Source: an optimization exercise on an open RTL-to-GDS flow (aim: small area). Production flows keep margins and buffers that such runs may drop.
Function was checked by simulation only, so behaviour that the tests miss may differ from the original.
The series may have gaps, and a smaller design here may also do less where the tests do not look.

==> flow/design.v <==
module ws2812b(
    input logic clk, 
    input logic rst,
    input logic serial_in, 
    input logic transmit, 
    output logic ws2812b_out, 
    output logic shift
);
    localparam IDLE = 1'b0;
    localparam TRANSMITTING = 1'b1;
    localparam T0_CYCLE_COUNT = 4'd5;
    localparam T1_CYCLE_COUNT = 4'd10;
    localparam MAX_CYCLE_COUNT = 4'd15;
    logic state;
    logic [3:0] cycle_count;
    logic bit_being_sent;
    always_ff @(posedge clk) begin
        if (rst) begin
            state <= IDLE;
            cycle_count <= 4'd0;
            bit_being_sent <= 1'b0;
        end
        else begin
        unique case (state)
            IDLE:
                if (transmit == 1'b1) begin
                    state <= TRANSMITTING;
                    cycle_count <= 4'd0;
                    bit_being_sent <= serial_in;
                end
            TRANSMITTING:
                if (transmit == 1'b0) begin
                    state <= IDLE;
                end
                else if (cycle_count == MAX_CYCLE_COUNT - 1) begin
                    cycle_count <= 4'd0;
                    bit_being_sent <= serial_in;
                end
                else begin
                    cycle_count <= cycle_count + 1;
                end
        endcase
        end
    end
    always_comb begin
        if (state == TRANSMITTING)
            if (bit_being_sent == 1'b0)
                ws2812b_out = (cycle_count < T0_CYCLE_COUNT);
            else
                ws2812b_out = (cycle_count < T1_CYCLE_COUNT);
        else
            ws2812b_out = 1'b0;
    end
    assign shift = (state == TRANSMITTING) && (cycle_count == 4'd0);
endmodule
module controller (
    input logic clk, 
    input logic rst,
    output logic load_sreg, 
    output logic transmit_pixel, 
    output logic [5:0] pixel, 
    output logic [4:0] frame
);
    localparam TRANSMIT_FRAME       = 1'b0;
    localparam IDLE                 = 1'b1;
    localparam [2:0] READ_CH_VALS   = 3'b001;
    localparam [2:0] LOAD_SREG      = 3'b010;
    localparam [2:0] TRANSMIT_PIXEL = 3'b100;
    localparam [8:0] TRANSMIT_CYCLES    = 9'd360;        
    localparam [19:0] IDLE_CYCLES       = 20'd2000;      
    logic state;
    logic next_state;
    logic [2:0] transmit_phase;
    logic [2:0] next_transmit_phase;
    logic [5:0] pixel_counter;
    logic [4:0] frame_counter;
    logic [8:0] transmit_counter;
    logic [19:0] idle_counter;
    logic transmit_pixel_done;
    logic idle_done;
    assign transmit_pixel_done = (transmit_counter == TRANSMIT_CYCLES - 1);
    assign idle_done = (idle_counter == IDLE_CYCLES - 1);
    always_ff @(posedge clk) begin
        if (rst) begin
            state <= TRANSMIT_FRAME;
            transmit_phase <= READ_CH_VALS;
        end
        else begin
            state <= next_state;
            transmit_phase <= next_transmit_phase;
        end
    end
    always_comb begin
        next_state = 1'bx;
        unique case (state)
            TRANSMIT_FRAME:
                if ((pixel_counter == 6'd63) && (transmit_pixel_done))
                    next_state = IDLE;
                else
                    next_state = TRANSMIT_FRAME;
            IDLE:
                if (idle_done)
                    next_state = TRANSMIT_FRAME;
                else
                    next_state = IDLE;
        endcase
    end
    always_comb begin
        next_transmit_phase = READ_CH_VALS;
        if (state == TRANSMIT_FRAME) begin
            case (transmit_phase)
                READ_CH_VALS:
                    next_transmit_phase = LOAD_SREG;
                LOAD_SREG:
                    next_transmit_phase = TRANSMIT_PIXEL;
                TRANSMIT_PIXEL:
                    next_transmit_phase = transmit_pixel_done ? READ_CH_VALS : TRANSMIT_PIXEL;
            endcase
        end
    end
    always_ff @(posedge clk) begin
        if (rst) begin
            pixel_counter <= 6'd0;
        end
        else if ((state == TRANSMIT_FRAME) && transmit_pixel_done) begin
            pixel_counter <= pixel_counter + 1;
        end
    end
    always_ff @(posedge clk) begin
        if (rst) begin
            frame_counter <= 5'd0;
        end
        else if (idle_done) begin
            frame_counter <= frame_counter + 1;
        end
    end
    always_ff @(posedge clk) begin
        if (rst) begin
            transmit_counter <= 9'd0;
        end
        else if (transmit_phase == TRANSMIT_PIXEL) begin
            transmit_counter <= transmit_counter + 1;
        end
        else begin
            transmit_counter <= 9'd0;
        end
    end
    always_ff @(posedge clk) begin
        if (rst) begin
            idle_counter <= 20'd0;
        end
        else if (state == IDLE) begin
            idle_counter <= idle_counter + 1;
        end
        else begin
            idle_counter <= 20'd0;
        end
    end
    assign pixel = pixel_counter;
    assign frame = frame_counter;
    assign load_sreg = (transmit_phase == LOAD_SREG);
    assign transmit_pixel = (transmit_phase == TRANSMIT_PIXEL);
endmodule
module game_of_life #(
    parameter [63:0] INIT_GRID = 64'hFFFF_FFFF_FFFF_FFFF
)(
    input  logic clk,
    input  logic rst,
    input  logic tick,          
    input  logic load,          
    input  logic load_bit,
    output logic [63:0] grid_out
);
    logic [63:0] grid;
    logic [63:0] next_grid;
    logic [63:0] north, south, east, west;
    logic [63:0] ne, nw, se, sw;
    logic [3:0] neighbors [63:0];
    integer i;
    always_comb begin
        for (i = 0; i < 64; i = i + 1) begin
            north[i] = grid[(((i / 8) + 1) % 8) * 8 + (i % 8)];
            south[i] = grid[(((i / 8) + 7) % 8) * 8 + (i % 8)];
            east[i]  = grid[(i / 8) * 8 + ((i % 8) + 1) % 8];
            west[i]  = grid[(i / 8) * 8 + ((i % 8) + 7) % 8];
            ne[i]    = grid[(((i / 8) + 1) % 8) * 8 + ((i % 8) + 1) % 8];
            nw[i]    = grid[(((i / 8) + 1) % 8) * 8 + ((i % 8) + 7) % 8];
            se[i]    = grid[(((i / 8) + 7) % 8) * 8 + ((i % 8) + 1) % 8];
            sw[i]    = grid[(((i / 8) + 7) % 8) * 8 + ((i % 8) + 7) % 8];
        end
        for (i = 0; i < 64; i = i + 1) begin
            neighbors[i] = north[i] + south[i] + east[i] + west[i] +
                           ne[i] + nw[i] + se[i] + sw[i];
        end
        for (i = 0; i < 64; i = i + 1) begin
            if (grid[i])
                next_grid[i] = (neighbors[i] == 2 || neighbors[i] == 3);
            else
                next_grid[i] = (neighbors[i] == 3);
        end
    end
    always_ff @(posedge clk) begin
        if (rst)
            grid <= INIT_GRID;
        else if (load)
            grid <= {load_bit, grid[63:1]};
        else if (tick)
            grid <= next_grid;
    end
    assign grid_out = grid;
endmodule
module top (
    input  logic clk,
    input  logic rst,
    input  logic load,
    input  logic [2:0] load_rgb,
    output logic _48b
);
    logic [5:0] pixel;
    logic load_sreg, transmit_pixel, shift;
    logic ws_out;
    logic [7:0] red_data, green_data, blue_data;
    logic [23:0] shift_reg;
    logic [23:0] div_counter;
    logic tick;
    always_ff @(posedge clk) begin
        if (rst) begin
            div_counter <= 0;
            tick <= 1'b0;
        end else if (div_counter == 24'd29_999) begin  
            div_counter <= 0;
            tick <= 1'b1;
        end else begin
            div_counter <= div_counter + 1;
            tick <= 1'b0;
        end
    end
    logic [63:0] red_grid, green_grid, blue_grid;
    localparam [63:0] RED_INIT   = 64'b11100000_00000000_00000000_00000000_00000000_00000000_00000000_00000000;  
    localparam [63:0] GREEN_INIT = 64'b00000000_00011100_00000000_00000000_00000000_00000000_00000000_00000000;  
    localparam [63:0] BLUE_INIT  = 64'b00000000_00000000_00000111_00000000_00000000_00000000_00000000_00000000;  
    game_of_life #(.INIT_GRID(RED_INIT))   u_red_gol   (.clk(clk), .rst(rst), .tick(tick), .load(load), .load_bit(load_rgb[2]), .grid_out(red_grid));
    game_of_life #(.INIT_GRID(GREEN_INIT)) u_green_gol (.clk(clk), .rst(rst), .tick(tick), .load(load), .load_bit(load_rgb[1]), .grid_out(green_grid));
    game_of_life #(.INIT_GRID(BLUE_INIT))  u_blue_gol  (.clk(clk), .rst(rst), .tick(tick), .load(load), .load_bit(load_rgb[0]), .grid_out(blue_grid));
    always_comb begin
        red_data   = {8{red_grid[pixel]}};
        green_data = {8{green_grid[pixel]}};
        blue_data  = {8{blue_grid[pixel]}};
    end
    controller u_ctrl (
        .clk(clk),
        .rst(rst),
        .load_sreg(load_sreg),
        .transmit_pixel(transmit_pixel),
        .pixel(pixel),
        .frame()
    );
    ws2812b u_ws (
        .clk(clk),
        .rst(rst),
        .serial_in(shift_reg[23]),
        .transmit(transmit_pixel),
        .ws2812b_out(ws_out),
        .shift(shift)
    );
    always_ff @(posedge clk) begin
        if (load_sreg)
            shift_reg <= {green_data, red_data, blue_data};  
        else if (shift)
            shift_reg <= {shift_reg[22:0], 1'b0};
    end
    assign _48b = ws_out;
endmodule
==> flow/run.sh <==
#!/bin/bash
# synth_recipe.tcl (not shown) runs the flow's synth.tcl, then flattens the netlist and writes it again
# the make line also repeats each setting of config.mk as NAME=value (left out here)
make -C /OpenROAD-flow-scripts/flow DESIGN_CONFIG=/design/flow/config.mk WORK_HOME=/design/flow/orfs CLKGATE_MAP_FILE= SYNTH_SCRIPT=/design/flow/synth_recipe.tcl finish
==> flow/config.mk <==
export PLATFORM = sky130hd
export DESIGN_NAME = top
export DESIGN_NICKNAME = top
export VERILOG_FILES = /design/flow/design.v
export SDC_FILE = /design/flow/constraint.sdc
export NUM_CORES = 4
export LEC_CHECK = 0
export CAP_MARGIN = 20
export CORE_MARGIN = 2
export CORE_UTILIZATION = 45
export SLEW_MARGIN = 20
==> flow/constraint.sdc <==
create_clock -name core_clock -period 10.0 [get_ports {clk}]
set_input_delay 2.0000 -clock core_clock [delete_from_list [all_inputs] [get_ports {clk}]]
set_output_delay 2.0000 -clock core_clock [all_outputs]
set_load 0.01 [all_outputs]
==> impl_metrics.env, run 1 <==
export IMPL_min_path_cells=1
export IMPL_die_h_um=324
export IMPL_final_period_utilization_pct=42.4
export IMPL_syn_num_nets=6501
export IMPL_end_kind="output port"
export IMPL_dpl_worst_slack_ns=5.67
export IMPL_max_clock_path_buffers=3
export IMPL_synth_cells=5147
export IMPL_max_stage_delay_ns=0.63
export IMPL_finalMaxSlewViolations=0
export IMPL_place_gp_congestion=0.841
export IMPL_start_util_pct=45.4
export IMPL_slowest_stage="clkdlybuf4s50_1"
export IMPL_vias_per_cell=5.30
export IMPL_yosysWarnings=9
export IMPL_ioPinCount=7
export IMPL_hold_viol=0
export IMPL_cts_tree="done"
export IMPL_relSlewSlack_pct=27.9
export IMPL_timing_fmax_mhz=236
export IMPL_tns_ns=0
export IMPL_hold_buffers=0
export IMPL_num_rows=117
export IMPL_syn_area_um2=46100
export IMPL_synth_top_area_cell="fa_1"
export IMPL_rsz0062_at_grt="false"
export IMPL_dieArea_um2=105000
export IMPL_ys_flop_type="dfxtp_1"
export IMPL_final_common_cell="inv_1"
export IMPL_top_regs="u_blue_gol.grid: 64 flops, u_green_gol.grid: 64 flops, u_red_gol.grid: 64 flops"
export IMPL_drc_errors=0
export IMPL_overflow=0
export IMPL_layout_common_cells="1352 x inv_1, 768 x fa_1, 580 x ha_1"
export IMPL_clock_skew_ns=0.0183
export IMPL_synth_area_per_cell_um2=8.97
export IMPL_fin_crit_ns=4.24
export IMPL_insertion_delay_ns=0.61
export IMPL_ys_ff_latch=286
export IMPL_firstDrtPassIters=6
export IMPL_worstPathRequired_ns=8.00
export IMPL_diodes=0
export IMPL_stdcell_area_um2=49100
export IMPL_path_clk_slew_ns=0.05
export IMPL_antenna_found_initial=0
export IMPL_layout_drive_gt1_share_pct=3.09
export IMPL_cts_resized=0
export IMPL_die_x_um=324
export IMPL_cpLargestDelayFamily="buffers and inverters"
export IMPL_grt_pass1_vias=35285
export IMPL_grt_pass1_wl_mm=194
export IMPL_outcome="no timing/DRC/antenna violations"
export IMPL_crit_chain="nor2_1 > a21oi_1 > o22ai_1 > and2_1 > clkdlybuf4s50_1"
export IMPL_synth_top_area_share_pct=33.3
export IMPL_grt_max_degree=181
export IMPL_setup_viol=0
export IMPL_cts_setup_buffers=0
export IMPL_finish_utilization_pct=48.3
export IMPL_dp_cells=6409
export IMPL_ys_seq_area_share_pct=12.9
export IMPL_hold_ws_ns=0.446
export IMPL_fillers=9657
export IMPL_htreeDepth=2
export IMPL_cts_sinks=286
export IMPL_setup_slack_ns=5.76
export IMPL_crit_path_start_kind="flip-flop"
export IMPL_io_buffers=6
export IMPL_final_cells=6487
export IMPL_nets=6440
[run 1: routing by layer]
metal | global-route usage, % | share of wire [%] | routed length (um)
met5 | 0 | 0 | 0
met4 | 7.21 | 3.1 | 3750
met3 | 3.31 | 5.7 | 6780
met2 | 40.4 | 48 | 57000
met1 | 31.5 | 44 | 52100
[run 1: kinds of logic (layout without fill, tap and decap cells)]
group / after synthesis / in the layout / share of synthesized area (%)
buf+inv: 1493 / 1465 / 12.4
fa+ha+maj: 1348 / 1348 / 49.0
simple gates: 959 / 959 / 9.18
compound gates: 871 / 871 / 11.7
flops: 286 / 286 / 12.9
mux: 141 / 141 / 3.87
xor+xnor: 49 / 49 / 0.930
[run 1: cell usage after synthesis (24+ instances only)]
cell      count
o21ai_0     200
dfxtp_1     262
clkbuf_1    111
a22oi_1     189
nor2_1      574
nand2_1     141
a21oi_1     250
ha_1        580
xnor2_1      27
nand3_1      28
mux4_2       24
fa_1        768
inv_1      1352
nor2b_1     132
edfxtp_1     24
a211oi_1     75
mux2i_1      98
a31oi_1     108
[run 1: path summary, 6_finish.rpt]
path                                                             from                               endpoint
worst min-delay path            u_ctrl.transmit_counter[0]$_SDFF_PP0_  u_ctrl.transmit_counter[0]$_SDFF_PP0_
worst max register to register         u_red_gol.grid[8]$_SDFFE_PP0P_        u_red_gol.grid[23]$_SDFFE_PP0P_
worst max-delay path                 u_ws.cycle_count[0]$_SDFFE_PP0P_                                   _48b
worst min register to register  u_ctrl.transmit_counter[0]$_SDFF_PP0_  u_ctrl.transmit_counter[0]$_SDFF_PP0_
[run 1: area by class of cell]
| type | count | area, um^2 | area share, % |
|---|---|---|---|
| clock inverters | 22 | 369 | 0.752 |
| inverters | 1352 | 5070 | 10.3 |
| multi-input cells | 3368 | 34500 | 70.2 |
| clock buffers | 56 | 1190 | 2.43 |
| flip-flops and latches | 286 | 5980 | 12.2 |
| well taps | 1368 | 1710 | 3.49 |
| repair buffers | 35 | 300 | 0.611 |
### Track usage over the die, run 1

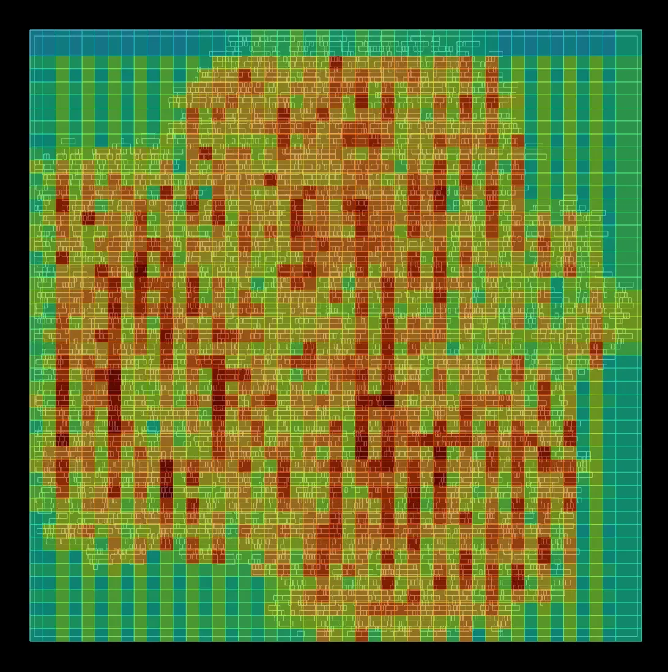
Most Crowded Layer GR: met2
routed len/inst: 18.4 um
total track usage: 23.8%
met3 usage: 3.31%

### Met1 routing, run 1

Supply wires on this layer in gray. Cells faint in the background.
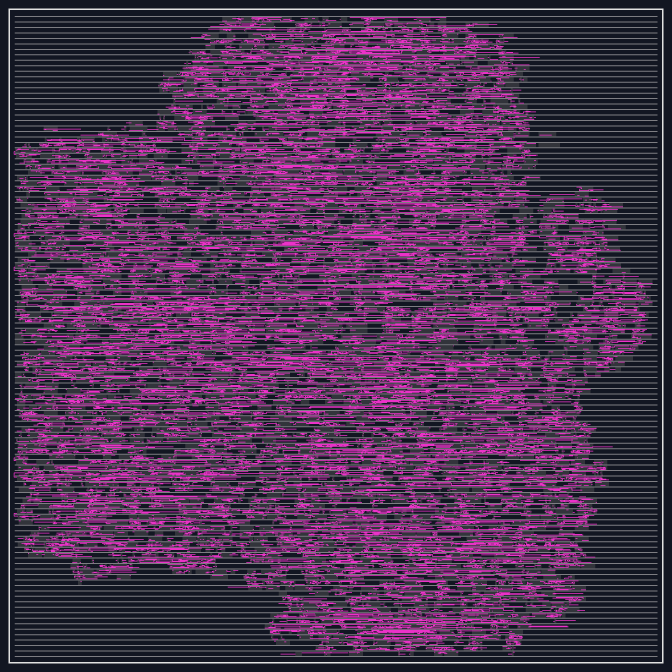
share of all routed wire: 44%
main direction: horizontal

### The metal 2 layer, run 1

The bar under the picture is 100 um long. Cells faint in the background.
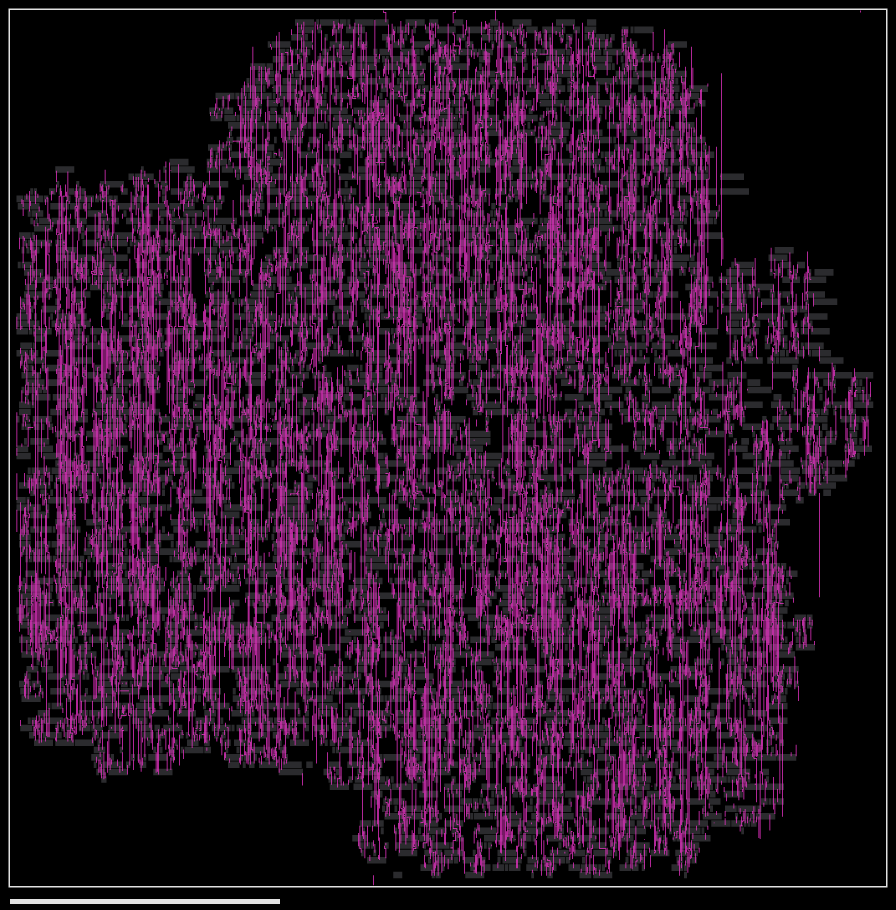
wire length on this layer: 57.0 mm
nets with wire on the layer: 5113
main direction: vertical
longest straight run: 138 um
Total Wirelength: 120 mm
via count: 34372
met2 Track Usage GR: 40.4%

## Run 2: files that changed since run 1, shown whole
==> flow/design.v <==
module ws2812b (
    input  logic       bits,
    input  logic [4:0] bitn,
    input  logic [3:0] sub,
    input  logic [2:0] rgb,       
    output logic       ws2812b_out
);
    logic bitval;
    always_comb begin
        if (bitn < 5'd8)
            bitval = rgb[1];
        else if (bitn < 5'd16)
            bitval = rgb[2];
        else
            bitval = rgb[0];
        ws2812b_out = bits & ((sub < 4'd5) | (bitval & (sub < 4'd10)));
    end
endmodule
module controller (
    input  logic       clk,
    input  logic       rst,
    output logic       rd,
    output logic       bits,
    output logic [5:0] pixel,
    output logic [4:0] bitn,
    output logic [3:0] sub
);
    localparam [2:0] READ = 3'd0, LOAD = 3'd1, GAP = 3'd2, BITS = 3'd3, IDLE = 3'd4;
    logic [2:0] ph;
    logic [3:0] j;
    logic [4:0] n;
    logic [5:0] pix;    
    always_ff @(posedge clk) begin
        if (rst) begin
            ph <= READ;
            j <= 4'd0;
            n <= 5'd0;
            pix <= 6'd0;
        end else begin
            case (ph)
                READ: ph <= LOAD;
                LOAD: ph <= GAP;
                GAP: begin
                    ph <= BITS;
                    j <= 4'd0;
                    n <= 5'd0;
                end
                BITS: begin
                    if (n == 5'd23 && j == 4'd13) begin
                        j <= 4'd0;
                        n <= 5'd0;
                        if (pix == 6'd63) begin
                            ph <= IDLE;
                            pix <= 6'd0;
                        end else begin
                            ph <= READ;
                            pix <= pix + 6'd1;
                        end
                    end else if (j == 4'd14) begin
                        j <= 4'd0;
                        n <= n + 5'd1;
                    end else begin
                        j <= j + 4'd1;
                    end
                end
                default: begin  
                    if (pix == 6'd5 && n == 5'd13 && j == 4'd4) begin
                        ph <= READ;
                        pix <= 6'd0;
                        n <= 5'd0;
                        j <= 4'd0;
                    end else if (j == 4'd14) begin
                        j <= 4'd0;
                        if (n == 5'd23) begin
                            n <= 5'd0;
                            pix <= pix + 6'd1;
                        end else begin
                            n <= n + 5'd1;
                        end
                    end else begin
                        j <= j + 4'd1;
                    end
                end
            endcase
        end
    end
    assign rd = (ph == READ);
    assign bits = (ph == BITS);
    assign pixel = pix;
    assign bitn = n;
    assign sub = j;
endmodule
module game_of_life #(
    parameter [63:0] INIT_GRID = 64'h0
)(
    input  logic       clk,
    input  logic       rst,
    input  logic       load,
    input  logic       load_bit,
    input  logic [2:0] fcol,       
    input  logic       use_s0,     
    input  logic       save_s0,    
    input  logic       borrow,     
    input  logic [7:0] wcol,       
    input  logic [7:0] wcol7,      
    output logic [7:0] fetch,      
    output logic [7:0] wdata       
);
    logic [63:0] grid;
    logic [7:0]  a, b, s0;          
    logic [7:0]  nxt;               
    logic [7:0]  rcol;
    always_comb begin
        for (int m = 0; m < 8; m++)
            fetch[m] = grid[m * 8 + fcol];
    end
    assign rcol = use_s0 ? s0 : fetch;
    always_comb begin
        for (int r = 0; r < 8; r++) begin
            logic [3:0] sum;
            sum = 4'(b[(r + 7) % 8]) + 4'(b[r]) + 4'(b[(r + 1) % 8])
                + 4'(a[(r + 7) % 8]) + 4'(a[(r + 1) % 8])
                + 4'(rcol[(r + 7) % 8]) + 4'(rcol[r]) + 4'(rcol[(r + 1) % 8]);
            nxt[r] = (sum == 4'd3) | (a[r] & (sum == 4'd2));
        end
        for (int m = 0; m < 8; m++)
            wdata[m] = borrow ? nxt[(m + 1) % 8] : nxt[m];
    end
    always_ff @(posedge clk) begin
        a <= fetch;
        b <= a;
        if (save_s0)
            s0 <= fetch;
    end
    always_ff @(posedge clk) begin
        for (int q = 0; q < 64; q++) begin
            if (rst)
                grid[q] <= INIT_GRID[q];
            else if ((q / 8 == 7) ? wcol7[q % 8] : wcol[q % 8])
                grid[q] <= wdata[q / 8];
            else if (load)
                grid[q] <= (q == 63) ? load_bit : grid[(q + 1) % 64];
        end
    end
endmodule
module top (
    input  logic clk,
    input  logic rst,
    input  logic load,
    input  logic [2:0] load_rgb,
    output logic _48b
);
    localparam [14:0] TICK_LAST = 15'd29_999;   
    logic [14:0] div_counter;
    logic tick;
    always_ff @(posedge clk) begin
        if (rst) begin
            div_counter <= 15'd0;
            tick <= 1'b0;
        end else if (div_counter == TICK_LAST) begin
            div_counter <= 15'd0;
            tick <= 1'b1;
        end else begin
            div_counter <= div_counter + 15'd1;
            tick <= 1'b0;
        end
    end
    logic       go;
    logic [3:0] wstep;      
    logic [3:0] dcnt;       
    logic [2:0] fcolr;      
    assign go = tick & ~load;
    always_ff @(posedge clk) begin
        if (rst) begin
            wstep <= 4'd0;
            dcnt <= 4'd0;
            fcolr <= 3'd0;
        end else if (go) begin
            wstep <= 4'd1;
            dcnt <= 4'd0;
            fcolr <= 3'd0;
        end else begin
            wstep <= (wstep == 4'd0 || wstep == 4'd9) ? 4'd0 : wstep + 4'd1;
            dcnt <= dcnt + 4'(load);
            fcolr <= fcolr + 3'd1 - 3'(load);
        end
    end
    logic       busy;       
    logic       cw;         
    logic [2:0] ccol;       
    logic       borrow;
    logic [2:0] jw;
    logic [7:0] wcol, wcol7;
    assign busy = go | (wstep != 4'd0 && wstep != 4'd9);
    assign cw = (wstep >= 4'd2);
    assign ccol = 3'(wstep - 4'd2);
    assign borrow = cw & ((dcnt + 4'(load)) > {1'b0, ccol});
    assign jw = fcolr - 3'd1 - 3'(load);
    always_comb begin
        for (int j = 0; j < 8; j++) begin
            wcol[j] = cw & (jw == 3'(j));
            wcol7[j] = wcol[j] & ~borrow;
        end
    end
    logic       rd;
    logic       bits;
    logic [5:0] pixel;
    logic [4:0] bitn;
    logic [3:0] sub;
    logic       pend;
    logic [5:0] pos;        
    logic [2:0] rgb;        
    logic [5:0] tgt;        
    logic [2:0] fcol;
    assign tgt = rd ? pixel : pos - 6'(load);
    assign fcol = go ? 3'd7 : busy ? fcolr : pos[2:0];
    logic [7:0] r_fetch, g_fetch, b_fetch;
    logic [7:0] r_wdata, g_wdata, b_wdata;
    game_of_life #(.INIT_GRID(64'hE000_0000_0000_0000)) u_red_gol (
        .clk(clk), .rst(rst), .load(load), .load_bit(load_rgb[2]),
        .fcol(fcol), .use_s0(wstep == 4'd9), .save_s0(wstep == 4'd1), .borrow(borrow),
        .wcol(wcol), .wcol7(wcol7), .fetch(r_fetch), .wdata(r_wdata));
    game_of_life #(.INIT_GRID(64'h001C_0000_0000_0000)) u_green_gol (
        .clk(clk), .rst(rst), .load(load), .load_bit(load_rgb[1]),
        .fcol(fcol), .use_s0(wstep == 4'd9), .save_s0(wstep == 4'd1), .borrow(borrow),
        .wcol(wcol), .wcol7(wcol7), .fetch(g_fetch), .wdata(g_wdata));
    game_of_life #(.INIT_GRID(64'h0000_0700_0000_0000)) u_blue_gol (
        .clk(clk), .rst(rst), .load(load), .load_bit(load_rgb[0]),
        .fcol(fcol), .use_s0(wstep == 4'd9), .save_s0(wstep == 4'd1), .borrow(borrow),
        .wcol(wcol), .wcol7(wcol7), .fetch(b_fetch), .wdata(b_wdata));
    logic wrp;          
    logic wrp_now;
    logic tgt_written;
    assign wrp_now = ~rd & (wrp | (pos == 6'd0 & load));
    assign tgt_written = (tgt[5:3] == 3'd7) ? (wrp_now ? wcol[tgt[2:0]] : wcol7[tgt[2:0]])
                                            : wcol[tgt[2:0]];
    always_ff @(posedge clk) begin
        if (rst) begin
            pend <= 1'b0;
        end else if (rd | pend) begin
            pos <= tgt;
            wrp <= wrp_now;
            if (tgt_written) begin
                rgb <= {r_wdata[tgt[5:3]], g_wdata[tgt[5:3]], b_wdata[tgt[5:3]]};
                pend <= 1'b0;
            end else if (!rd && !busy) begin
                rgb <= {r_fetch[pos[5:3]], g_fetch[pos[5:3]], b_fetch[pos[5:3]]};
                pend <= 1'b0;
            end else begin
                pend <= 1'b1;
            end
        end
    end
    controller u_ctrl (
        .clk(clk), .rst(rst), .rd(rd), .bits(bits),
        .pixel(pixel), .bitn(bitn), .sub(sub));
    ws2812b u_ws (
        .bits(bits), .bitn(bitn), .sub(sub), .rgb(rgb), .ws2812b_out(_48b));
endmodule
==> flow/config.mk <==
export PLATFORM = sky130hd
export DESIGN_NAME = top
export DESIGN_NICKNAME = top
export VERILOG_FILES = /design/flow/design.v
export SDC_FILE = /design/flow/constraint.sdc
export NUM_CORES = 4
export LEC_CHECK = 0
export ABC_AREA = 1
export CAP_MARGIN = 20
export CORE_MARGIN = 2
export CORE_UTILIZATION = 45
export SLEW_MARGIN = 20
### The metal 2 layer, run 2

The bar under the picture is 50 um long. Cells faint in the background.
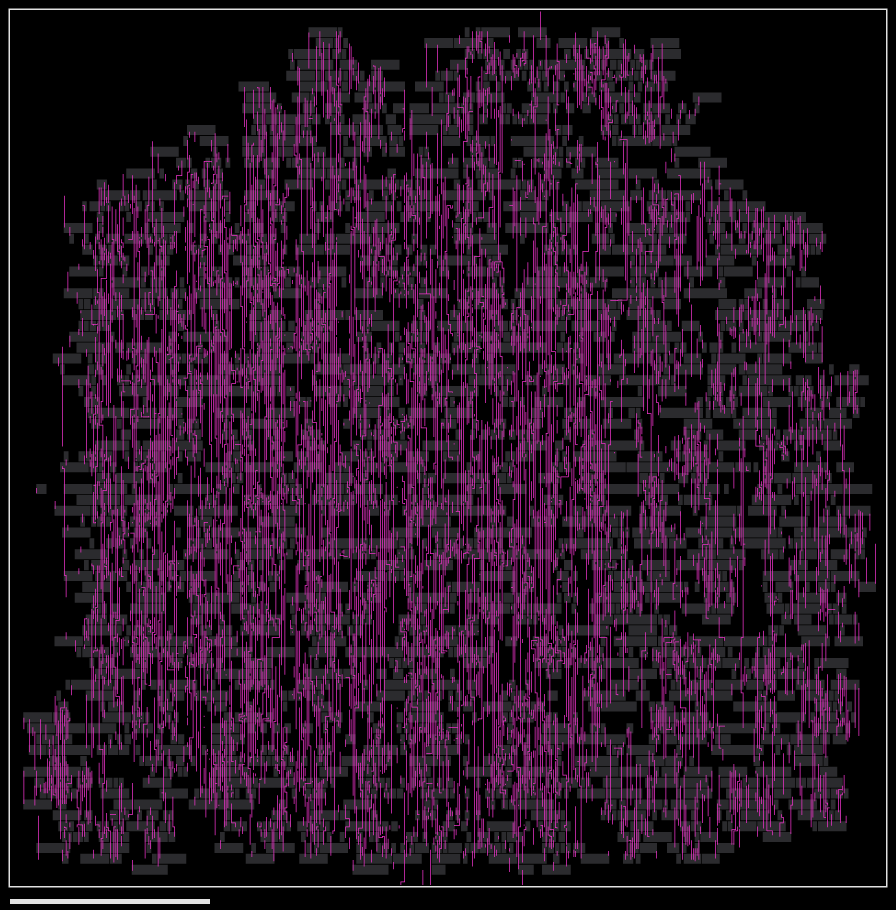
main direction: vertical
wire length on this layer: 29.4 mm

### Met1 routing, run 2

Supply wires on this layer in gray. Cells faint in the background.
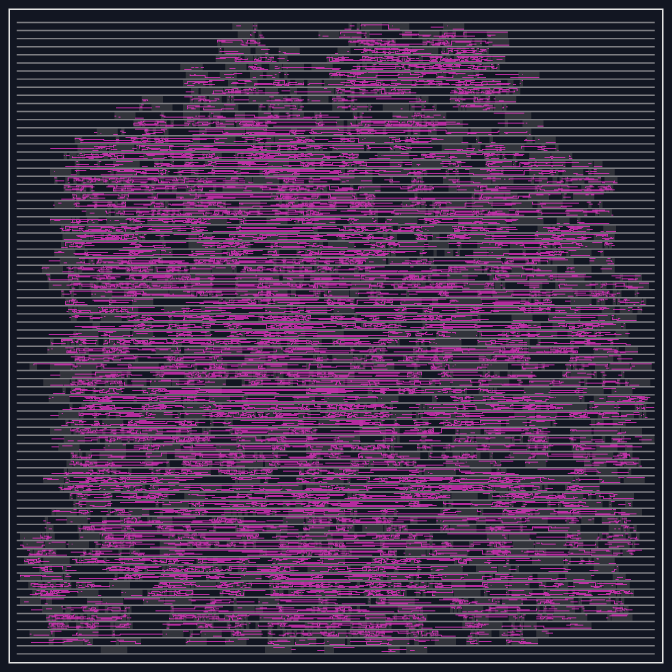
share of all routed wire: 43%
main direction: horizontal
longest straight run: 82.8 um
wire length on this layer: 28.7 mm
via count: 19360
met1 usage: 37.2%
Total Wirelength: 66.0 mm

==> run 2 against run 1 <==
Against the previous run: clock skew is 0.015 ns higher; sequential share of layout area grew 18 points; via count shrank 44%; critical endpoint is now rgb[2]$_DFFE_PP_; still clean; global-route usage grew 3.9 points; synthesized cell count fell by 45%.
==> impl_metrics.env, run 2 <==
export IMPL_grt_pass1_wl_mm=104
export IMPL_root_buffer="clkbuf_16"
export IMPL_setup_slack_ns=1.55
export IMPL_die_h_um=219
export IMPL_cpLargestDelayFamily="buffers and inverters"
export IMPL_place_gp_congestion=0.862
export IMPL_dieArea_um2=48000
export IMPL_hp_class="reg -> reg"
export IMPL_outcome="no timing/DRC/antenna violations"
export IMPL_tightestPinTransition_ns=1.20
export IMPL_hold_viol=0
export IMPL_drv_cap=0
export IMPL_top_regs="u_blue_gol.grid: 64 flops, u_green_gol.grid: 64 flops, u_red_gol.grid: 64 flops"
export IMPL_regArea_um2=6750
export IMPL_synthTopCellsByCount="571 x nand2_1, 503 x inv_1, 286 x dfxtp_1, 246 x o21ai_0, 174 x nand3_1"
export IMPL_path_clk_slew_ns=0.06
export IMPL_synth_cells=2830
export IMPL_syn_num_nets=3024
export IMPL_cp_depth=33
export IMPL_end_kind="flip-flop"
export IMPL_htreeDepth=2
export IMPL_synthDistinctLibCells=65
export IMPL_cts_sinks=320
export IMPL_synth_most_common_cell="nand2_1"
export IMPL_path_buf_inv=13
export IMPL_async_reset_ff_share_pct=0
export IMPL_grt_pass1_vias=18476
export IMPL_critPathArrivalTime_ns=8.78
export IMPL_crit_path_start_kind="input pin"
export IMPL_grt_max_degree=95
export IMPL_synth_top_area_share_pct=27.5
export IMPL_syn_area_um2=20800
export IMPL_fillers=4566
export IMPL_multi_input_area_um2=11500
export IMPL_drc_errors=0
export IMPL_dpl_worst_slack_ns=1.10
export IMPL_tns_ns=0
export IMPL_hpwl_mm=44.5
export IMPL_synth_area_top_cells="dfxtp_1 28%, nand2_1 10%, inv_1 9.1%"
export IMPL_start_util_pct=45.8
export IMPL_io_buffers=6
export IMPL_worst_r2r_setup_slack_ns=2.38
export IMPL_synth_top_area_cell="dfxtp_1"
export IMPL_worstPathRequired_ns=10.33
export IMPL_area_growth_pct=8.30
export IMPL_crit_fanout=80
export IMPL_ys_ff_latch=320
export IMPL_setup_viol=0
export IMPL_endpoint="rgb[2]$_DFFE_PP_"
export IMPL_rsz0062_at_grt="false"
export IMPL_crit_start="load"
export IMPL_antenna_found_initial=1
export IMPL_final_common_cell="nand2_1"
export IMPL_num_rows=78
export IMPL_die_x_um=219
export IMPL_finalMaxSlewViolations=0
export IMPL_firstDrtPassIters=8
export IMPL_overflow=0
export IMPL_hold_buffers=0
export IMPL_cts_tree="done"
export IMPL_synth_area_per_cell_um2=7.35
export IMPL_max_clock_path_buffers=3
export IMPL_cts_buffers=39
export IMPL_cts_resized=0
export IMPL_regToRegEndpoint="rgb[2]$_DFFE_PP_"
export IMPL_diodes=0
export IMPL_insertion_delay_ns=0.58
export IMPL_yosysWarnings=6
export IMPL_postRouteAntennaNets=0
export IMPL_core_um2=45500
export IMPL_ys_seq_area_share_pct=32.4
export IMPL_timing_rr_start="wstep[1]$_SDFF_PP0_"
export IMPL_slowest_stage="buf_4"
export IMPL_ioPinCount=7
export IMPL_relSlewSlack_pct=19.5
export IMPL_reg2regPathDepth=34
export IMPL_nets=2965
export IMPL_clock_skew_ns=0.0337
export IMPL_worst_setup_path_type="in -> reg"
export IMPL_first_iter_violations=1878
export IMPL_max_stage_delay_ns=0.73
export IMPL_ys_flop_type="dfxtp_1"
export IMPL_synth_edf_count=34
export IMPL_timing_fmax_mhz=118
export IMPL_vias_per_cell=5.69
export IMPL_final_period_utilization_pct=84.5
export IMPL_layout_common_cells="571 x nand2_1, 502 x inv_1, 286 x dfxtp_1"
export IMPL_layout_drive_gt1_share_pct=6.25
export IMPL_cts_setup_buffers=0
export IMPL_cp_common_cell="inv_1"
export IMPL_fin_crit_ns=8.45
### Track usage over the die, run 2

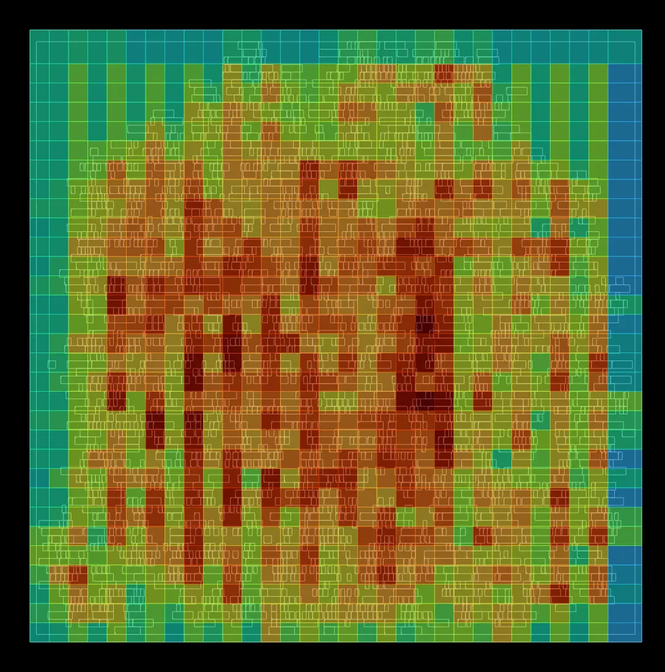
routed len/inst: 19.4 um
total track usage: 27.7%
met2 Track Usage GR: 43.9%

==> run 2: changes by cell type after synthesis, sizes merged, moves of 189 or more <==
cell   change
fa       -680
inv      -832
a22oi    -189
ha       -480
nor2     -478
nand2    +450
==> run 2: worst min-delay path by stage <==
| stage | to | cells after the start | slack (ns) | start |
|---|---|---|---|---|
| after floorplan | u_blue_gol.b[1]$_DFF_P_ | 0 | 0.33 | u_blue_gol.a[1]$_DFF_P_ |
| after global placement | u_blue_gol.b[4]$_DFF_P_ | 0 | 0.34 | u_blue_gol.a[4]$_DFF_P_ |
| after detailed placement | u_red_gol.b[3]$_DFF_P_ | 0 | 0.34 | u_red_gol.a[3]$_DFF_P_ |
| after CTS | u_green_gol.b[3]$_DFF_P_ | 0 | 0.35 | u_green_gol.a[3]$_DFF_P_ |
| after global routing | u_red_gol.b[4]$_DFF_P_ | 0 | 0.35 | u_red_gol.a[4]$_DFF_P_ |
| final | u_green_gol.b[3]$_DFF_P_ | 0 | 0.34 | u_green_gol.a[3]$_DFF_P_ |
==> run 2: cells by family after synthesis <==
family          synth area share, %
simple gates                   20.2
mux                          0.0481
compound gates                 19.5
flops                          32.4
buf+inv                        12.4
xor+xnor                       1.01
fa+ha+maj                      14.5
==> run 2: final cells by class <==
cell class,count,share of cell area [%]
clock buffer,61,5.10
clock inverter,9,0.361
timing repair buffer,39,1.36
tap,600,3.33
sequential,320,29.9
inverter,524,8.75
multi-input combinational,1847,51.2
==> run 2: layer usage <==
metal	track usage, %	up-vias	share of wire, %	wire, um
li1	-	9192	-	-
met1	37.2	9183	43	28700
met5	0	-	0.068	45
met3	5.06	172	8.0	5260
met4	11.5	2	3.9	2580
met2	43.9	811	45	29400
==> run 2: stage by stage <==
stage	area, um^2	instances	hold slack [ns]	util [%]
5_1_grt	22500	3400	0.353	49.6
4_1_cts	22500	3400	0.348	49.6
6_report	22500	3400	0.343	49.6
3_3_place_gp	21300	3330	0.335	46.9
3_5_place_dp	21300	3330	0.337	46.9
2_1_floorplan	20800	2830	0.331	-
## Run 3: what changed since run 2
--- a/flow/design.v
+++ b/flow/design.v
@@ -115,13 +115,14 @@
             fetch[m] = grid[m * 8 + fcol];
     end
     assign rcol = use_s0 ? s0 : fetch;
-    always_comb begin
+    logic [1:0] h [8];
+    always_comb begin
+        for (int r = 0; r < 8; r++)
+            h[r] = 2'(b[r]) + 2'(a[r]) + 2'(rcol[r]);
         for (int r = 0; r < 8; r++) begin
             logic [3:0] sum;
-            sum = 4'(b[(r + 7) % 8]) + 4'(b[r]) + 4'(b[(r + 1) % 8])
-                + 4'(a[(r + 7) % 8]) + 4'(a[(r + 1) % 8])
-                + 4'(rcol[(r + 7) % 8]) + 4'(rcol[r]) + 4'(rcol[(r + 1) % 8]);
-            nxt[r] = (sum == 4'd3) | (a[r] & (sum == 4'd2));
+            sum = 4'(h[(r + 7) % 8]) + 4'(h[r]) + 4'(h[(r + 1) % 8]);
+            nxt[r] = (sum == 4'd3) | (a[r] & (sum == 4'd4));
         end
         for (int m = 0; m < 8; m++)
             wdata[m] = borrow ? nxt[(m + 1) % 8] : nxt[m];
@@ -132,14 +133,21 @@
         if (save_s0)
             s0 <= fetch;
     end
+    logic [7:0] x0, x1;     
+    logic [7:0] sel, sel7;  
+    logic [7:0] en, en7;
+    assign x0 = wdata & {8{~rst}};
+    assign x1 = wdata | {8{rst}};
+    assign sel = wcol | {8{rst}};
+    assign sel7 = wcol7 | {8{rst}};
+    assign en = sel | {8{load}};
+    assign en7 = sel7 | {8{load}};
     always_ff @(posedge clk) begin
         for (int q = 0; q < 64; q++) begin
-            if (rst)
-                grid[q] <= INIT_GRID[q];
-            else if ((q / 8 == 7) ? wcol7[q % 8] : wcol[q % 8])
-                grid[q] <= wdata[q / 8];
-            else if (load)
-                grid[q] <= (q == 63) ? load_bit : grid[(q + 1) % 64];
+            if ((q / 8 == 7) ? en7[q % 8] : en[q % 8])
+                grid[q] <= ((q / 8 == 7) ? sel7[q % 8] : sel[q % 8])
+                         ? (INIT_GRID[q] ? x1[q / 8] : x0[q / 8])
+                         : ((q == 63) ? load_bit : grid[(q + 1) % 64]);
         end
     end
 endmodule
### Logic cells by family, run 3

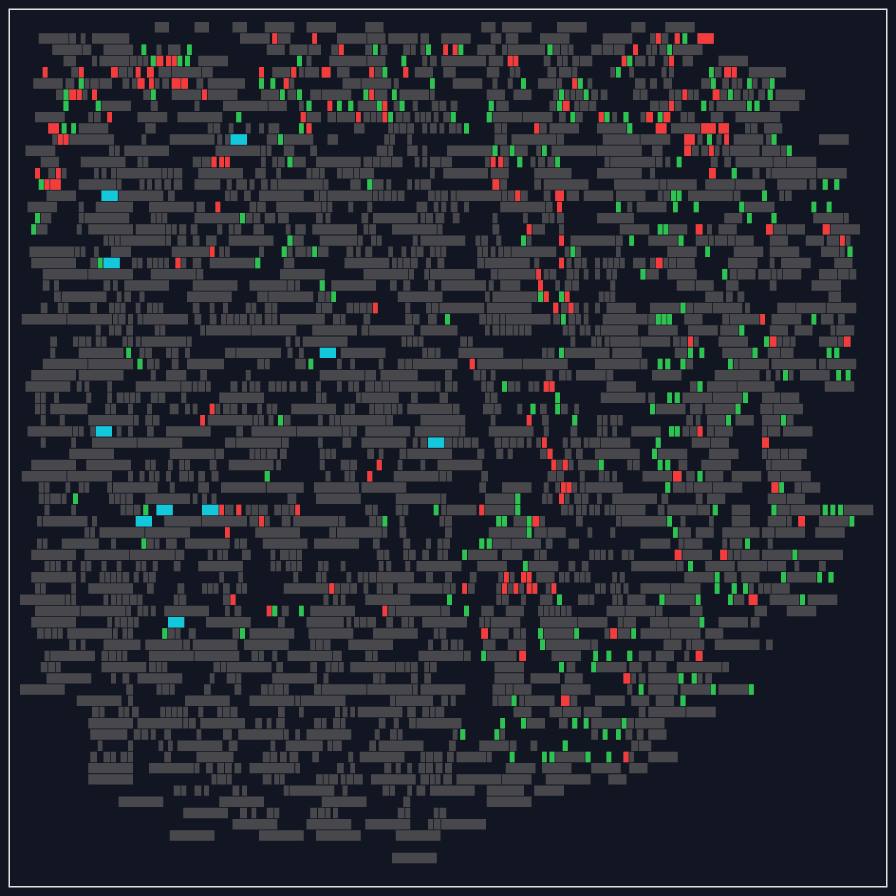
legend:
  cyan:
    family: multiplexers
    cells: 10
    most_used: mux2_2
    where: middle left
  red:
    family: NOR gates
    cells: 150
    most_used: nor2_1
    where: all over the die
  green:
    family: inverters
    cells: 237
    most_used: inv_1
    where: all over the die
commonest non-fill, non-tap cell in the layout: nand2_1
multi-input combinational area share: 44.8%
fin cells: 2924

### Track usage over the die, run 3

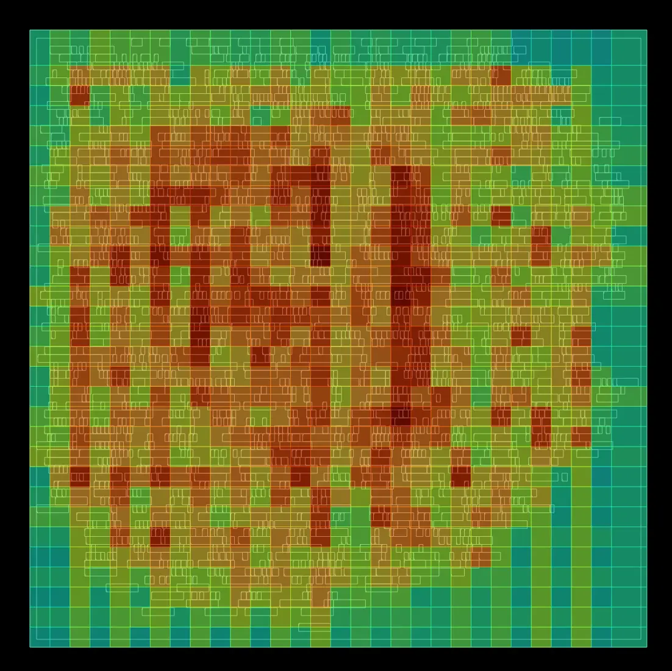
met1 usage: 37.2%
Util after Layout: 49.7%
routed len/inst: 20.1 um
met3 usage: 5.98%

==> run 3 against run 2 <==
Against the previous run: die area decreased by 6.1%; global-route usage decreased by 0.90 points; routed wire length decreased by 11%; still clean; register-to-register slack improved by 0.50 ns; largest cell class unchanged; first-iteration DRC count decreased by 8.3%.
==> impl_metrics.env, run 3 <==
export IMPL_outcome="no timing/DRC/antenna violations"
export IMPL_setup_viol=0
export IMPL_finalMaxSlewViolations=0
export IMPL_synth_area_per_cell_um2=8.42
export IMPL_tns_ns=0
export IMPL_path_clk_slew_ns=0.06
export IMPL_hold_buffers=0
export IMPL_postRouteAntennaNets=0
export IMPL_crit_path_start_kind="input pin"
export IMPL_max_clock_path_buffers=3
export IMPL_htreeDepth=2
export IMPL_fillers=4153
export IMPL_hp_class="reg -> reg"
export IMPL_synth_edf_count=226
export IMPL_syn_area_um2=19500
export IMPL_synth_area_top_cells="edfxtp_1 35%, nand2_1 14%, dfxtp_1 9.6%"
export IMPL_dieArea_um2=45100
export IMPL_drt_wl_total_mm=58.6
export IMPL_vias_per_cell=5.62
export IMPL_end_kind="flip-flop"
export IMPL_ys_seq_area_share_pct=44.4
export IMPL_diodes=0
export IMPL_track_usage_pct=26.8
export IMPL_cts_tree="done"
export IMPL_vias=16424
export IMPL_synth_cells=2319
export IMPL_relSlewSlack_pct=34.4
export IMPL_ys_ff_latch=320
export IMPL_final_period_utilization_pct=79.5
export IMPL_hpwl_mm=39.6
export IMPL_grt_pass1_wl_mm=91.9
export IMPL_cts_resized=0
export IMPL_tightestPinTransition_ns=0.981
export IMPL_synth_top_area_share_pct=34.8
export IMPL_worstPathRequired_ns=10.43
export IMPL_grt_max_degree=77
export IMPL_clock_skew_ns=0.0181
export IMPL_start_util_pct=45.4
export IMPL_firstDrtPassIters=6
export IMPL_grt_pass1_vias=15975
export IMPL_hold_viol=0
export IMPL_synth_top_area_cell="edfxtp_1"
export IMPL_root_buffer="clkbuf_16"
export IMPL_worst_setup_path_type="in -> reg"
export IMPL_overflow=0
export IMPL_rsz0062_at_grt="false"
export IMPL_max_stage_delay_ns=0.56
export IMPL_die_x_um=212
export IMPL_layout_common_cells="749 x nand2_1, 233 x inv_1, 226 x nand3_1, 226 x edfxtp_1, 170 x o21ai_0"
export IMPL_fin_crit_ns=7.95
export IMPL_drv_cap=0
export IMPL_cpLargestDelayFamily="simple AND/OR/NAND/NOR gates"
export IMPL_stdcell_area_um2=21400
export IMPL_timing_fmax_mhz=126
export IMPL_io_buffers=6
export IMPL_syn_num_nets=2489
export IMPL_async_reset_ff_share_pct=0
### Met1 routing, run 3

Supply wires on this layer in gray. Cells faint in the background.
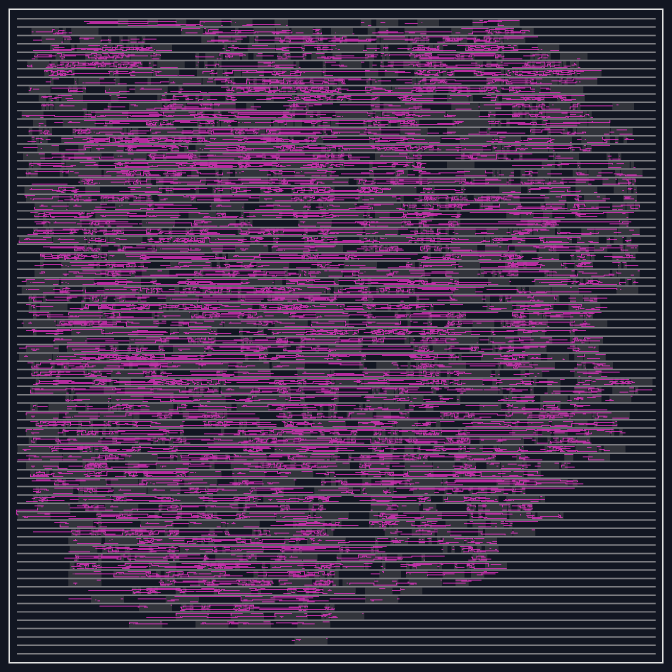
share of all routed wire: 42%
nets with wire on the layer: 2358
longest straight run: 76.4 um

==> run 3: layer usage <==
layer | GRT usage [%] | vias up | wire, um
met3 | 5.98 | 121 | 5990
met1 | 37.2 | 7848 | 24900
li1 | - | 7707 | -
met2 | 41.9 | 748 | 26100
met4 | 8.17 | 0 | 1650
met5 | 0 | - | 0
==> run 3: area by class of cell <==
cell class | instances | area, um^2 | area share [%]
clock buffers | 55 | 1090 | 5.08
inverters | 237 | 890 | 4.16
repair buffers | 42 | 343 | 1.60
flip-flops and latches | 320 | 8670 | 40.6
clock inverters | 13 | 83.8 | 0.392
well taps | 585 | 732 | 3.43
multi-input cells | 1672 | 9570 | 44.8
==> run 3: cells by family (layout without fill, tap and decap cells) <==
group,after synthesis,count (layout),synth area share (%)
adder cells (fa/ha/maj),164,164,13.3
AND/OR/NAND/NOR,1193,1193,25.8
AO/OA/AOI/OAI,265,265,7.51
flip-flops,320,320,44.4
multiplexers,10,10,0.577
XOR/XNOR,40,40,1.79
buffers and inverters,327,347,6.64
==> run 3: final timing paths <==
kind	slack [ns]	startpoint	end	depth (start not counted)
worst max-delay path	2.05	load	u_green_gol.grid[55]$_DFFE_PP_	24
worst max register to register	2.88	wstep[1]$_SDFF_PP0_	u_green_gol.grid[55]$_DFFE_PP_	26
worst min-delay path	0.35	u_green_gol.a[7]$_DFF_P_	u_green_gol.b[7]$_DFF_P_	0
worst min register to register	0.35	u_green_gol.a[7]$_DFF_P_	u_green_gol.b[7]$_DFF_P_	0
==> run 3: through the flow <==
step | hold WS (ns) | cells | setup slack [ns] | utilization [%]
floorplan | 0.331 | 2319 | 3.73 | -
global placement | 0.336 | 2856 | 1.67 | 47.0
detailed placement | 0.337 | 2856 | 1.52 | 47.0
CTS | 0.350 | 2924 | 2.09 | 49.7
global route | 0.357 | 2924 | 1.53 | 49.7
finish | 0.348 | 2924 | 2.05 | 49.7
## Run 4: what changed since run 3
--- a/flow/config.mk
+++ b/flow/config.mk
@@ -8,5 +8,5 @@
 export ABC_AREA = 1
 export CAP_MARGIN = 20
 export CORE_MARGIN = 2
-export CORE_UTILIZATION = 45
+export CORE_UTILIZATION = 70
 export SLEW_MARGIN = 20
### Logic cells by family, run 4

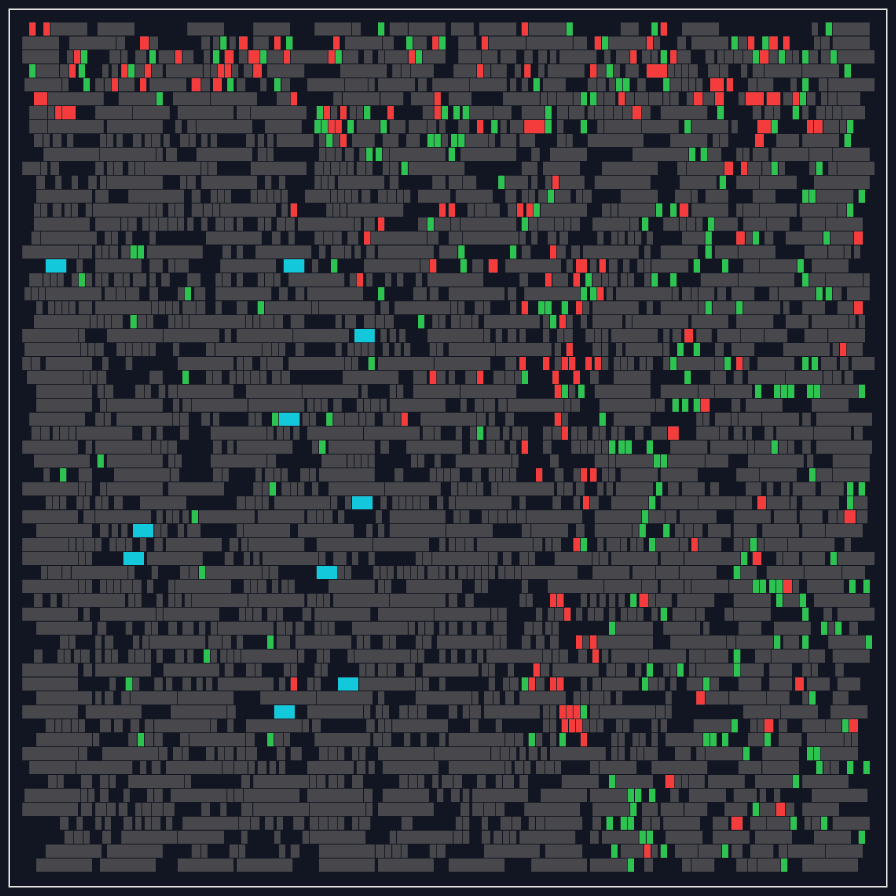
legend:
  cyan:
    family: multiplexers
    cells: 10
    most_used: mux2_2
  red:
    family: NOR gates
    cells: 150
    most_used: nor2_1
    where: all over the die
  green:
    family: inverters
    cells: 237
    most_used: inv_1
    where: all over the die
fin cells: 2701
multi-input combinational area share: 45.7%

### Met1 routing, run 4

Supply wires on this layer in gray. Cells faint in the background.
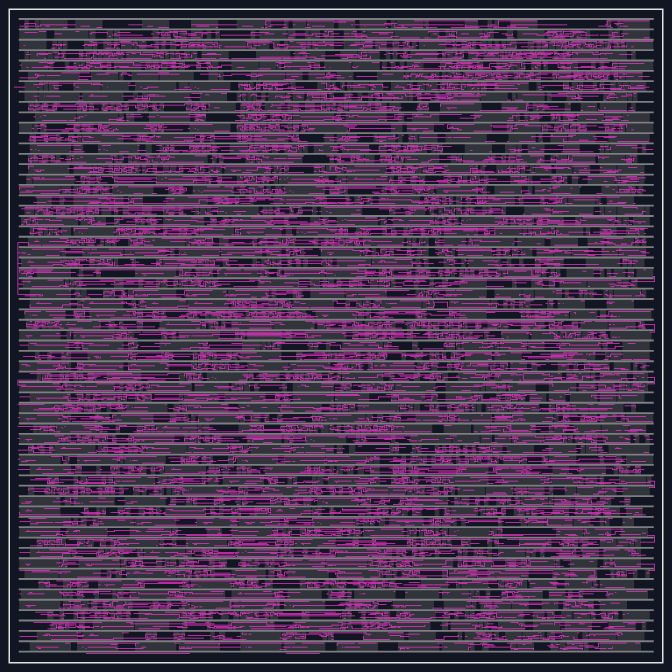
met1 usage: 51.7%
via count: 16761
Total Wirelength: 55.1 mm

==> run 4 against run 3 <==
Against the previous run: setup slack worse by 0.21 ns; clock skew fell by 0.0012 ns; die area shrank 35%; synthesized area stayed put; synthesized cell count is the same; largest cell class unchanged.
==> impl_metrics.env, run 4 <==
export IMPL_outcome="no timing/DRC/antenna violations"
export IMPL_setup_viol=0
export IMPL_multi_input_area_um2=9570
export IMPL_synth_cells=2319
export IMPL_die_h_um=171
export IMPL_hold_buffers=0
export IMPL_met2_usage_pct=59.3
export IMPL_grt_pass1_wl_mm=86.0
export IMPL_overflow=0
export IMPL_synth_edf_count=226
export IMPL_firstDrtPassIters=6
export IMPL_min_from="u_red_gol.a[1]$_DFF_P_"
export IMPL_drv_cap=0
export IMPL_dpl_worst_slack_ns=1.55
export IMPL_worstPathRequired_ns=10.41
export IMPL_end_kind="flip-flop"
export IMPL_cts_buffers=36
export IMPL_timing_fmax_mhz=123
export IMPL_nets=2468
export IMPL_worst_setup_path_type="in -> reg"
export IMPL_final_common_cell="nand2_1"
export IMPL_synthTopCellsByCount="750 x nand2_1, 233 x inv_1, 227 x nand3_1, 226 x edfxtp_1, 170 x o21ai_0"
export IMPL_async_reset_ff_share_pct=0
export IMPL_synth_area_per_cell_um2=8.42
export IMPL_ys_seq_area_share_pct=44.4
export IMPL_tightestPinTransition_ns=1.13
export IMPL_final_period_utilization_pct=81.6
export IMPL_ioPinCount=7
export IMPL_finish_utilization_pct=75.8
export IMPL_dieArea_um2=29200
export IMPL_io_buffers=6
export IMPL_htreeDepth=2
export IMPL_antenna_found_initial=0
export IMPL_layout_common_cells="750 x nand2_1, 233 x inv_1, 226 x nand3_1, 226 x edfxtp_1, 170 x o21ai_0"
export IMPL_place_gp_congestion=0.968
export IMPL_slowest_stage="inv_2"
export IMPL_start_util_pct=70.7
export IMPL_yosysWarnings=9
export IMPL_layout_drive_gt1_share_pct=4.65
export IMPL_synth_most_common_cell="nand2_1"
export IMPL_endpoint="u_red_gol.grid[31]$_DFFE_PP_"
export IMPL_fin_crit_ns=8.16
export IMPL_path_clk_slew_ns=0.06
export IMPL_core_um2=27600
export IMPL_regToRegEndpoint="u_red_gol.grid[31]$_DFFE_PP_"
export IMPL_setup_slack_ns=1.84
export IMPL_max_stage_delay_ns=0.62
export IMPL_tns_ns=0
export IMPL_regArea_um2=8670
export IMPL_ys_ff_latch=320
export IMPL_cts_tree="done"
export IMPL_hp_class="reg -> reg"
export IMPL_syn_num_nets=2489
export IMPL_vias_per_cell=6.21
export IMPL_ys_flop_type="edfxtp_1"
export IMPL_first_iter_violations=2097
export IMPL_postRouteAntennaNets=0
export IMPL_finalMaxSlewViolations=0
export IMPL_grt_max_degree=52
export IMPL_fillers=2104
export IMPL_hold_viol=0
export IMPL_grt_util_met3_pct=8.54
export IMPL_area_growth_pct=7.24
export IMPL_die_x_um=171
export IMPL_cts_setup_buffers=0
export IMPL_insertion_delay_ns=0.54
export IMPL_crit_path_start_kind="input pin"
export IMPL_num_rows=61
export IMPL_diodes=0
export IMPL_clock_skew_ns=0.0169
export IMPL_hpwl_mm=37.1
export IMPL_rsz0062_at_grt="false"
export IMPL_crit_fanout=35
export IMPL_drc_errors=0
export IMPL_synth_top_area_share_pct=34.8
export IMPL_cp_common_cell="nand3_1"
export IMPL_synthDistinctLibCells=45
export IMPL_top_regs="u_blue_gol.grid: 64 flops, u_green_gol.grid: 64 flops, u_red_gol.grid: 64 flops"
export IMPL_max_clock_path_buffers=3
export IMPL_synth_area_top_cells="edfxtp_1 35%, nand2_1 14%, dfxtp_1 9.6%"
export IMPL_crit_start="load"
### Track usage over the die, run 4

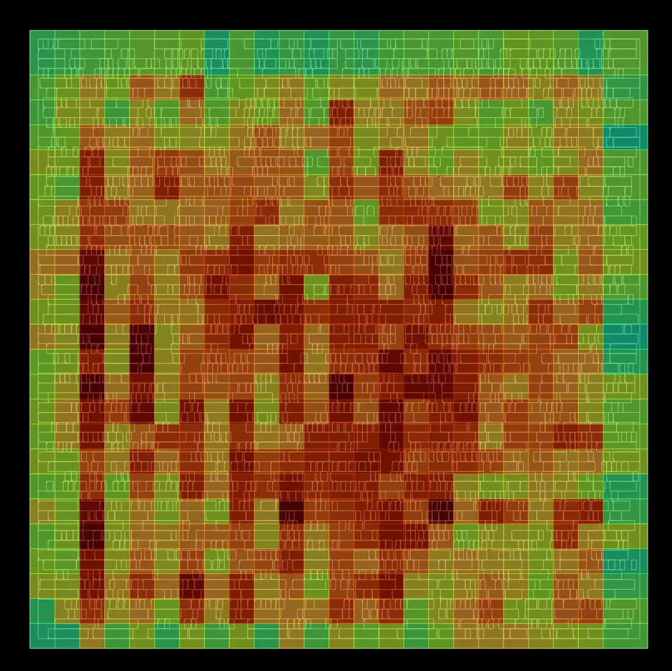
routed len/inst: 20.4 um
total track usage: 38.4%

-- run 4: area by class of cell --
| class | count | area share (%) |
|---|---|---|
| multi-input combinational | 1672 | 45.7 |
| sequential | 320 | 41.4 |
| clock buffer | 51 | 4.76 |
| tap | 378 | 2.26 |
| inverter | 237 | 4.25 |
| clock inverter | 12 | 0.424 |
| timing repair buffer | 31 | 1.18 |
-- run 4: metal layers --
layer | part of all wire, % | vias to the layer above
li1 | - | 7673
met1 | 38 | 7791
met2 | 44 | 1069
met3 | 13 | 228
met4 | 5.1 | 0
met5 | 0 | -
-- run 4: worst min path at each step --
| stage | end | depth (start not counted) | slack (ns) |
|---|---|---|---|
| after floorplan | u_blue_gol.b[0]$_DFF_P_ | 0 | 0.33 |
| after global placement | u_green_gol.b[1]$_DFF_P_ | 0 | 0.33 |
| after detailed placement | u_red_gol.b[2]$_DFF_P_ | 0 | 0.34 |
| after CTS | u_red_gol.b[2]$_DFF_P_ | 0 | 0.35 |
| after global routing | u_red_gol.b[0]$_DFF_P_ | 0 | 0.36 |
| final | u_red_gol.b[1]$_DFF_P_ | 0 | 0.35 |
-- run 4: worst max-delay path: cells and delay by family --
family | cells | cell delay [ns]
simple gates | 10 | 2.02
buf+inv | 6 | 1.88
fa+ha+maj | 4 | 1.70
compound gates | 4 | 0.69
mux | 1 | 0.27
-- run 4: cells by family (layout without fill, tap and decap cells) --
family	after synthesis	after routing	share of synthesized area [%]
muxes	10	10	0.577
DFF	320	320	44.4
xor gates and xnor gates	40	40	1.79
and+or+nand+nor	1193	1193	25.8
AOI/OAI and AO/OA	265	265	7.51
adders and majority gates	164	164	13.3
buffers and inverters	327	331	6.64
-- run 4: through the flow --
stage | std cells | area, um^2
floorplan | 2319 | 19500
global placement | 2638 | 19800
detailed placement | 2638 | 19800
CTS | 2701 | 20900
global route | 2701 | 20900
finish | 2701 | 20900
--- run 5 (changed files replaced; the others as in run 4) ---
==> flow/design.v <==
module ws2812b (
    input  logic       bits,
    input  logic [1:0] colour,    
    input  logic [1:0] third,
    input  logic [2:0] rgb,       
    output logic       ws2812b_out
);
    logic bitval;
    always_comb begin
        case (colour)
            2'd0: bitval = rgb[1];
            2'd1: bitval = rgb[2];
            default: bitval = rgb[0];
        endcase
        ws2812b_out = bits & ((third == 2'd0) | (bitval & (third == 2'd1)));
    end
endmodule
module controller (
    input  logic       clk,
    input  logic       rst,
    output logic       rd,
    output logic       bits,
    output logic [5:0] pixel,
    output logic [1:0] colour,   
    output logic [1:0] third
);
    localparam [1:0] READ = 2'd0, PRE = 2'd1, BITS = 2'd2, IDLE = 2'd3;
    logic [1:0] ph;
    logic       gap;    
    logic [2:0] q5;     
    logic [1:0] t3;     
    logic [2:0] b8;     
    logic [1:0] c3;     
    logic [5:0] pix;    
    logic q_end, t_end, b_end, c_end;
    assign q_end = (q5 == 3'd4);
    assign t_end = q_end & (t3 == 2'd2);
    assign b_end = t_end & (b8 == 3'd7);
    assign c_end = b_end & (c3 == 2'd2);
    always_ff @(posedge clk) begin
        if (rst) begin
            ph <= READ;
            gap <= 1'b0;
            q5 <= 3'd0;
            t3 <= 2'd0;
            b8 <= 3'd0;
            c3 <= 2'd0;
            pix <= 6'd0;
        end else begin
            case (ph)
                READ: begin
                    ph <= PRE;
                    gap <= 1'b0;
                end
                PRE: begin
                    gap <= 1'b1;
                    if (gap)
                        ph <= BITS;
                end
                BITS: begin
                    if (c3 == 2'd2 && b8 == 3'd7 && t3 == 2'd2 && q5 == 3'd3) begin
                        q5 <= 3'd0;
                        t3 <= 2'd0;
                        b8 <= 3'd0;
                        c3 <= 2'd0;
                        pix <= pix + 6'd1;    
                        ph <= (pix == 6'd63) ? IDLE : READ;
                    end else begin
                        q5 <= q_end ? 3'd0 : q5 + 3'd1;
                        if (q_end) t3 <= (t3 == 2'd2) ? 2'd0 : t3 + 2'd1;
                        if (t_end) b8 <= b8 + 3'd1;
                        if (b_end) c3 <= (c3 == 2'd2) ? 2'd0 : c3 + 2'd1;
                    end
                end
                default: begin
                    if (pix == 6'd5 && c3 == 2'd1 && b8 == 3'd5 && t3 == 2'd0 && q5 == 3'd4) begin
                        q5 <= 3'd0;
                        t3 <= 2'd0;
                        b8 <= 3'd0;
                        c3 <= 2'd0;
                        pix <= 6'd0;
                        ph <= READ;
                    end else begin
                        q5 <= q_end ? 3'd0 : q5 + 3'd1;
                        if (q_end) t3 <= (t3 == 2'd2) ? 2'd0 : t3 + 2'd1;
                        if (t_end) b8 <= b8 + 3'd1;
                        if (b_end) c3 <= (c3 == 2'd2) ? 2'd0 : c3 + 2'd1;
                        if (c_end) pix <= pix + 6'd1;
                    end
                end
            endcase
        end
    end
    assign rd = (ph == READ);
    assign bits = (ph == BITS);
    assign pixel = pix;
    assign colour = c3;
    assign third = t3;
endmodule
module game_of_life #(
    parameter [63:0] INIT_GRID = 64'h0
)(
    input  logic       clk,
    input  logic       rst,
    input  logic       load,
    input  logic       load_bit,
    input  logic [2:0] fcol,       
    input  logic       use_s0,     
    input  logic       save_s0,    
    input  logic       borrow,     
    input  logic [7:0] wcol,       
    input  logic [7:0] wcol7,      
    output logic [7:0] fetch,      
    output logic [7:0] wdata       
);
    logic [63:0] grid;
    logic [7:0]  a, b, s0;          
    logic [7:0]  nxt;               
    logic [7:0]  rcol;
    always_comb begin
        for (int m = 0; m < 8; m++)
            fetch[m] = grid[m * 8 + fcol];
    end
    assign rcol = use_s0 ? s0 : fetch;
    logic [1:0] h [8];
    always_comb begin
        for (int r = 0; r < 8; r++)
            h[r] = 2'(b[r]) + 2'(a[r]) + 2'(rcol[r]);
        for (int r = 0; r < 8; r++) begin
            logic [3:0] sum;
            sum = 4'(h[(r + 7) % 8]) + 4'(h[r]) + 4'(h[(r + 1) % 8]);
            nxt[r] = (sum == 4'd3) | (a[r] & (sum == 4'd4));
        end
        for (int m = 0; m < 8; m++)
            wdata[m] = borrow ? nxt[(m + 1) % 8] : nxt[m];
    end
    always_ff @(posedge clk) begin
        a <= fetch;
        b <= a;
        if (save_s0)
            s0 <= fetch;
    end
    logic [7:0] x0, x1;     
    logic [7:0] sel, sel7;  
    logic [7:0] en, en7;
    assign x0 = wdata & {8{~rst}};
    assign x1 = wdata | {8{rst}};
    assign sel = wcol | {8{rst}};
    assign sel7 = wcol7 | {8{rst}};
    assign en = sel | {8{load}};
    assign en7 = sel7 | {8{load}};
    always_ff @(posedge clk) begin
        for (int q = 0; q < 64; q++) begin
            if ((q / 8 == 7) ? en7[q % 8] : en[q % 8])
                grid[q] <= ((q / 8 == 7) ? sel7[q % 8] : sel[q % 8])
                         ? (INIT_GRID[q] ? x1[q / 8] : x0[q / 8])
                         : ((q == 63) ? load_bit : grid[(q + 1) % 64]);
        end
    end
endmodule
module top (
    input  logic clk,
    input  logic rst,
    input  logic load,
    input  logic [2:0] load_rgb,
    output logic _48b
);
    localparam [14:0] TICK_FIRST = 15'h0001;
    localparam [14:0] TICK_LAST  = 15'h57EA;
    logic [14:0] div_lfsr;
    logic tick;
    always_ff @(posedge clk) begin
        if (rst) begin
            div_lfsr <= TICK_FIRST;
            tick <= 1'b0;
        end else if (div_lfsr == TICK_LAST) begin
            div_lfsr <= TICK_FIRST;
            tick <= 1'b1;
        end else begin
            div_lfsr <= {div_lfsr[13:0], div_lfsr[14] ^ div_lfsr[13]};
            tick <= 1'b0;
        end
    end
    logic       go;
    logic [3:0] wstep;      
    logic [3:0] eoff;       
    assign go = tick & ~load;
    always_ff @(posedge clk) begin
        if (rst)
            wstep <= 4'd0;
        else if (go)
            wstep <= 4'd1;
        else
            wstep <= (wstep == 4'd0 || wstep == 4'd9) ? 4'd0 : wstep + 4'd1;
        eoff <= go ? 4'hF : eoff + 4'd1 - 4'(load);
    end
    logic       busy;       
    logic       cw;         
    logic [3:0] wpos;       
    logic       borrow;
    logic [2:0] jw;
    logic [2:0] fcolr;      
    logic [7:0] wcol, wcol7;
    assign busy = go | (wstep != 4'd0 && wstep != 4'd9);
    assign cw = (wstep >= 4'd2);
    assign wpos = eoff - 4'(load);
    assign borrow = cw & wpos[3];
    assign jw = wpos[2:0];
    assign fcolr = 3'(eoff + 4'd1);
    always_comb begin
        for (int j = 0; j < 8; j++) begin
            wcol[j] = cw & (jw == 3'(j));
            wcol7[j] = wcol[j] & ~borrow;
        end
    end
    logic       rd;
    logic       bits;
    logic [5:0] pixel;
    logic [1:0] colour;
    logic [1:0] third;
    logic       pend;
    logic [5:0] pos;        
    logic [2:0] rgb;        
    logic [5:0] tgt;        
    logic [2:0] fcol;
    assign tgt = rd ? pixel : pos - 6'(load);
    assign fcol = go ? 3'd7 : busy ? fcolr : pos[2:0];
    logic [7:0] r_fetch, g_fetch, b_fetch;
    logic [7:0] r_wdata, g_wdata, b_wdata;
    game_of_life #(.INIT_GRID(64'hE000_0000_0000_0000)) u_red_gol (
        .clk(clk), .rst(rst), .load(load), .load_bit(load_rgb[2]),
        .fcol(fcol), .use_s0(wstep == 4'd9), .save_s0(wstep == 4'd1), .borrow(borrow),
        .wcol(wcol), .wcol7(wcol7), .fetch(r_fetch), .wdata(r_wdata));
    game_of_life #(.INIT_GRID(64'h001C_0000_0000_0000)) u_green_gol (
        .clk(clk), .rst(rst), .load(load), .load_bit(load_rgb[1]),
        .fcol(fcol), .use_s0(wstep == 4'd9), .save_s0(wstep == 4'd1), .borrow(borrow),
        .wcol(wcol), .wcol7(wcol7), .fetch(g_fetch), .wdata(g_wdata));
    game_of_life #(.INIT_GRID(64'h0000_0700_0000_0000)) u_blue_gol (
        .clk(clk), .rst(rst), .load(load), .load_bit(load_rgb[0]),
        .fcol(fcol), .use_s0(wstep == 4'd9), .save_s0(wstep == 4'd1), .borrow(borrow),
        .wcol(wcol), .wcol7(wcol7), .fetch(b_fetch), .wdata(b_wdata));
    logic wrp;          
    logic wrp_now;
    logic tgt_written;
    assign wrp_now = ~rd & (wrp | (pos == 6'd0 & load));
    assign tgt_written = cw & (tgt[2:0] == jw) & ((tgt[5:3] != 3'd7) | ~borrow | wrp_now);
    always_ff @(posedge clk) begin
        if (rst) begin
            pend <= 1'b0;
        end else if (rd | pend) begin
            pos <= tgt;
            wrp <= wrp_now;
            if (tgt_written) begin
                rgb <= {r_wdata[tgt[5:3]], g_wdata[tgt[5:3]], b_wdata[tgt[5:3]]};
                pend <= 1'b0;
            end else if (!rd && !busy) begin
                rgb <= {r_fetch[pos[5:3]], g_fetch[pos[5:3]], b_fetch[pos[5:3]]};
                pend <= 1'b0;
            end else begin
                pend <= 1'b1;
            end
        end
    end
    controller u_ctrl (
        .clk(clk), .rst(rst), .rd(rd), .bits(bits),
        .pixel(pixel), .colour(colour), .third(third));
    ws2812b u_ws (
        .bits(bits), .colour(colour), .third(third), .rgb(rgb), .ws2812b_out(_48b));
endmodule
==> flow/config.mk <==
export PLATFORM = sky130hd
export DESIGN_NAME = top
export DESIGN_NICKNAME = top
export VERILOG_FILES = /design/flow/design.v
export SDC_FILE = /design/flow/constraint.sdc
export NUM_CORES = 4
export LEC_CHECK = 0
export ABC_AREA = 1
export CAP_MARGIN = 20
export CORE_MARGIN = 2
export CORE_UTILIZATION = 45
export CTS_BUF_LIST = sky130_fd_sc_hd__clkbuf_4 sky130_fd_sc_hd__clkbuf_8
export SLEW_MARGIN = 20
### Logic cells by family, run 5

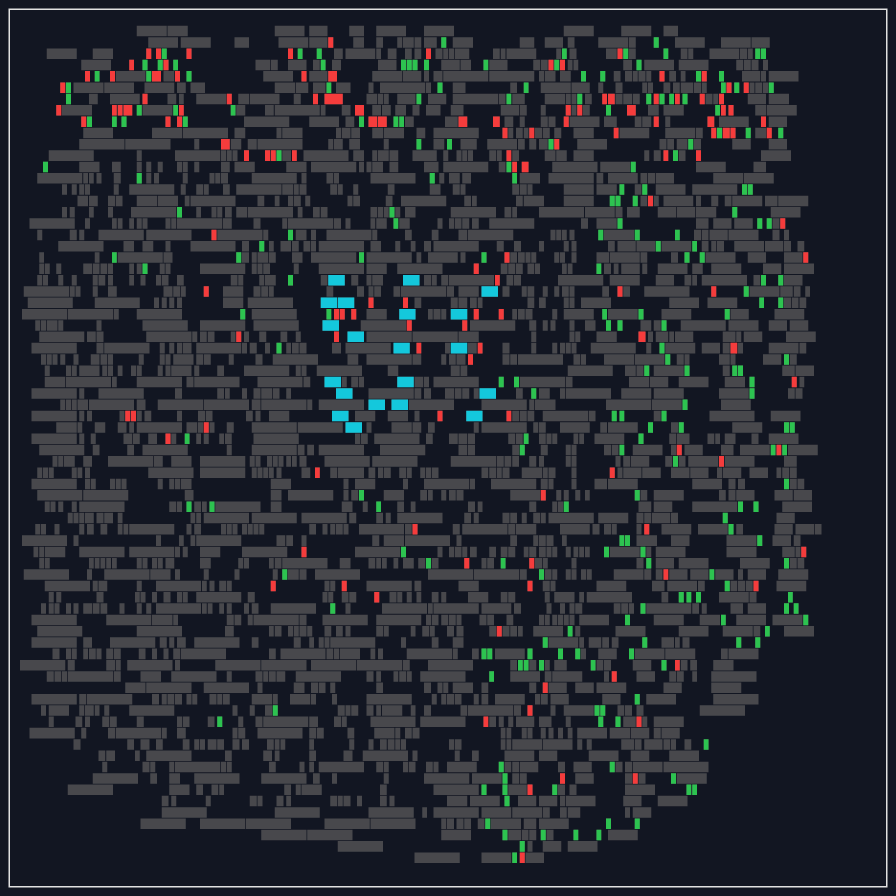
multi-input combinational area share: 44.3%
fin cells: 2806

### Track usage over the die, run 5

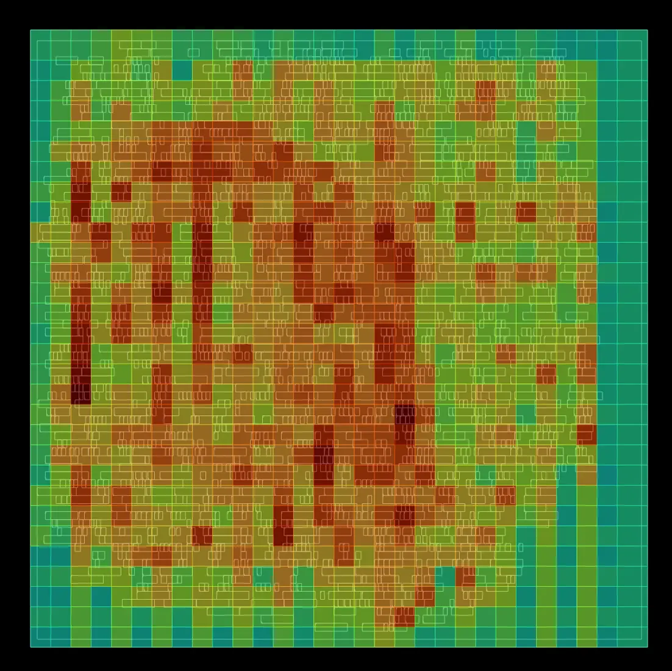
Util after Layout: 49.7%
routed len/inst: 20.1 um
met1 usage: 36.2%

==> run 5 against run 4 <==
Against the previous run: still clean; first-iteration DRC count is 22% lower; routed wire length is 2.6% higher; synthesized cell count is 3.8% lower; hold slack worse by 0.0014 ns; non-clock buffer count is 1 higher; synthesized area is 1.8% lower; largest cell class unchanged.
==> impl_metrics.env, run 5 <==
export IMPL_path_clk_slew_ns=0.06
export IMPL_root_buffer="clkbuf_8"
export IMPL_multi_input_area_um2=9250
export IMPL_dp_cells=2702
export IMPL_critPathArrivalTime_ns=8.63
export IMPL_place_gp_congestion=0.879
export IMPL_synth_top_family_by_area="simple AND/OR/NAND/NOR gates"
export IMPL_syn_num_nets=2399
export IMPL_async_reset_ff_share_pct=0
export IMPL_synth_area_per_cell_um2=8.60
export IMPL_crit_fanout=39
export IMPL_insertion_delay_ns=0.66
export IMPL_cts_setup_buffers=0
export IMPL_synth_edf_count=226
export IMPL_yosysWarnings=9
export IMPL_grt_max_degree=52
export IMPL_layout_common_cells="633 x nand2_1, 272 x nand3_1, 226 x edfxtp_1"
export IMPL_synth_top_area_cell="edfxtp_1"
export IMPL_min_from="u_blue_gol.a[7]$_DFF_P_"
export IMPL_top_regs="u_blue_gol.grid: 64 flops, u_green_gol.grid: 64 flops, u_red_gol.grid: 64 flops"
export IMPL_relSlewSlack_pct=35.3
export IMPL_fillers=4049
export IMPL_die_h_um=210
export IMPL_antenna_found_initial=0
export IMPL_timing_rr_start="wstep[1]$_SDFF_PP0_"
export IMPL_die_x_um=210
export IMPL_ys_ff_latch=318
export IMPL_synth_xor_xnor_area_share_pct=1.51
export IMPL_synthSimpleGateAreaFrac_pct=24.8
export IMPL_cts_sinks=318
export IMPL_cts_tree="done"
export IMPL_track_usage_pct=25.8
export IMPL_outcome="no timing/DRC/antenna violations"
export IMPL_ioPinCount=7
export IMPL_diodes=0
export IMPL_nets=2391
export IMPL_synthMuxAreaShare_pct=1.17
export IMPL_io_buffers=6
export IMPL_syn_area_um2=19200
export IMPL_timing_fmax_mhz=123
export IMPL_ys_flop_type="edfxtp_1"
export IMPL_synth_compound_area_share_pct=7.22
export IMPL_drv_cap=0
export IMPL_layout_drive_gt1_share_pct=7.63
export IMPL_end_kind="flip-flop"
export IMPL_rsz0062_at_grt="false"
export IMPL_start_util_pct=45.6
export IMPL_max_clock_path_buffers=3
export IMPL_fin_crit_ns=8.12
export IMPL_postRouteAntennaNets=0
export IMPL_drt_wl_total_mm=56.5
export IMPL_synth_cells=2230
export IMPL_ys_seq_area_share_pct=45.0
export IMPL_crit_path_start_kind="input pin"
export IMPL_first_iter_violations=1639
export IMPL_worstPathRequired_ns=10.51
export IMPL_overflow=0
export IMPL_firstDrtPassIters=6
export IMPL_drc_errors=0
export IMPL_htreeDepth=2
export IMPL_vias=15956
export IMPL_dieArea_um2=44300
export IMPL_yosys_area_share_adder_pct=13.5
export IMPL_cts_buffers=56
export IMPL_grt_pass1_vias=15399
export IMPL_grt_pass1_wl_mm=87.4
export IMPL_hold_buffers=0
### Met1 routing, run 5

Supply wires on this layer in gray. Cells faint in the background.
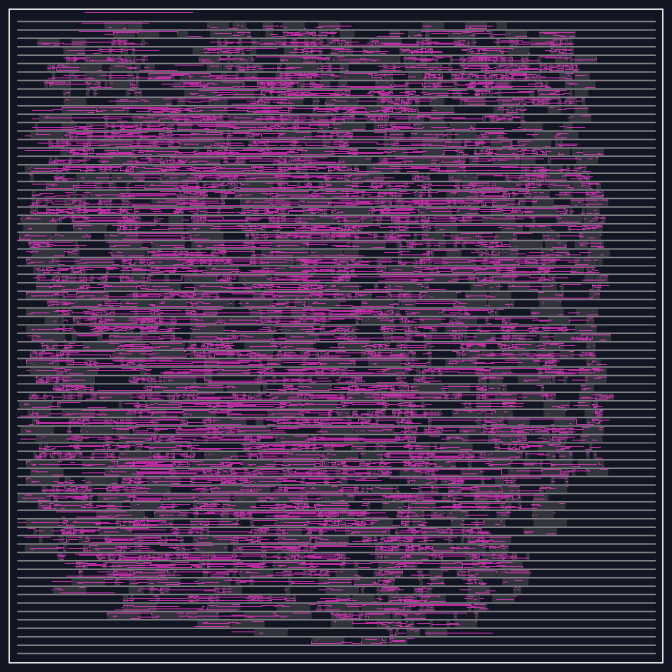
main direction: horizontal
wire length on this layer: 24.5 mm
longest straight run: 81.0 um
share of all routed wire: 43%
nets with wire on the layer: 2273

## run 5: worst paths after layout
check / end / cells after the start / slack, ns
min: u_blue_gol.b[7]$_DFF_P_ / 0 / 0.35
min reg2reg: u_blue_gol.b[7]$_DFF_P_ / 0 / 0.35
max reg2reg: u_red_gol.grid[26]$_DFFE_PP_ / 27 / 2.40
max: u_red_gol.grid[26]$_DFFE_PP_ / 24 / 1.88
## run 5: layout make-up
| cell class | instances | area share, % |
|---|---|---|
| clock buffer | 95 | 5.51 |
| clock inverter | 8 | 0.431 |
| inverter | 223 | 4.00 |
| multi-input combinational | 1591 | 44.3 |
| sequential | 318 | 41.3 |
| tap | 539 | 3.23 |
| timing repair buffer | 32 | 1.28 |
## run 5: critical path: stages
cell and delay, ns:
clkdlybuf4s50_1 0.60, inv_1 0.30, nand2_2 0.41, nand3_4 0.36, inv_2 0.78, nand2_1 0.10, nand3_1 0.12, nand3_1 0.25
nand3_1 0.14, o21ai_0 0.20, fa_1 0.54, inv_1 0.08, ha_1 0.20, fa_1 0.50, fa_1 0.42, xor2_1 0.21
nand3_1 0.10, o21ai_0 0.09, o21ai_0 0.15, nand2_1 0.09, nand2_1 0.20, nor2_1 0.52, nand2_1 0.10, nand2_1 0.09
## run 5: per-layer routing
layer  up-vias  track usage [%]  share of wire (%)
li1       7471                -                  -
met1      7639             36.2                 43
met2       723             40.6                 45
met3       123             4.69                8.9
met4         0             8.33                2.7
met5         -                0                  0
## run 5: through the flow
| stage | worst slack [ns] | hold WS, ns | utilization, % | instance area, um^2 |
|---|---|---|---|---|
| 6_report | 1.88 | 0.350 | 49.7 | 20900 |
| 5_1_grt | 1.52 | 0.365 | 49.7 | 20900 |
| 4_1_cts | 2.05 | 0.352 | 49.7 | 20900 |
| 3_5_place_dp | 1.40 | 0.339 | 46.7 | 19600 |
| 3_3_place_gp | 1.56 | 0.336 | 46.7 | 19600 |
| 2_1_floorplan | 3.96 | 0.331 | - | 19200 |
## run 5: logic make-up after synthesis
group           count (synthesis)
compound gates                262
xor+xnor                       33
flops                         318
fa+ha+maj                     163
simple gates                 1113
mux                            20
buf+inv                       321
## Run 6: what changed since run 5
--- a/flow/design.v
+++ b/flow/design.v
@@ -104,7 +104,7 @@
     input  logic       rst,
     input  logic       load,
     input  logic       load_bit,
-    input  logic [2:0] fcol,       
+    input  logic [7:0] fsel,       
     input  logic       use_s0,     
     input  logic       save_s0,    
     input  logic       borrow,     
@@ -119,7 +119,7 @@
     logic [7:0]  rcol;
     always_comb begin
         for (int m = 0; m < 8; m++)
-            fetch[m] = grid[m * 8 + fcol];
+            fetch[m] = |(grid[m * 8 +: 8] & fsel);
     end
     assign rcol = use_s0 ? s0 : fetch;
     logic [1:0] h [8];
@@ -182,16 +182,16 @@
         end
     end
     logic       go;
-    logic [3:0] wstep;      
+    logic       win;        
     logic [3:0] eoff;       
+    logic [9:1] wstep;
+    assign wstep = div_lfsr[9:1];
     assign go = tick & ~load;
     always_ff @(posedge clk) begin
         if (rst)
-            wstep <= 4'd0;
-        else if (go)
-            wstep <= 4'd1;
+            win <= 1'b0;
         else
-            wstep <= (wstep == 4'd0 || wstep == 4'd9) ? 4'd0 : wstep + 4'd1;
+            win <= go | (win & ~wstep[9]);
         eoff <= go ? 4'hF : eoff + 4'd1 - 4'(load);
     end
     logic       busy;       
@@ -201,8 +201,8 @@
     logic [2:0] jw;
     logic [2:0] fcolr;      
     logic [7:0] wcol, wcol7;
-    assign busy = go | (wstep != 4'd0 && wstep != 4'd9);
-    assign cw = (wstep >= 4'd2);
+    assign busy = go | (win & ~wstep[9]);
+    assign cw = win & ~wstep[1];
     assign wpos = eoff - 4'(load);
     assign borrow = cw & wpos[3];
     assign jw = wpos[2:0];
@@ -225,19 +225,24 @@
     logic [2:0] fcol;
     assign tgt = rd ? pixel : pos - 6'(load);
     assign fcol = go ? 3'd7 : busy ? fcolr : pos[2:0];
+    logic [7:0] fsel;
+    always_comb begin
+        for (int j = 0; j < 8; j++)
+            fsel[j] = (fcol == 3'(j));
+    end
     logic [7:0] r_fetch, g_fetch, b_fetch;
     logic [7:0] r_wdata, g_wdata, b_wdata;
     game_of_life #(.INIT_GRID(64'hE000_0000_0000_0000)) u_red_gol (
         .clk(clk), .rst(rst), .load(load), .load_bit(load_rgb[2]),
-        .fcol(fcol), .use_s0(wstep == 4'd9), .save_s0(wstep == 4'd1), .borrow(borrow),
+        .fsel(fsel), .use_s0(win & wstep[9]), .save_s0(win & wstep[1]), .borrow(borrow),
         .wcol(wcol), .wcol7(wcol7), .fetch(r_fetch), .wdata(r_wdata));
     game_of_life #(.INIT_GRID(64'h001C_0000_0000_0000)) u_green_gol (
         .clk(clk), .rst(rst), .load(load), .load_bit(load_rgb[1]),
-        .fcol(fcol), .use_s0(wstep == 4'd9), .save_s0(wstep == 4'd1), .borrow(borrow),
+        .fsel(fsel), .use_s0(win & wstep[9]), .save_s0(win & wstep[1]), .borrow(borrow),
         .wcol(wcol), .wcol7(wcol7), .fetch(g_fetch), .wdata(g_wdata));
     game_of_life #(.INIT_GRID(64'h0000_0700_0000_0000)) u_blue_gol (
         .clk(clk), .rst(rst), .load(load), .load_bit(load_rgb[0]),
-        .fcol(fcol), .use_s0(wstep == 4'd9), .save_s0(wstep == 4'd1), .borrow(borrow),
+        .fsel(fsel), .use_s0(win & wstep[9]), .save_s0(win & wstep[1]), .borrow(borrow),
         .wcol(wcol), .wcol7(wcol7), .fetch(b_fetch), .wdata(b_wdata));
     logic wrp;          
     logic wrp_now;
--- a/flow/config.mk
+++ b/flow/config.mk
@@ -8,6 +8,8 @@
 export ABC_AREA = 1
 export CAP_MARGIN = 20
 export CORE_MARGIN = 2
-export CORE_UTILIZATION = 45
-export CTS_BUF_LIST = sky130_fd_sc_hd__clkbuf_4 sky130_fd_sc_hd__clkbuf_8
+export CORE_UTILIZATION = 70
+export CTS_BUF_LIST = sky130_fd_sc_hd__clkbuf_8
+export CTS_CLUSTER_DIAMETER = 80
+export CTS_CLUSTER_SIZE = 13
 export SLEW_MARGIN = 20
### Track usage over the die, run 6

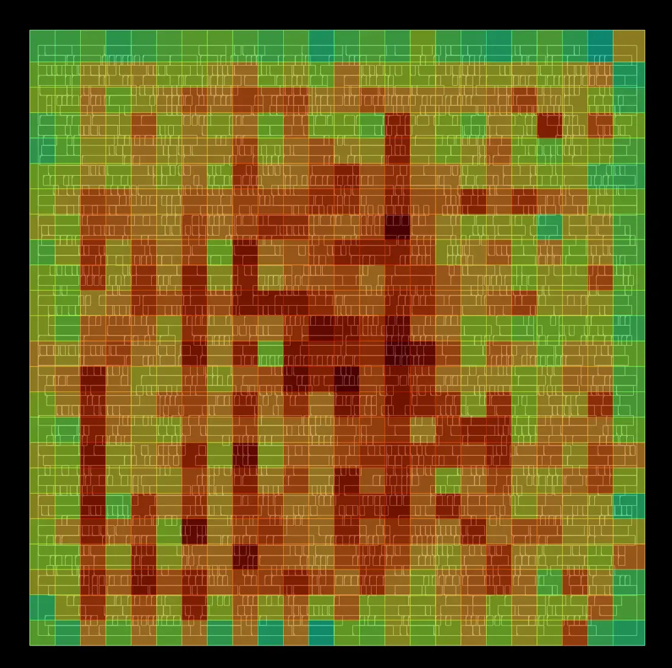
met3 usage: 8.48%
met1 usage: 49.6%

### Signal wires by layer, run 6

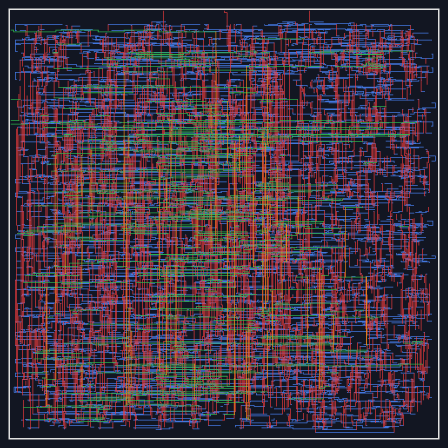
legend:
  red:
    layer: met2
    wire_length: 22.2 mm
  blue:
    layer: met1
    wire_length: 19600 um
  orange:
    layer: met4
    wire_length: 1680 um
  green:
    layer: met3
    wire_length: 6160 um
via count: 15338
total track usage: 36.0%
routed len/inst: 19.8 um
Total Wirelength: 49.6 mm

==> run 6 against run 5 <==
Against the previous run: count of clock-buffer cells in the layout is 67 lower; synthesized cell count shrank 2.7%; synthesized area shrank 2.6%; highest routed layer unchanged; critical path depth decreased by 1; global-route usage increased by 10 points; non-clock buffer count increased by 1; die area down 37%; largest cell class unchanged; utilization increased by 25 points; register-to-register slack better by 1.5 ns; still clean.
==> impl_metrics.env, run 6 <==
export IMPL_rsz0062_at_grt="false"
export IMPL_fin_crit_ns=7.67
export IMPL_synth_top_area_share_pct=36.3
export IMPL_critPathArrivalTime_ns=8.14
export IMPL_start_util_pct=71.5
export IMPL_first_iter_violations=1850
export IMPL_crit_start="load"
export IMPL_area_growth_pct=4.50
export IMPL_final_period_utilization_pct=76.7
export IMPL_core_um2=26100
export IMPL_syn_area_um2=18700
export IMPL_drc_errors=0
export IMPL_clock_skew_ns=0.0522
export IMPL_drv_cap=0
export IMPL_max_clock_path_buffers=3
export IMPL_postRouteAntennaNets=0
export IMPL_vias_per_cell=6.11
export IMPL_syn_num_nets=2334
export IMPL_grt_pass1_vias=14786
export IMPL_synth_most_common_cell="nand2_1"
export IMPL_final_common_cell="nand2_1"
export IMPL_htreeDepth=1
export IMPL_path_clk_slew_ns=0.10
export IMPL_cp_common_cell="nand2_1"
export IMPL_timing_fmax_mhz=130
export IMPL_antenna_found_initial=0
export IMPL_ys_seq_area_share_pct=45.9
export IMPL_setup_viol=0
export IMPL_worstPathRequired_ns=10.47
export IMPL_cpLargestDelayFamily="simple AND/OR/NAND/NOR gates"
export IMPL_cts_tree="done"
export IMPL_synth_top_area_cell="edfxtp_1"
export IMPL_hp_class="reg -> reg"
export IMPL_path_buf_inv=5
export IMPL_layout_drive_gt1_share_pct=4.23
export IMPL_root_buffer="clkbuf_8"
export IMPL_overflow=0
export IMPL_yosysWarnings=9
export IMPL_outcome="no timing/DRC/antenna violations"
export IMPL_hold_viol=0
export IMPL_synth_area_top_cells="edfxtp_1 36%, nand2_1 11%, dfxtp_1 9.5%"
export IMPL_insertion_delay_ns=0.66
export IMPL_relSlewSlack_pct=39.1
export IMPL_tns_ns=0
export IMPL_worst_setup_path_type="in -> reg"
export IMPL_crit_chain="clkdlybuf4s50_1 > inv_2 > nand2_4 > nand2_1 > nor2_2 > buf_4 > nand3_1 > nand2_1 > nor2_1 > nand3_1 > o21ai_0 > fa_1 > inv_1 > ha_1 > fa_1 > fa_1 > o31ai_1 > nand3b_1 > nand2_1 > nand2_1 > nor2_1 > inv_1 > o21ai_0"
export IMPL_die_h_um=167
export IMPL_io_buffers=6
### Logic cells by family, run 6

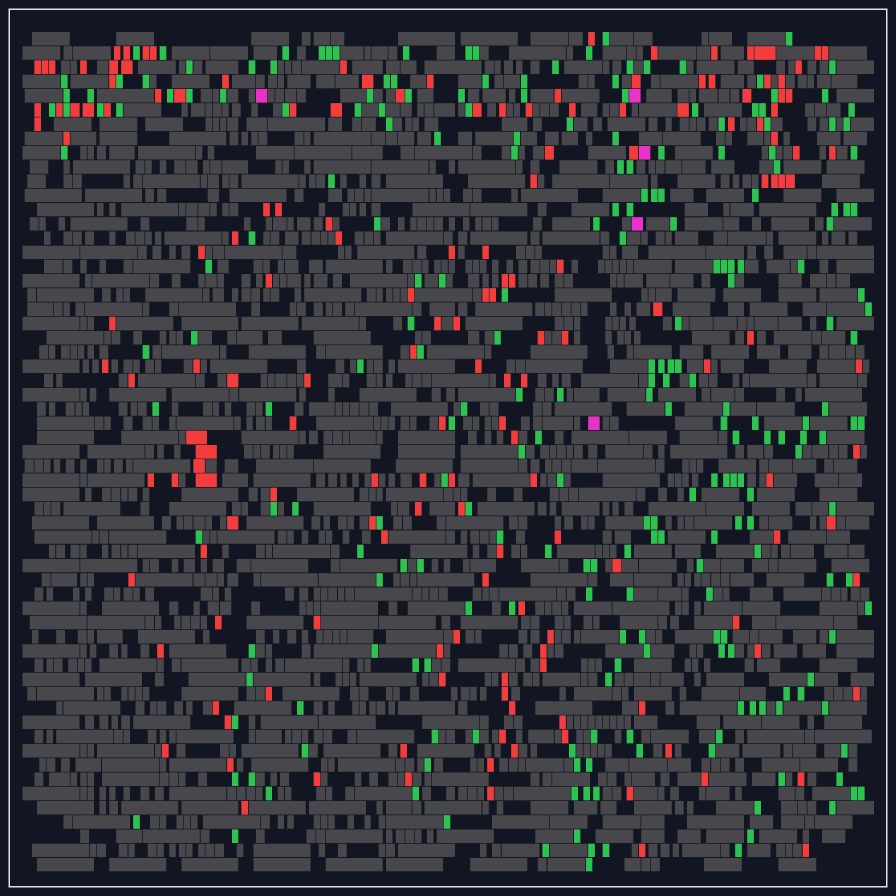
legend:
  magenta:
    family: AND and OR gates
    cells: 5
    most_used: or2_2
  green:
    family: inverters
    cells: 239
    most_used: inv_1
    where: all over the die
  red:
    family: NOR gates
    cells: 165
    most_used: nor2_1
    where: all over the die

## run 6: cell types whose count changed after synthesis, moves of 5 or more
cell      before  now
o21ai_0      195  280
nand4_1       58   25
nand2_1      634  564
o21ai_1        1    8
clkbuf_1      53   44
nor3_1         7   12
inv_1        211  233
mux2_2        20    0
clkinv_1       5    0
nand3_1      272  221
o211ai_1      11    2
nor2_1       119  141
## run 6: per-layer routing
layer / track usage [%] / wire length, um / part of all wire, %
met1: 49.6 / 19600 / 40
met3: 8.48 / 6160 / 12
met5: 0 / 0 / 0
met4: 12.7 / 1680 / 3.4
met2: 56.7 / 22200 / 45
## run 6: cell type report
type                       instances  area, um^2
clock inverter                    24         110
clock buffer                      28         385
timing repair buffer              33         263
multi-input combinational       1535        8870
inverter                         239         897
tap                              335         419
sequential                       315        8570
fill                            2000        6620
## run 6: stage by stage
stage | cell area, um^2 | hold WS [ns] | cells
3_3_place_gp | 19000 | 0.336 | 2457
4_1_cts | 19500 | 0.356 | 2509
2_1_floorplan | 18700 | 0.331 | 2169
6_report | 19500 | 0.355 | 2509
5_1_grt | 19500 | 0.370 | 2509
3_5_place_dp | 19000 | 0.338 | 2457
## run 6: cells by family (layout without fill, tap and decap cells)
logic type	after synthesis	after routing	share of synthesized area, %
mux	2	2	0.107
buf+inv	319	324	6.72
flops	315	315	45.9
xor+xnor	33	33	1.59
fa+ha+maj	159	159	13.5
simple gates	992	992	22.5
compound gates	349	349	9.70
## run 6: worst paths after layout
kind / end / slack (ns) / cells after the start
max: u_blue_gol.grid[37]$_DFFE_PP_ / 2.33 / 23
min: u_blue_gol.b[6]$_DFF_P_ / 0.35 / 0
max reg2reg: u_blue_gol.grid[37]$_DFFE_PP_ / 3.85 / 22
min reg2reg: u_blue_gol.b[6]$_DFF_P_ / 0.35 / 0
## Run 7: what changed since run 6
--- a/flow/config.mk
+++ b/flow/config.mk
@@ -10,6 +10,6 @@
 export CORE_MARGIN = 2
 export CORE_UTILIZATION = 70
 export CTS_BUF_LIST = sky130_fd_sc_hd__clkbuf_8
-export CTS_CLUSTER_DIAMETER = 80
-export CTS_CLUSTER_SIZE = 13
+export CTS_CLUSTER_DIAMETER = 100
+export CTS_CLUSTER_SIZE = 16
 export SLEW_MARGIN = 20
### Signal wires by layer, run 7

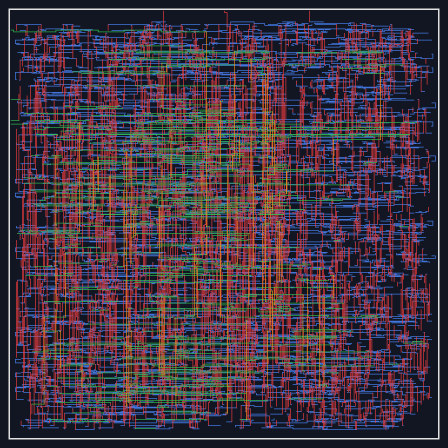
legend:
  red:
    layer: met2
    wire_length: 21.8 mm
  green:
    layer: met3
    wire_length: 6320 um
  orange:
    layer: met4
    wire_length: 1930 um
  blue:
    layer: met1
    wire_length: 19500 um
via count: 15305
total track usage: 35.9%
Total Wirelength: 49.5 mm
routed len/inst: 19.8 um

### The metal 2 layer, run 7

The bar under the picture is 50 um long. Cells faint in the background.
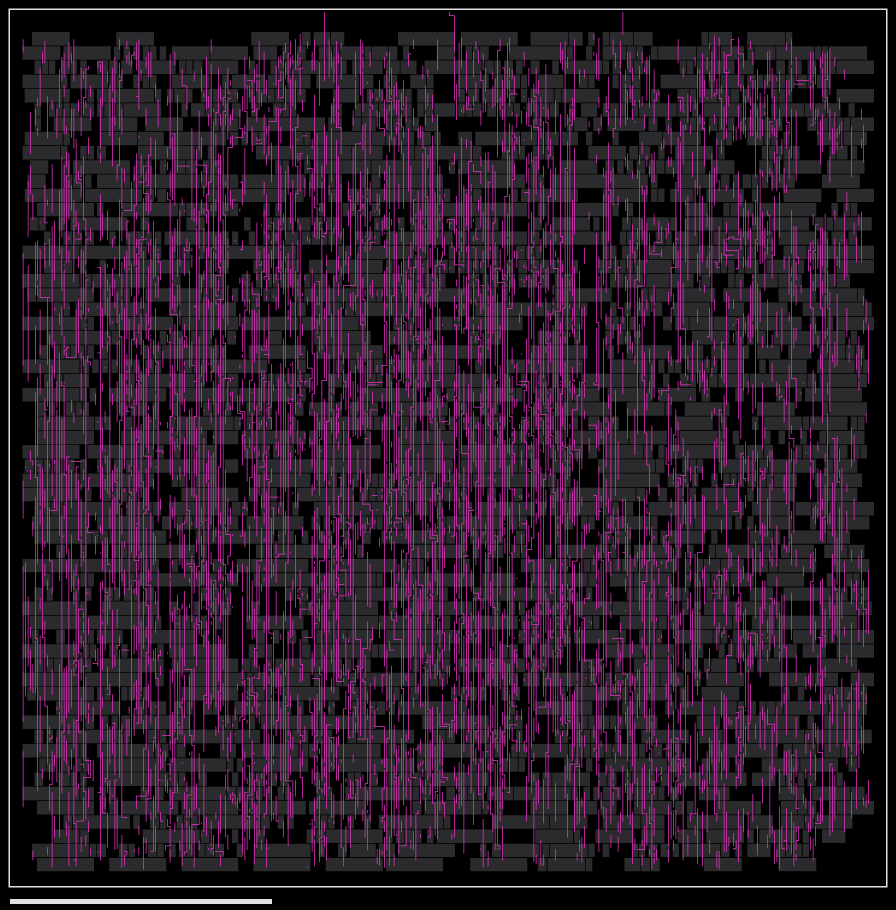
met2 Track Usage GR: 56.1%

==> run 7 against run 6 <==
Against the previous run: clock skew fell by 0.016 ns; routed wire length is 0.19% lower; fmax shrank 0.81%; highest routed layer unchanged; global-route usage down 0.17 points; synthesized area stayed put; largest cell class unchanged; hold slack worse by 0.0086 ns.
==> impl_metrics.env, run 7 <==
export IMPL_slowest_stage="clkdlybuf4s50_1"
export IMPL_clock_skew_ns=0.0365
export IMPL_ys_ff_latch=315
export IMPL_endpoint="u_green_gol.grid[23]$_DFFE_PP_"
export IMPL_synth_area_top_cells="edfxtp_1 36%, nand2_1 11%, dfxtp_1 9.5%"
export IMPL_timing_fmax_mhz=129
export IMPL_regToRegEndpoint="u_green_gol.grid[23]$_DFFE_PP_"
export IMPL_relSlewSlack_pct=38.5
export IMPL_finish_utilization_pct=74.3
export IMPL_syn_area_um2=18700
export IMPL_drc_errors=0
export IMPL_drv_cap=0
export IMPL_overflow=0
export IMPL_tns_ns=0
export IMPL_die_x_um=167
export IMPL_final_period_utilization_pct=77.3
export IMPL_core_um2=26100
export IMPL_hold_buffers=0
export IMPL_synthDistinctLibCells=43
export IMPL_hp_class="reg -> reg"
export IMPL_io_buffers=6
export IMPL_syn_num_nets=2334
export IMPL_worstPathRequired_ns=10.41
export IMPL_cts_sinks=315
export IMPL_insertion_delay_ns=0.59
export IMPL_max_clock_path_buffers=3
export IMPL_finalMaxSlewViolations=0
export IMPL_worst_r2r_setup_slack_ns=3.87
export IMPL_layout_common_cells="564 x nand2_1, 280 x o21ai_0, 250 x inv_1"
export IMPL_synth_most_common_cell="nand2_1"
export IMPL_outcome="no timing/DRC/antenna violations"
export IMPL_postRouteAntennaNets=0
export IMPL_min_path_cells=0
export IMPL_setup_viol=0
export IMPL_layout_drive_gt1_share_pct=3.98
export IMPL_tightestPinTransition_ns=0.921
export IMPL_crit_start="load"
export IMPL_synth_area_per_cell_um2=8.61
export IMPL_area_growth_pct=3.92
export IMPL_final_common_cell="nand2_1"
export IMPL_grt_pass1_vias=14750
export IMPL_hpwl_mm=35.4
export IMPL_cts_resized=0
export IMPL_place_gp_congestion=0.952
export IMPL_path_buf_inv=5
export IMPL_grt_max_degree=49
export IMPL_root_buffer="clkbuf_8"
export IMPL_multi_input_area_um2=8870
export IMPL_ioPinCount=7
export IMPL_first_iter_violations=2003
export IMPL_cp_depth=25
export IMPL_fillers=2025
export IMPL_dieArea_um2=28000
export IMPL_ys_flop_type="edfxtp_1"
export IMPL_ys_seq_area_share_pct=45.9
export IMPL_end_kind="flip-flop"
export IMPL_synth_top_area_cell="edfxtp_1"
export IMPL_timing_rr_start="eoff[0]$_SDFF_PP1_"
export IMPL_hold_viol=0
export IMPL_die_h_um=167
export IMPL_regArea_um2=8570
export IMPL_cts_setup_buffers=0
export IMPL_worst_setup_path_type="in -> reg"
export IMPL_cpLargestDelayFamily="simple AND/OR/NAND/NOR gates"
export IMPL_synth_edf_count=226
### Logic cells by family, run 7

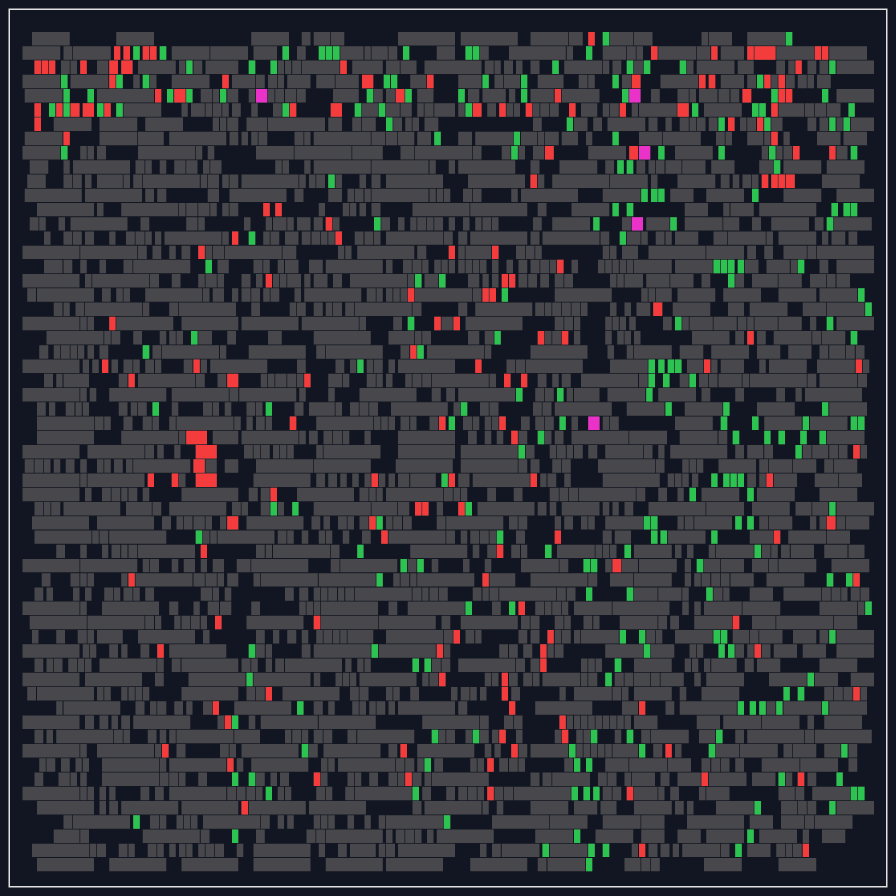
legend:
  magenta:
    family: AND and OR gates
    cells: 5
    most_used: or2_2
  red:
    family: NOR gates
    cells: 165
    most_used: nor2_1
    where: all over the die
  green:
    family: inverters
    cells: 239
    most_used: inv_1
    where: all over the die
fin cells: 2498
multi-input combinational area share: 45.7%

==> run 7: cell counts after synthesis <==
No cell type changed its count.
==> run 7: worst register-to-register path: stages, from the launching register on <==
cell	delay, ns
dfxtp_1	0.47
ha_1	0.29
nand3_1	0.13
nand3_4	0.27
nor2_2	0.43
buf_4	0.46
nand3_1	0.14
nand2_1	0.11
nor2_1	0.15
nand3_1	0.13
o21ai_0	0.14
fa_1	0.57
inv_1	0.09
ha_1	0.20
fa_1	0.54
fa_1	0.45
nor2_1	0.12
nand3_1	0.08
o21ai_0	0.09
nand3_1	0.19
nand2_1	0.10
nand2_1	0.09
nor2_1	0.33
inv_1	0.20
o21ai_0	0.18
==> run 7: logic make-up (layout without fill, tap and decap cells) <==
logic type / count (synthesis) / after routing / share of synthesized area [%]
simple gates: 992 / 992 / 22.5
compound gates: 349 / 349 / 9.70
buf+inv: 319 / 313 / 6.72
flops: 315 / 315 / 45.9
fa+ha+maj: 159 / 159 / 13.5
xor+xnor: 33 / 33 / 1.59
mux: 2 / 2 / 0.107
==> run 7: per-stage QoR <==
step	cell area, um^2	hold WS [ns]	worst slack [ns]	std cells
floorplan	18700	0.331	3.97	2169
global placement	19000	0.336	2.03	2457
detailed placement	19000	0.338	1.86	2457
CTS	19400	0.352	2.46	2498
global route	19400	0.364	1.79	2498
finish	19400	0.346	2.27	2498
==> run 7: final cells by class <==
class                           count  area share, %
Multi-Input combinational cell   1535           45.7
Sequential cell                   315           44.1
Inverter                          239           4.62
Tap cell                          335           2.16
Clock buffer                       23           1.63
Timing Repair Buffer               33           1.35
Clock inverter                     18          0.361
==> run 7: routing by layer <==
| layer | up-vias | share of wire (%) | wire length [um] | global-route usage [%] |
|---|---|---|---|---|
| met5 | - | 0 | 0 | 0 |
| met4 | 0 | 3.9 | 1930 | 13.0 |
| met3 | 163 | 13 | 6320 | 7.54 |
| met2 | 893 | 44 | 21800 | 56.1 |
| met1 | 7069 | 39 | 19500 | 50.2 |
| li1 | 7180 | - | - | - |
## Run 8: what changed since run 7
==> flow/flow/run.sh (new file) <==
#!/bin/bash
# The standard layout, except for synthesis: the combinational logic is
# mapped with an area-oriented ABC script (flow/abc_area.script) and without
# Yosys's full-adder extraction. Registers, flattening and renaming are those
# of the standard synthesis (same synth_recipe.tcl).
set -euo pipefail
rm -rf scripts_area
cp -r "$FLOW_HOME/scripts" scripts_area
cp flow/abc_area.script scripts_area/abc_area.script
bash standard.sh SCRIPTS_DIR="$PWD/scripts_area" ADDER_MAP_FILE= synth > synth.log 2>&1
bash standard.sh finish > layout.log 2>&1
==> flow/flow/abc_area.script (new file) <==
strash
&get -n
&deepsyn -T 20
&put
dch -f
amap
strash
dch -f
amap
topo
==> flow/standard.sh (new file) <==
#!/bin/bash
# synth_recipe.tcl (not shown) runs the flow's synth.tcl, then flattens the netlist and writes it again
# the make line also repeats each setting of config.mk as NAME=value (left out here)
make -C /OpenROAD-flow-scripts/flow DESIGN_CONFIG=/design/flow/config.mk WORK_HOME=/design/flow/orfs CLKGATE_MAP_FILE= SYNTH_SCRIPT=/design/flow/synth_recipe.tcl "${@:-finish}"
removed: flow/run.sh
### Met1 routing, run 8

Supply wires on this layer in gray. Cells faint in the background.
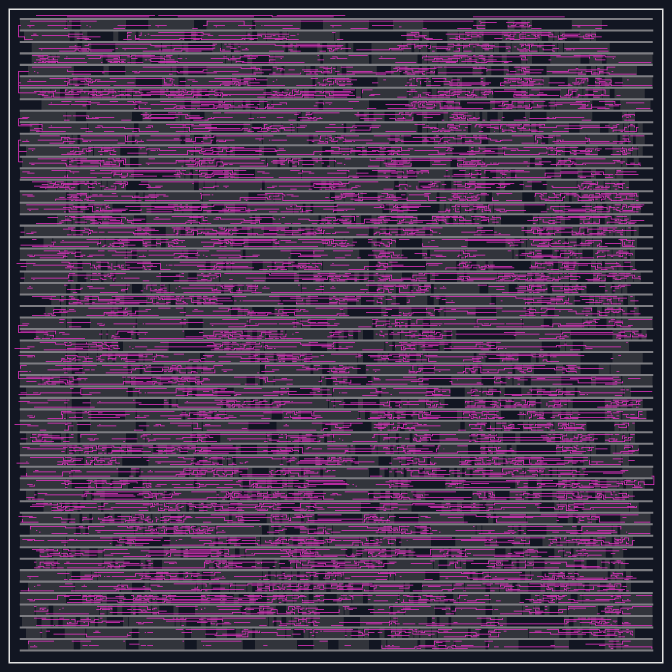
main direction: horizontal
share of all routed wire: 36%

### Logic cells by family, run 8

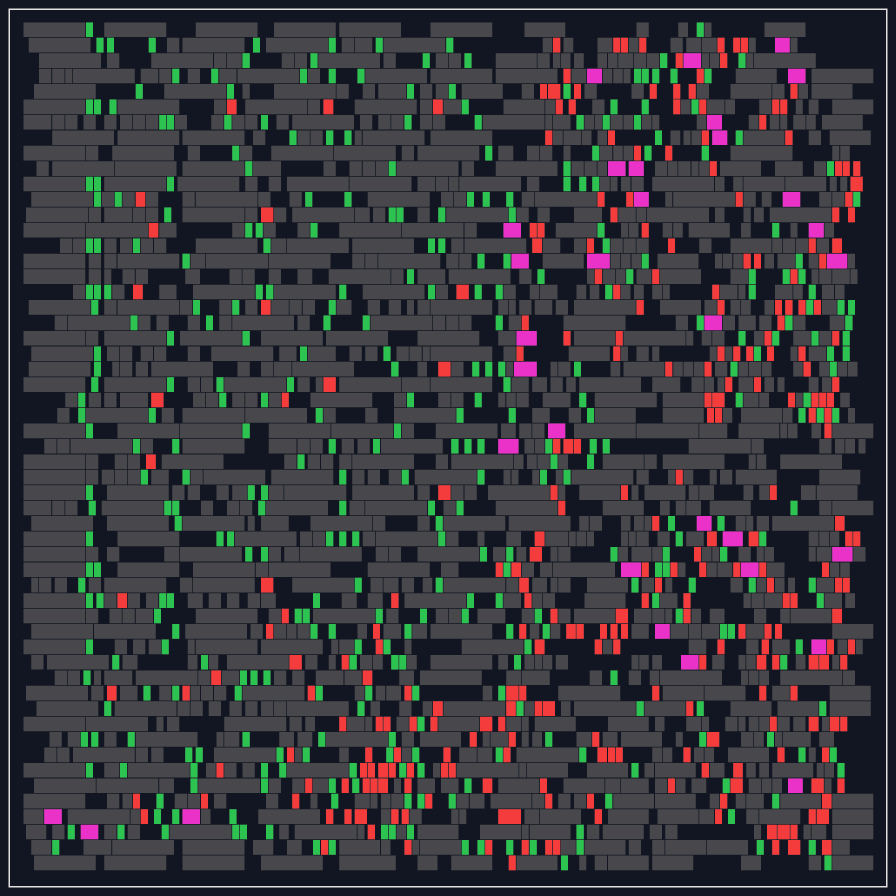
legend:
  magenta:
    family: AND-OR and OR-AND gates
    cells: 32
    most_used: o21a_1
  green:
    family: inverters
    cells: 362
    most_used: clkinv_1
    where: all over the die
  red:
    family: NOR gates
    cells: 277
    most_used: nor2_1

==> run 8 against run 7 <==
Against the previous run: clock skew rose by 0.024 ns; cell count shrank 15%; die area fell by 15%; routed wire length down 0.84%; sequential share of layout area rose by 6.5 points; fmax down 10%; register-to-register slack worse by 1.1 ns; critical path depth up 1; critical endpoint is now rgb[2]$_DFFE_PP_; largest cell class is now sequential cells; highest routed layer unchanged.
==> impl_metrics.env, run 8 <==
export IMPL_synth_top_area_cell="edfxtp_1"
export IMPL_die_h_um=154
export IMPL_ys_flop_type="edfxtp_1"
export IMPL_cts_setup_buffers=0
export IMPL_synth_xor_xnor_area_share_pct=0
export IMPL_hold_viol=0
export IMPL_outcome="no timing/DRC/antenna violations"
export IMPL_place_gp_congestion=0.973
export IMPL_synthMuxAreaShare_pct=0
export IMPL_grt_pass1_wl_mm=74.3
export IMPL_cts_buffers=23
export IMPL_layout_drive_gt1_share_pct=3.27
export IMPL_synth_edf_count=226
export IMPL_synthDistinctLibCells=46
export IMPL_vias_per_cell=7.09
export IMPL_fillers=1661
export IMPL_setup_viol=0
export IMPL_drv_cap=0
export IMPL_max_clock_path_buffers=3
export IMPL_crit_fanout=15
export IMPL_hp_class="reg -> reg"
export IMPL_cts_sinks=315
export IMPL_synth_cells=1754
export IMPL_final_common_cell="clkinv_1"
export IMPL_tns_ns=0
export IMPL_yosysWarnings=9
export IMPL_drc_errors=0
export IMPL_io_buffers=6
export IMPL_holdPathEnd="u_red_gol.b[4]$_DFF_P_"
export IMPL_tightestPinTransition_ns=1.18
export IMPL_die_x_um=154
export IMPL_grt_max_degree=28
export IMPL_slowest_stage="o22ai_1"
export IMPL_relSlewSlack_pct=20.7
export IMPL_postRouteAntennaNets=0
export IMPL_fin_crit_ns=8.61
export IMPL_ys_seq_area_share_pct=54.1
export IMPL_dieArea_um2=23900
export IMPL_synthTopCellsByCount="362 x clkinv_1, 338 x o22ai_1, 226 x edfxtp_1, 215 x nor2_1, 113 x o21ai_0"
export IMPL_syn_area_um2=15800
export IMPL_htreeDepth=1
export IMPL_synth_top_area_share_pct=42.8
export IMPL_layout_common_cells="362 x clkinv_1, 338 x o22ai_1, 226 x edfxtp_1"
export IMPL_clock_skew_ns=0.0603
export IMPL_critPathArrivalTime_ns=8.89
export IMPL_insertion_delay_ns=0.62
export IMPL_worstPathRequired_ns=10.28
export IMPL_num_rows=55
export IMPL_track_usage_pct=40.2
export IMPL_finalMaxSlewViolations=0
export IMPL_reg2regPathDepth=28
export IMPL_final_period_utilization_pct=86.1
export IMPL_synth_compound_area_share_pct=25.8
export IMPL_core_um2=22400
export IMPL_first_iter_violations=2261
export IMPL_synth_area_top_cells="edfxtp_1 43%, o22ai_1 13%, dfxtp_1 11%"
export IMPL_crit_start="load"
export IMPL_worst_setup_path_type="in -> reg"
export IMPL_synth_top_family_by_area="compound AO/OA/AOI/OAI gates"
export IMPL_dp_cells=2075
export IMPL_overflow=0
export IMPL_path_clk_slew_ns=0.10
export IMPL_top_regs="u_blue_gol.grid: 64 flops, u_green_gol.grid: 64 flops, u_red_gol.grid: 64 flops"
export IMPL_synth_area_per_cell_um2=9.03
export IMPL_hpwl_mm=32.3
export IMPL_timing_fmax_mhz=116
export IMPL_final_cells=2119
export IMPL_crit_path_start_kind="input pin"
export IMPL_cp_common_cell="clkinv_1"
export IMPL_synthSimpleGateAreaFrac_pct=11.6
export IMPL_cts_resized=0
export IMPL_ioPinCount=7
export IMPL_hold_ws_ns=0.380
export IMPL_min_path_cells=0
### The metal 2 layer, run 8

The bar under the picture is 50 um long. Cells faint in the background.
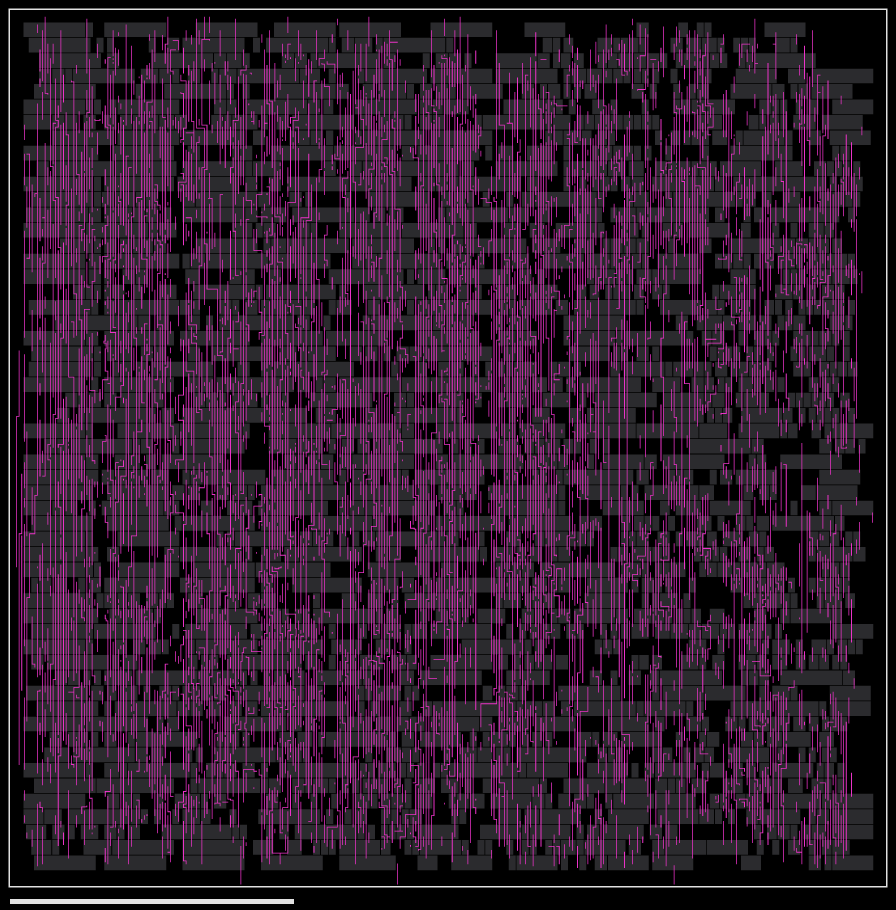
main direction: vertical
share of all routed wire: 44%
longest straight run: 69.0 um
wire length on this layer: 21.8 mm
nets with wire on the layer: 1604
Total Wirelength: 49.1 mm
met2 Track Usage GR: 63.9%
via count: 15016

[run 8: through the flow]
step / cell area, um^2 / worst slack [ns] / utilization [%]
after global routing: 16900 / 0.883 / 75.4
after detailed placement: 16500 / 1.20 / 73.5
after floorplan: 15800 / 3.15 / -
after CTS: 16900 / 1.79 / 75.3
after global placement: 16500 / 1.40 / 73.5
final: 16900 / 1.39 / 75.5
[run 8: how the worst max path moves through the flow]
stage                        to  slack (ns)
6_report       rgb[2]$_DFFE_PP_        1.39
5_1_grt        rgb[0]$_DFFE_PP_        0.88
4_1_cts        rgb[2]$_DFFE_PP_        1.79
3_5_place_dp   rgb[1]$_DFFE_PP_        1.20
3_3_place_gp   rgb[2]$_DFFE_PP_        1.40
2_1_floorplan  rgb[2]$_DFFE_PP_        3.15
[run 8: critical path, delay by kind of cell]
family                 cells  cell delay [ns]
and+or+nand+nor            8             1.43
buffers and inverters      7             2.32
AOI/OAI and AO/OA         11             3.13
[run 8: cells by family after synthesis]
family,count (synthesis)
compound gates,646
buf+inv,362
flops,315
simple gates,431
[run 8: per-layer routing]
layer	routed length [um]	part of all wire, %	vias to the layer above	track usage [%]
met4	2860	5.8	0	19.9
met1	17700	36	6857	53.0
met5	0	0	-	0
met2	21800	44	1181	63.9
met3	6860	14	283	8.38
li1	-	-	6695	-
[run 8: final cells by class]
type                       instances  area share (%)
sequential                       315            50.6
multi-input combinational       1077            35.0
inverter                         362            8.03
tap                              285            2.11
timing repair buffer              38            1.88
clock buffer                      23            1.87
clock inverter                    18           0.466
antenna                            1          0.0148

==> screenshots <==
Signal wires by layer.
panel A
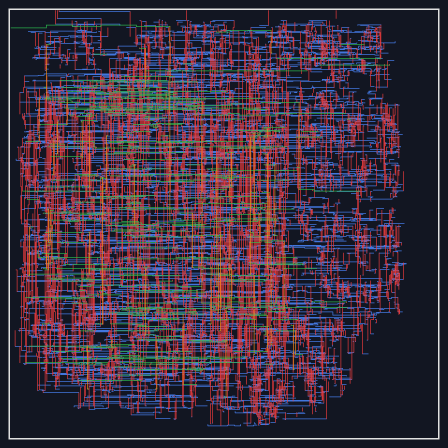
panel B
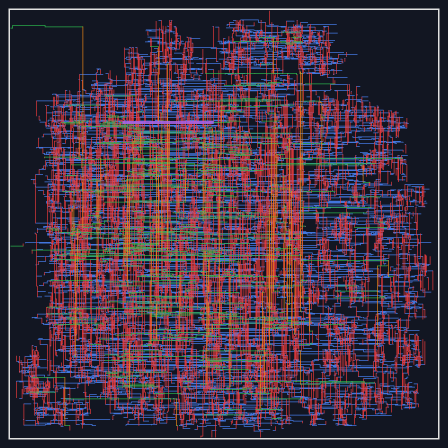
panel C
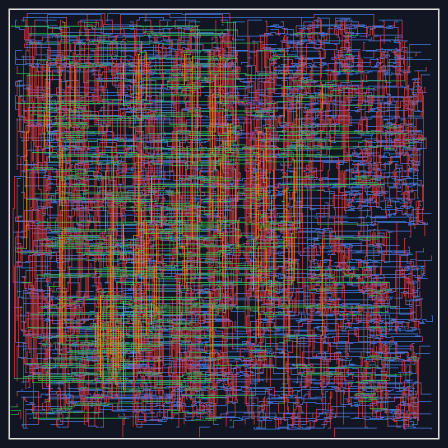
panel D
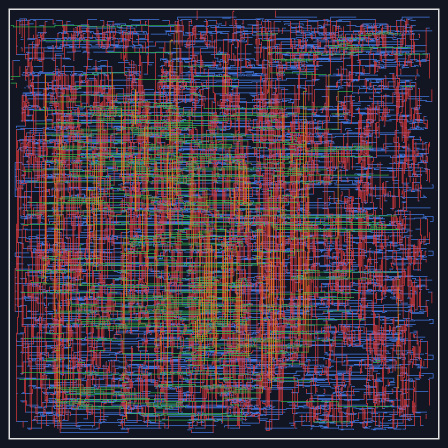
panel E
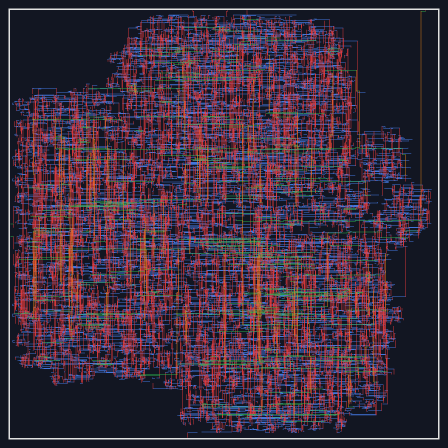
| from | picture |
|---|---|
| run 4 | panel D |
| run 5 | panel A |
| run 1 | panel E |
| run 2 | panel B |
| run 8 | panel C |
Of these, most wire: panel E


==> layout pictures side by side <==
The metal 2 layer.
The bar under the picture is 50 um long. Cells faint in the background.
image #1
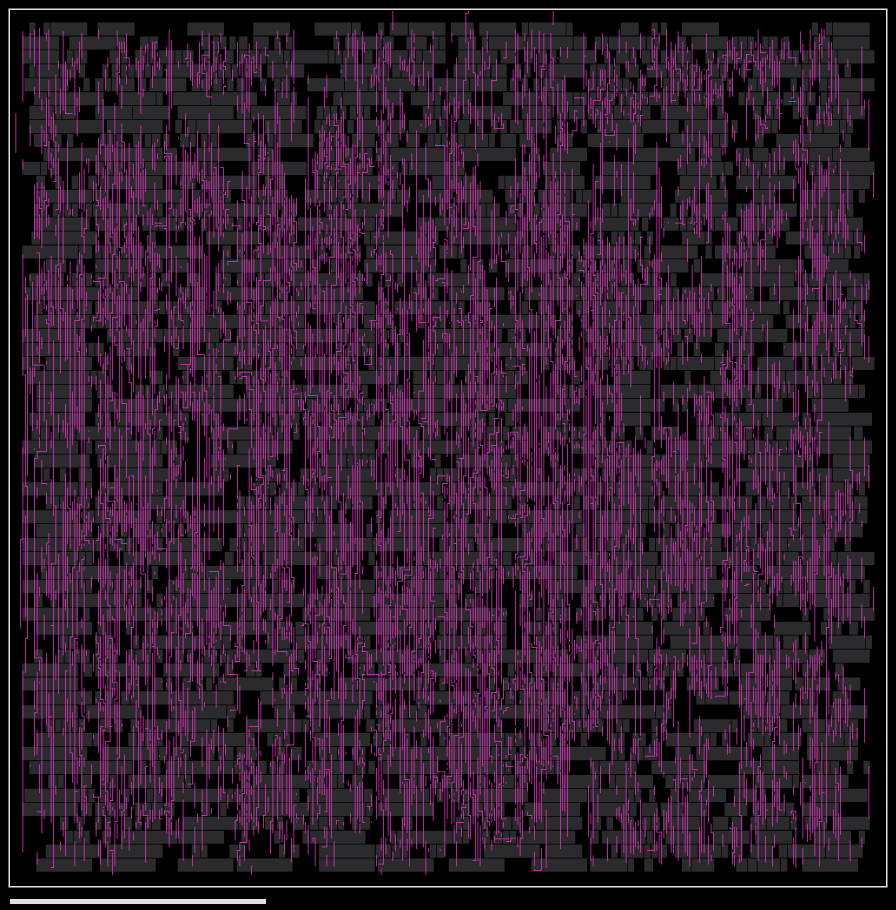
image #2
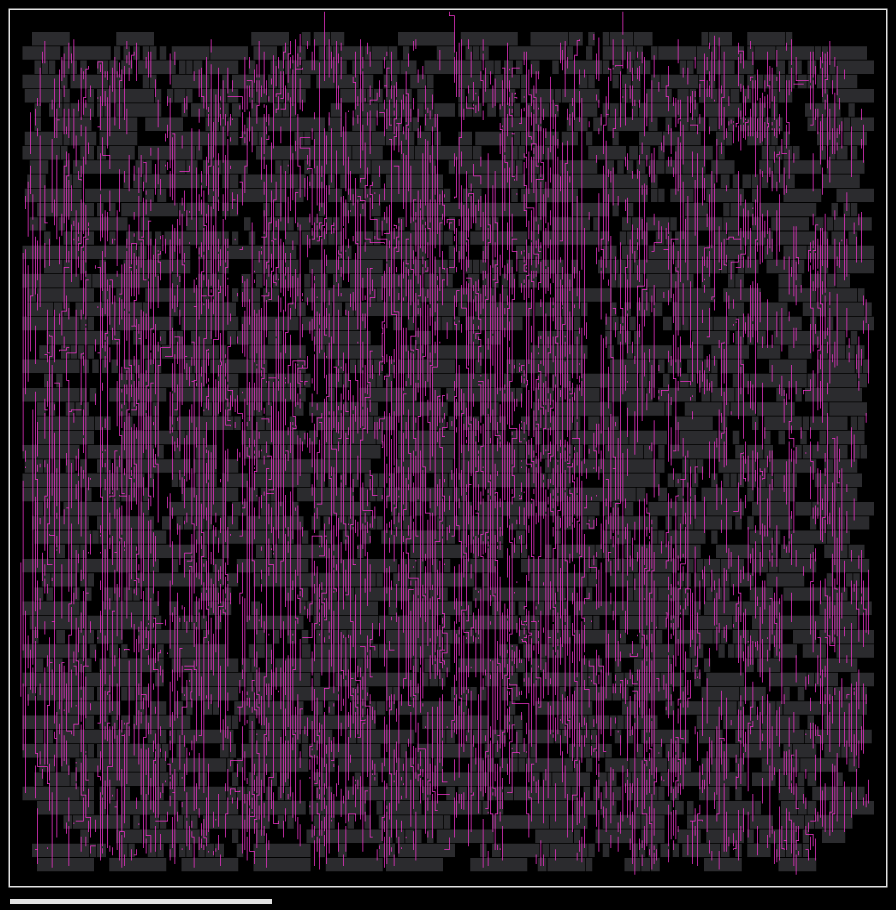
image #3
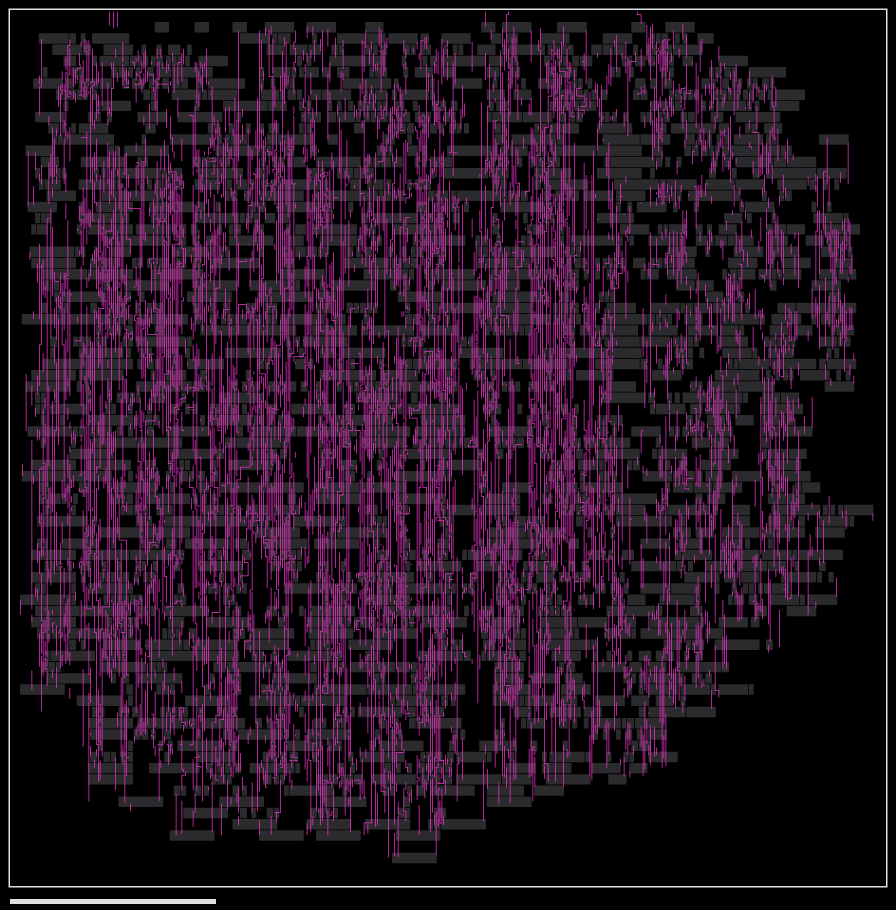
run 4 -> image #1
run 6 -> image #2
run 3 -> image #3
The one with the largest die is image #3.

-- afterwards: timing with drivers on the ports --
In the flow no input, the clock included, has a driving cell. The finished layouts below were timed again as built, in two steps.
Step 1 assumes that a clkbuf_16 drives the clock port and a buf_2 every other input.
Step 2 adds t to the input delays and takes it off the output delays; t is the mean of the earliest and latest rising clock arrival at the registers after step 1. Input paths then give back, and output paths get back, about the clock's delay inside the block.
a / b / c = ideal ports / drivers / drivers and shift; a / b = the first two.
| run | t, ns | setup slack, ns | clock arrival spread, ns |
|---|---|---|---|
| run 1 | 0.673 | 5.762 / 5.693 / 5.651 | 0.022 / 0.021 |
| run 2 | 0.620 | 1.546 / 1.574 / 0.954 | 0.035 / 0.034 |
| run 3 | 0.608 | 2.055 / 2.079 / 1.471 | 0.019 / 0.020 |
| run 4 | 0.581 | 1.840 / 1.865 / 1.284 | 0.017 / 0.017 |
| run 5 | 0.697 | 1.882 / 1.906 / 1.209 | 0.022 / 0.022 |
| run 6 | 0.676 | 2.330 / 2.350 / 1.673 | 0.053 / 0.053 |
| run 7 | 0.625 | 2.268 / 2.289 / 1.663 | 0.041 / 0.041 |
| run 8 | 0.632 | 1.393 / 1.412 / 0.780 | 0.061 / 0.060 |
After both steps setup and hold are still met in every run listed. The setup slack of run 5, which loses most, moves by +0.024 ns with the drivers and by -0.673 ns with both steps.
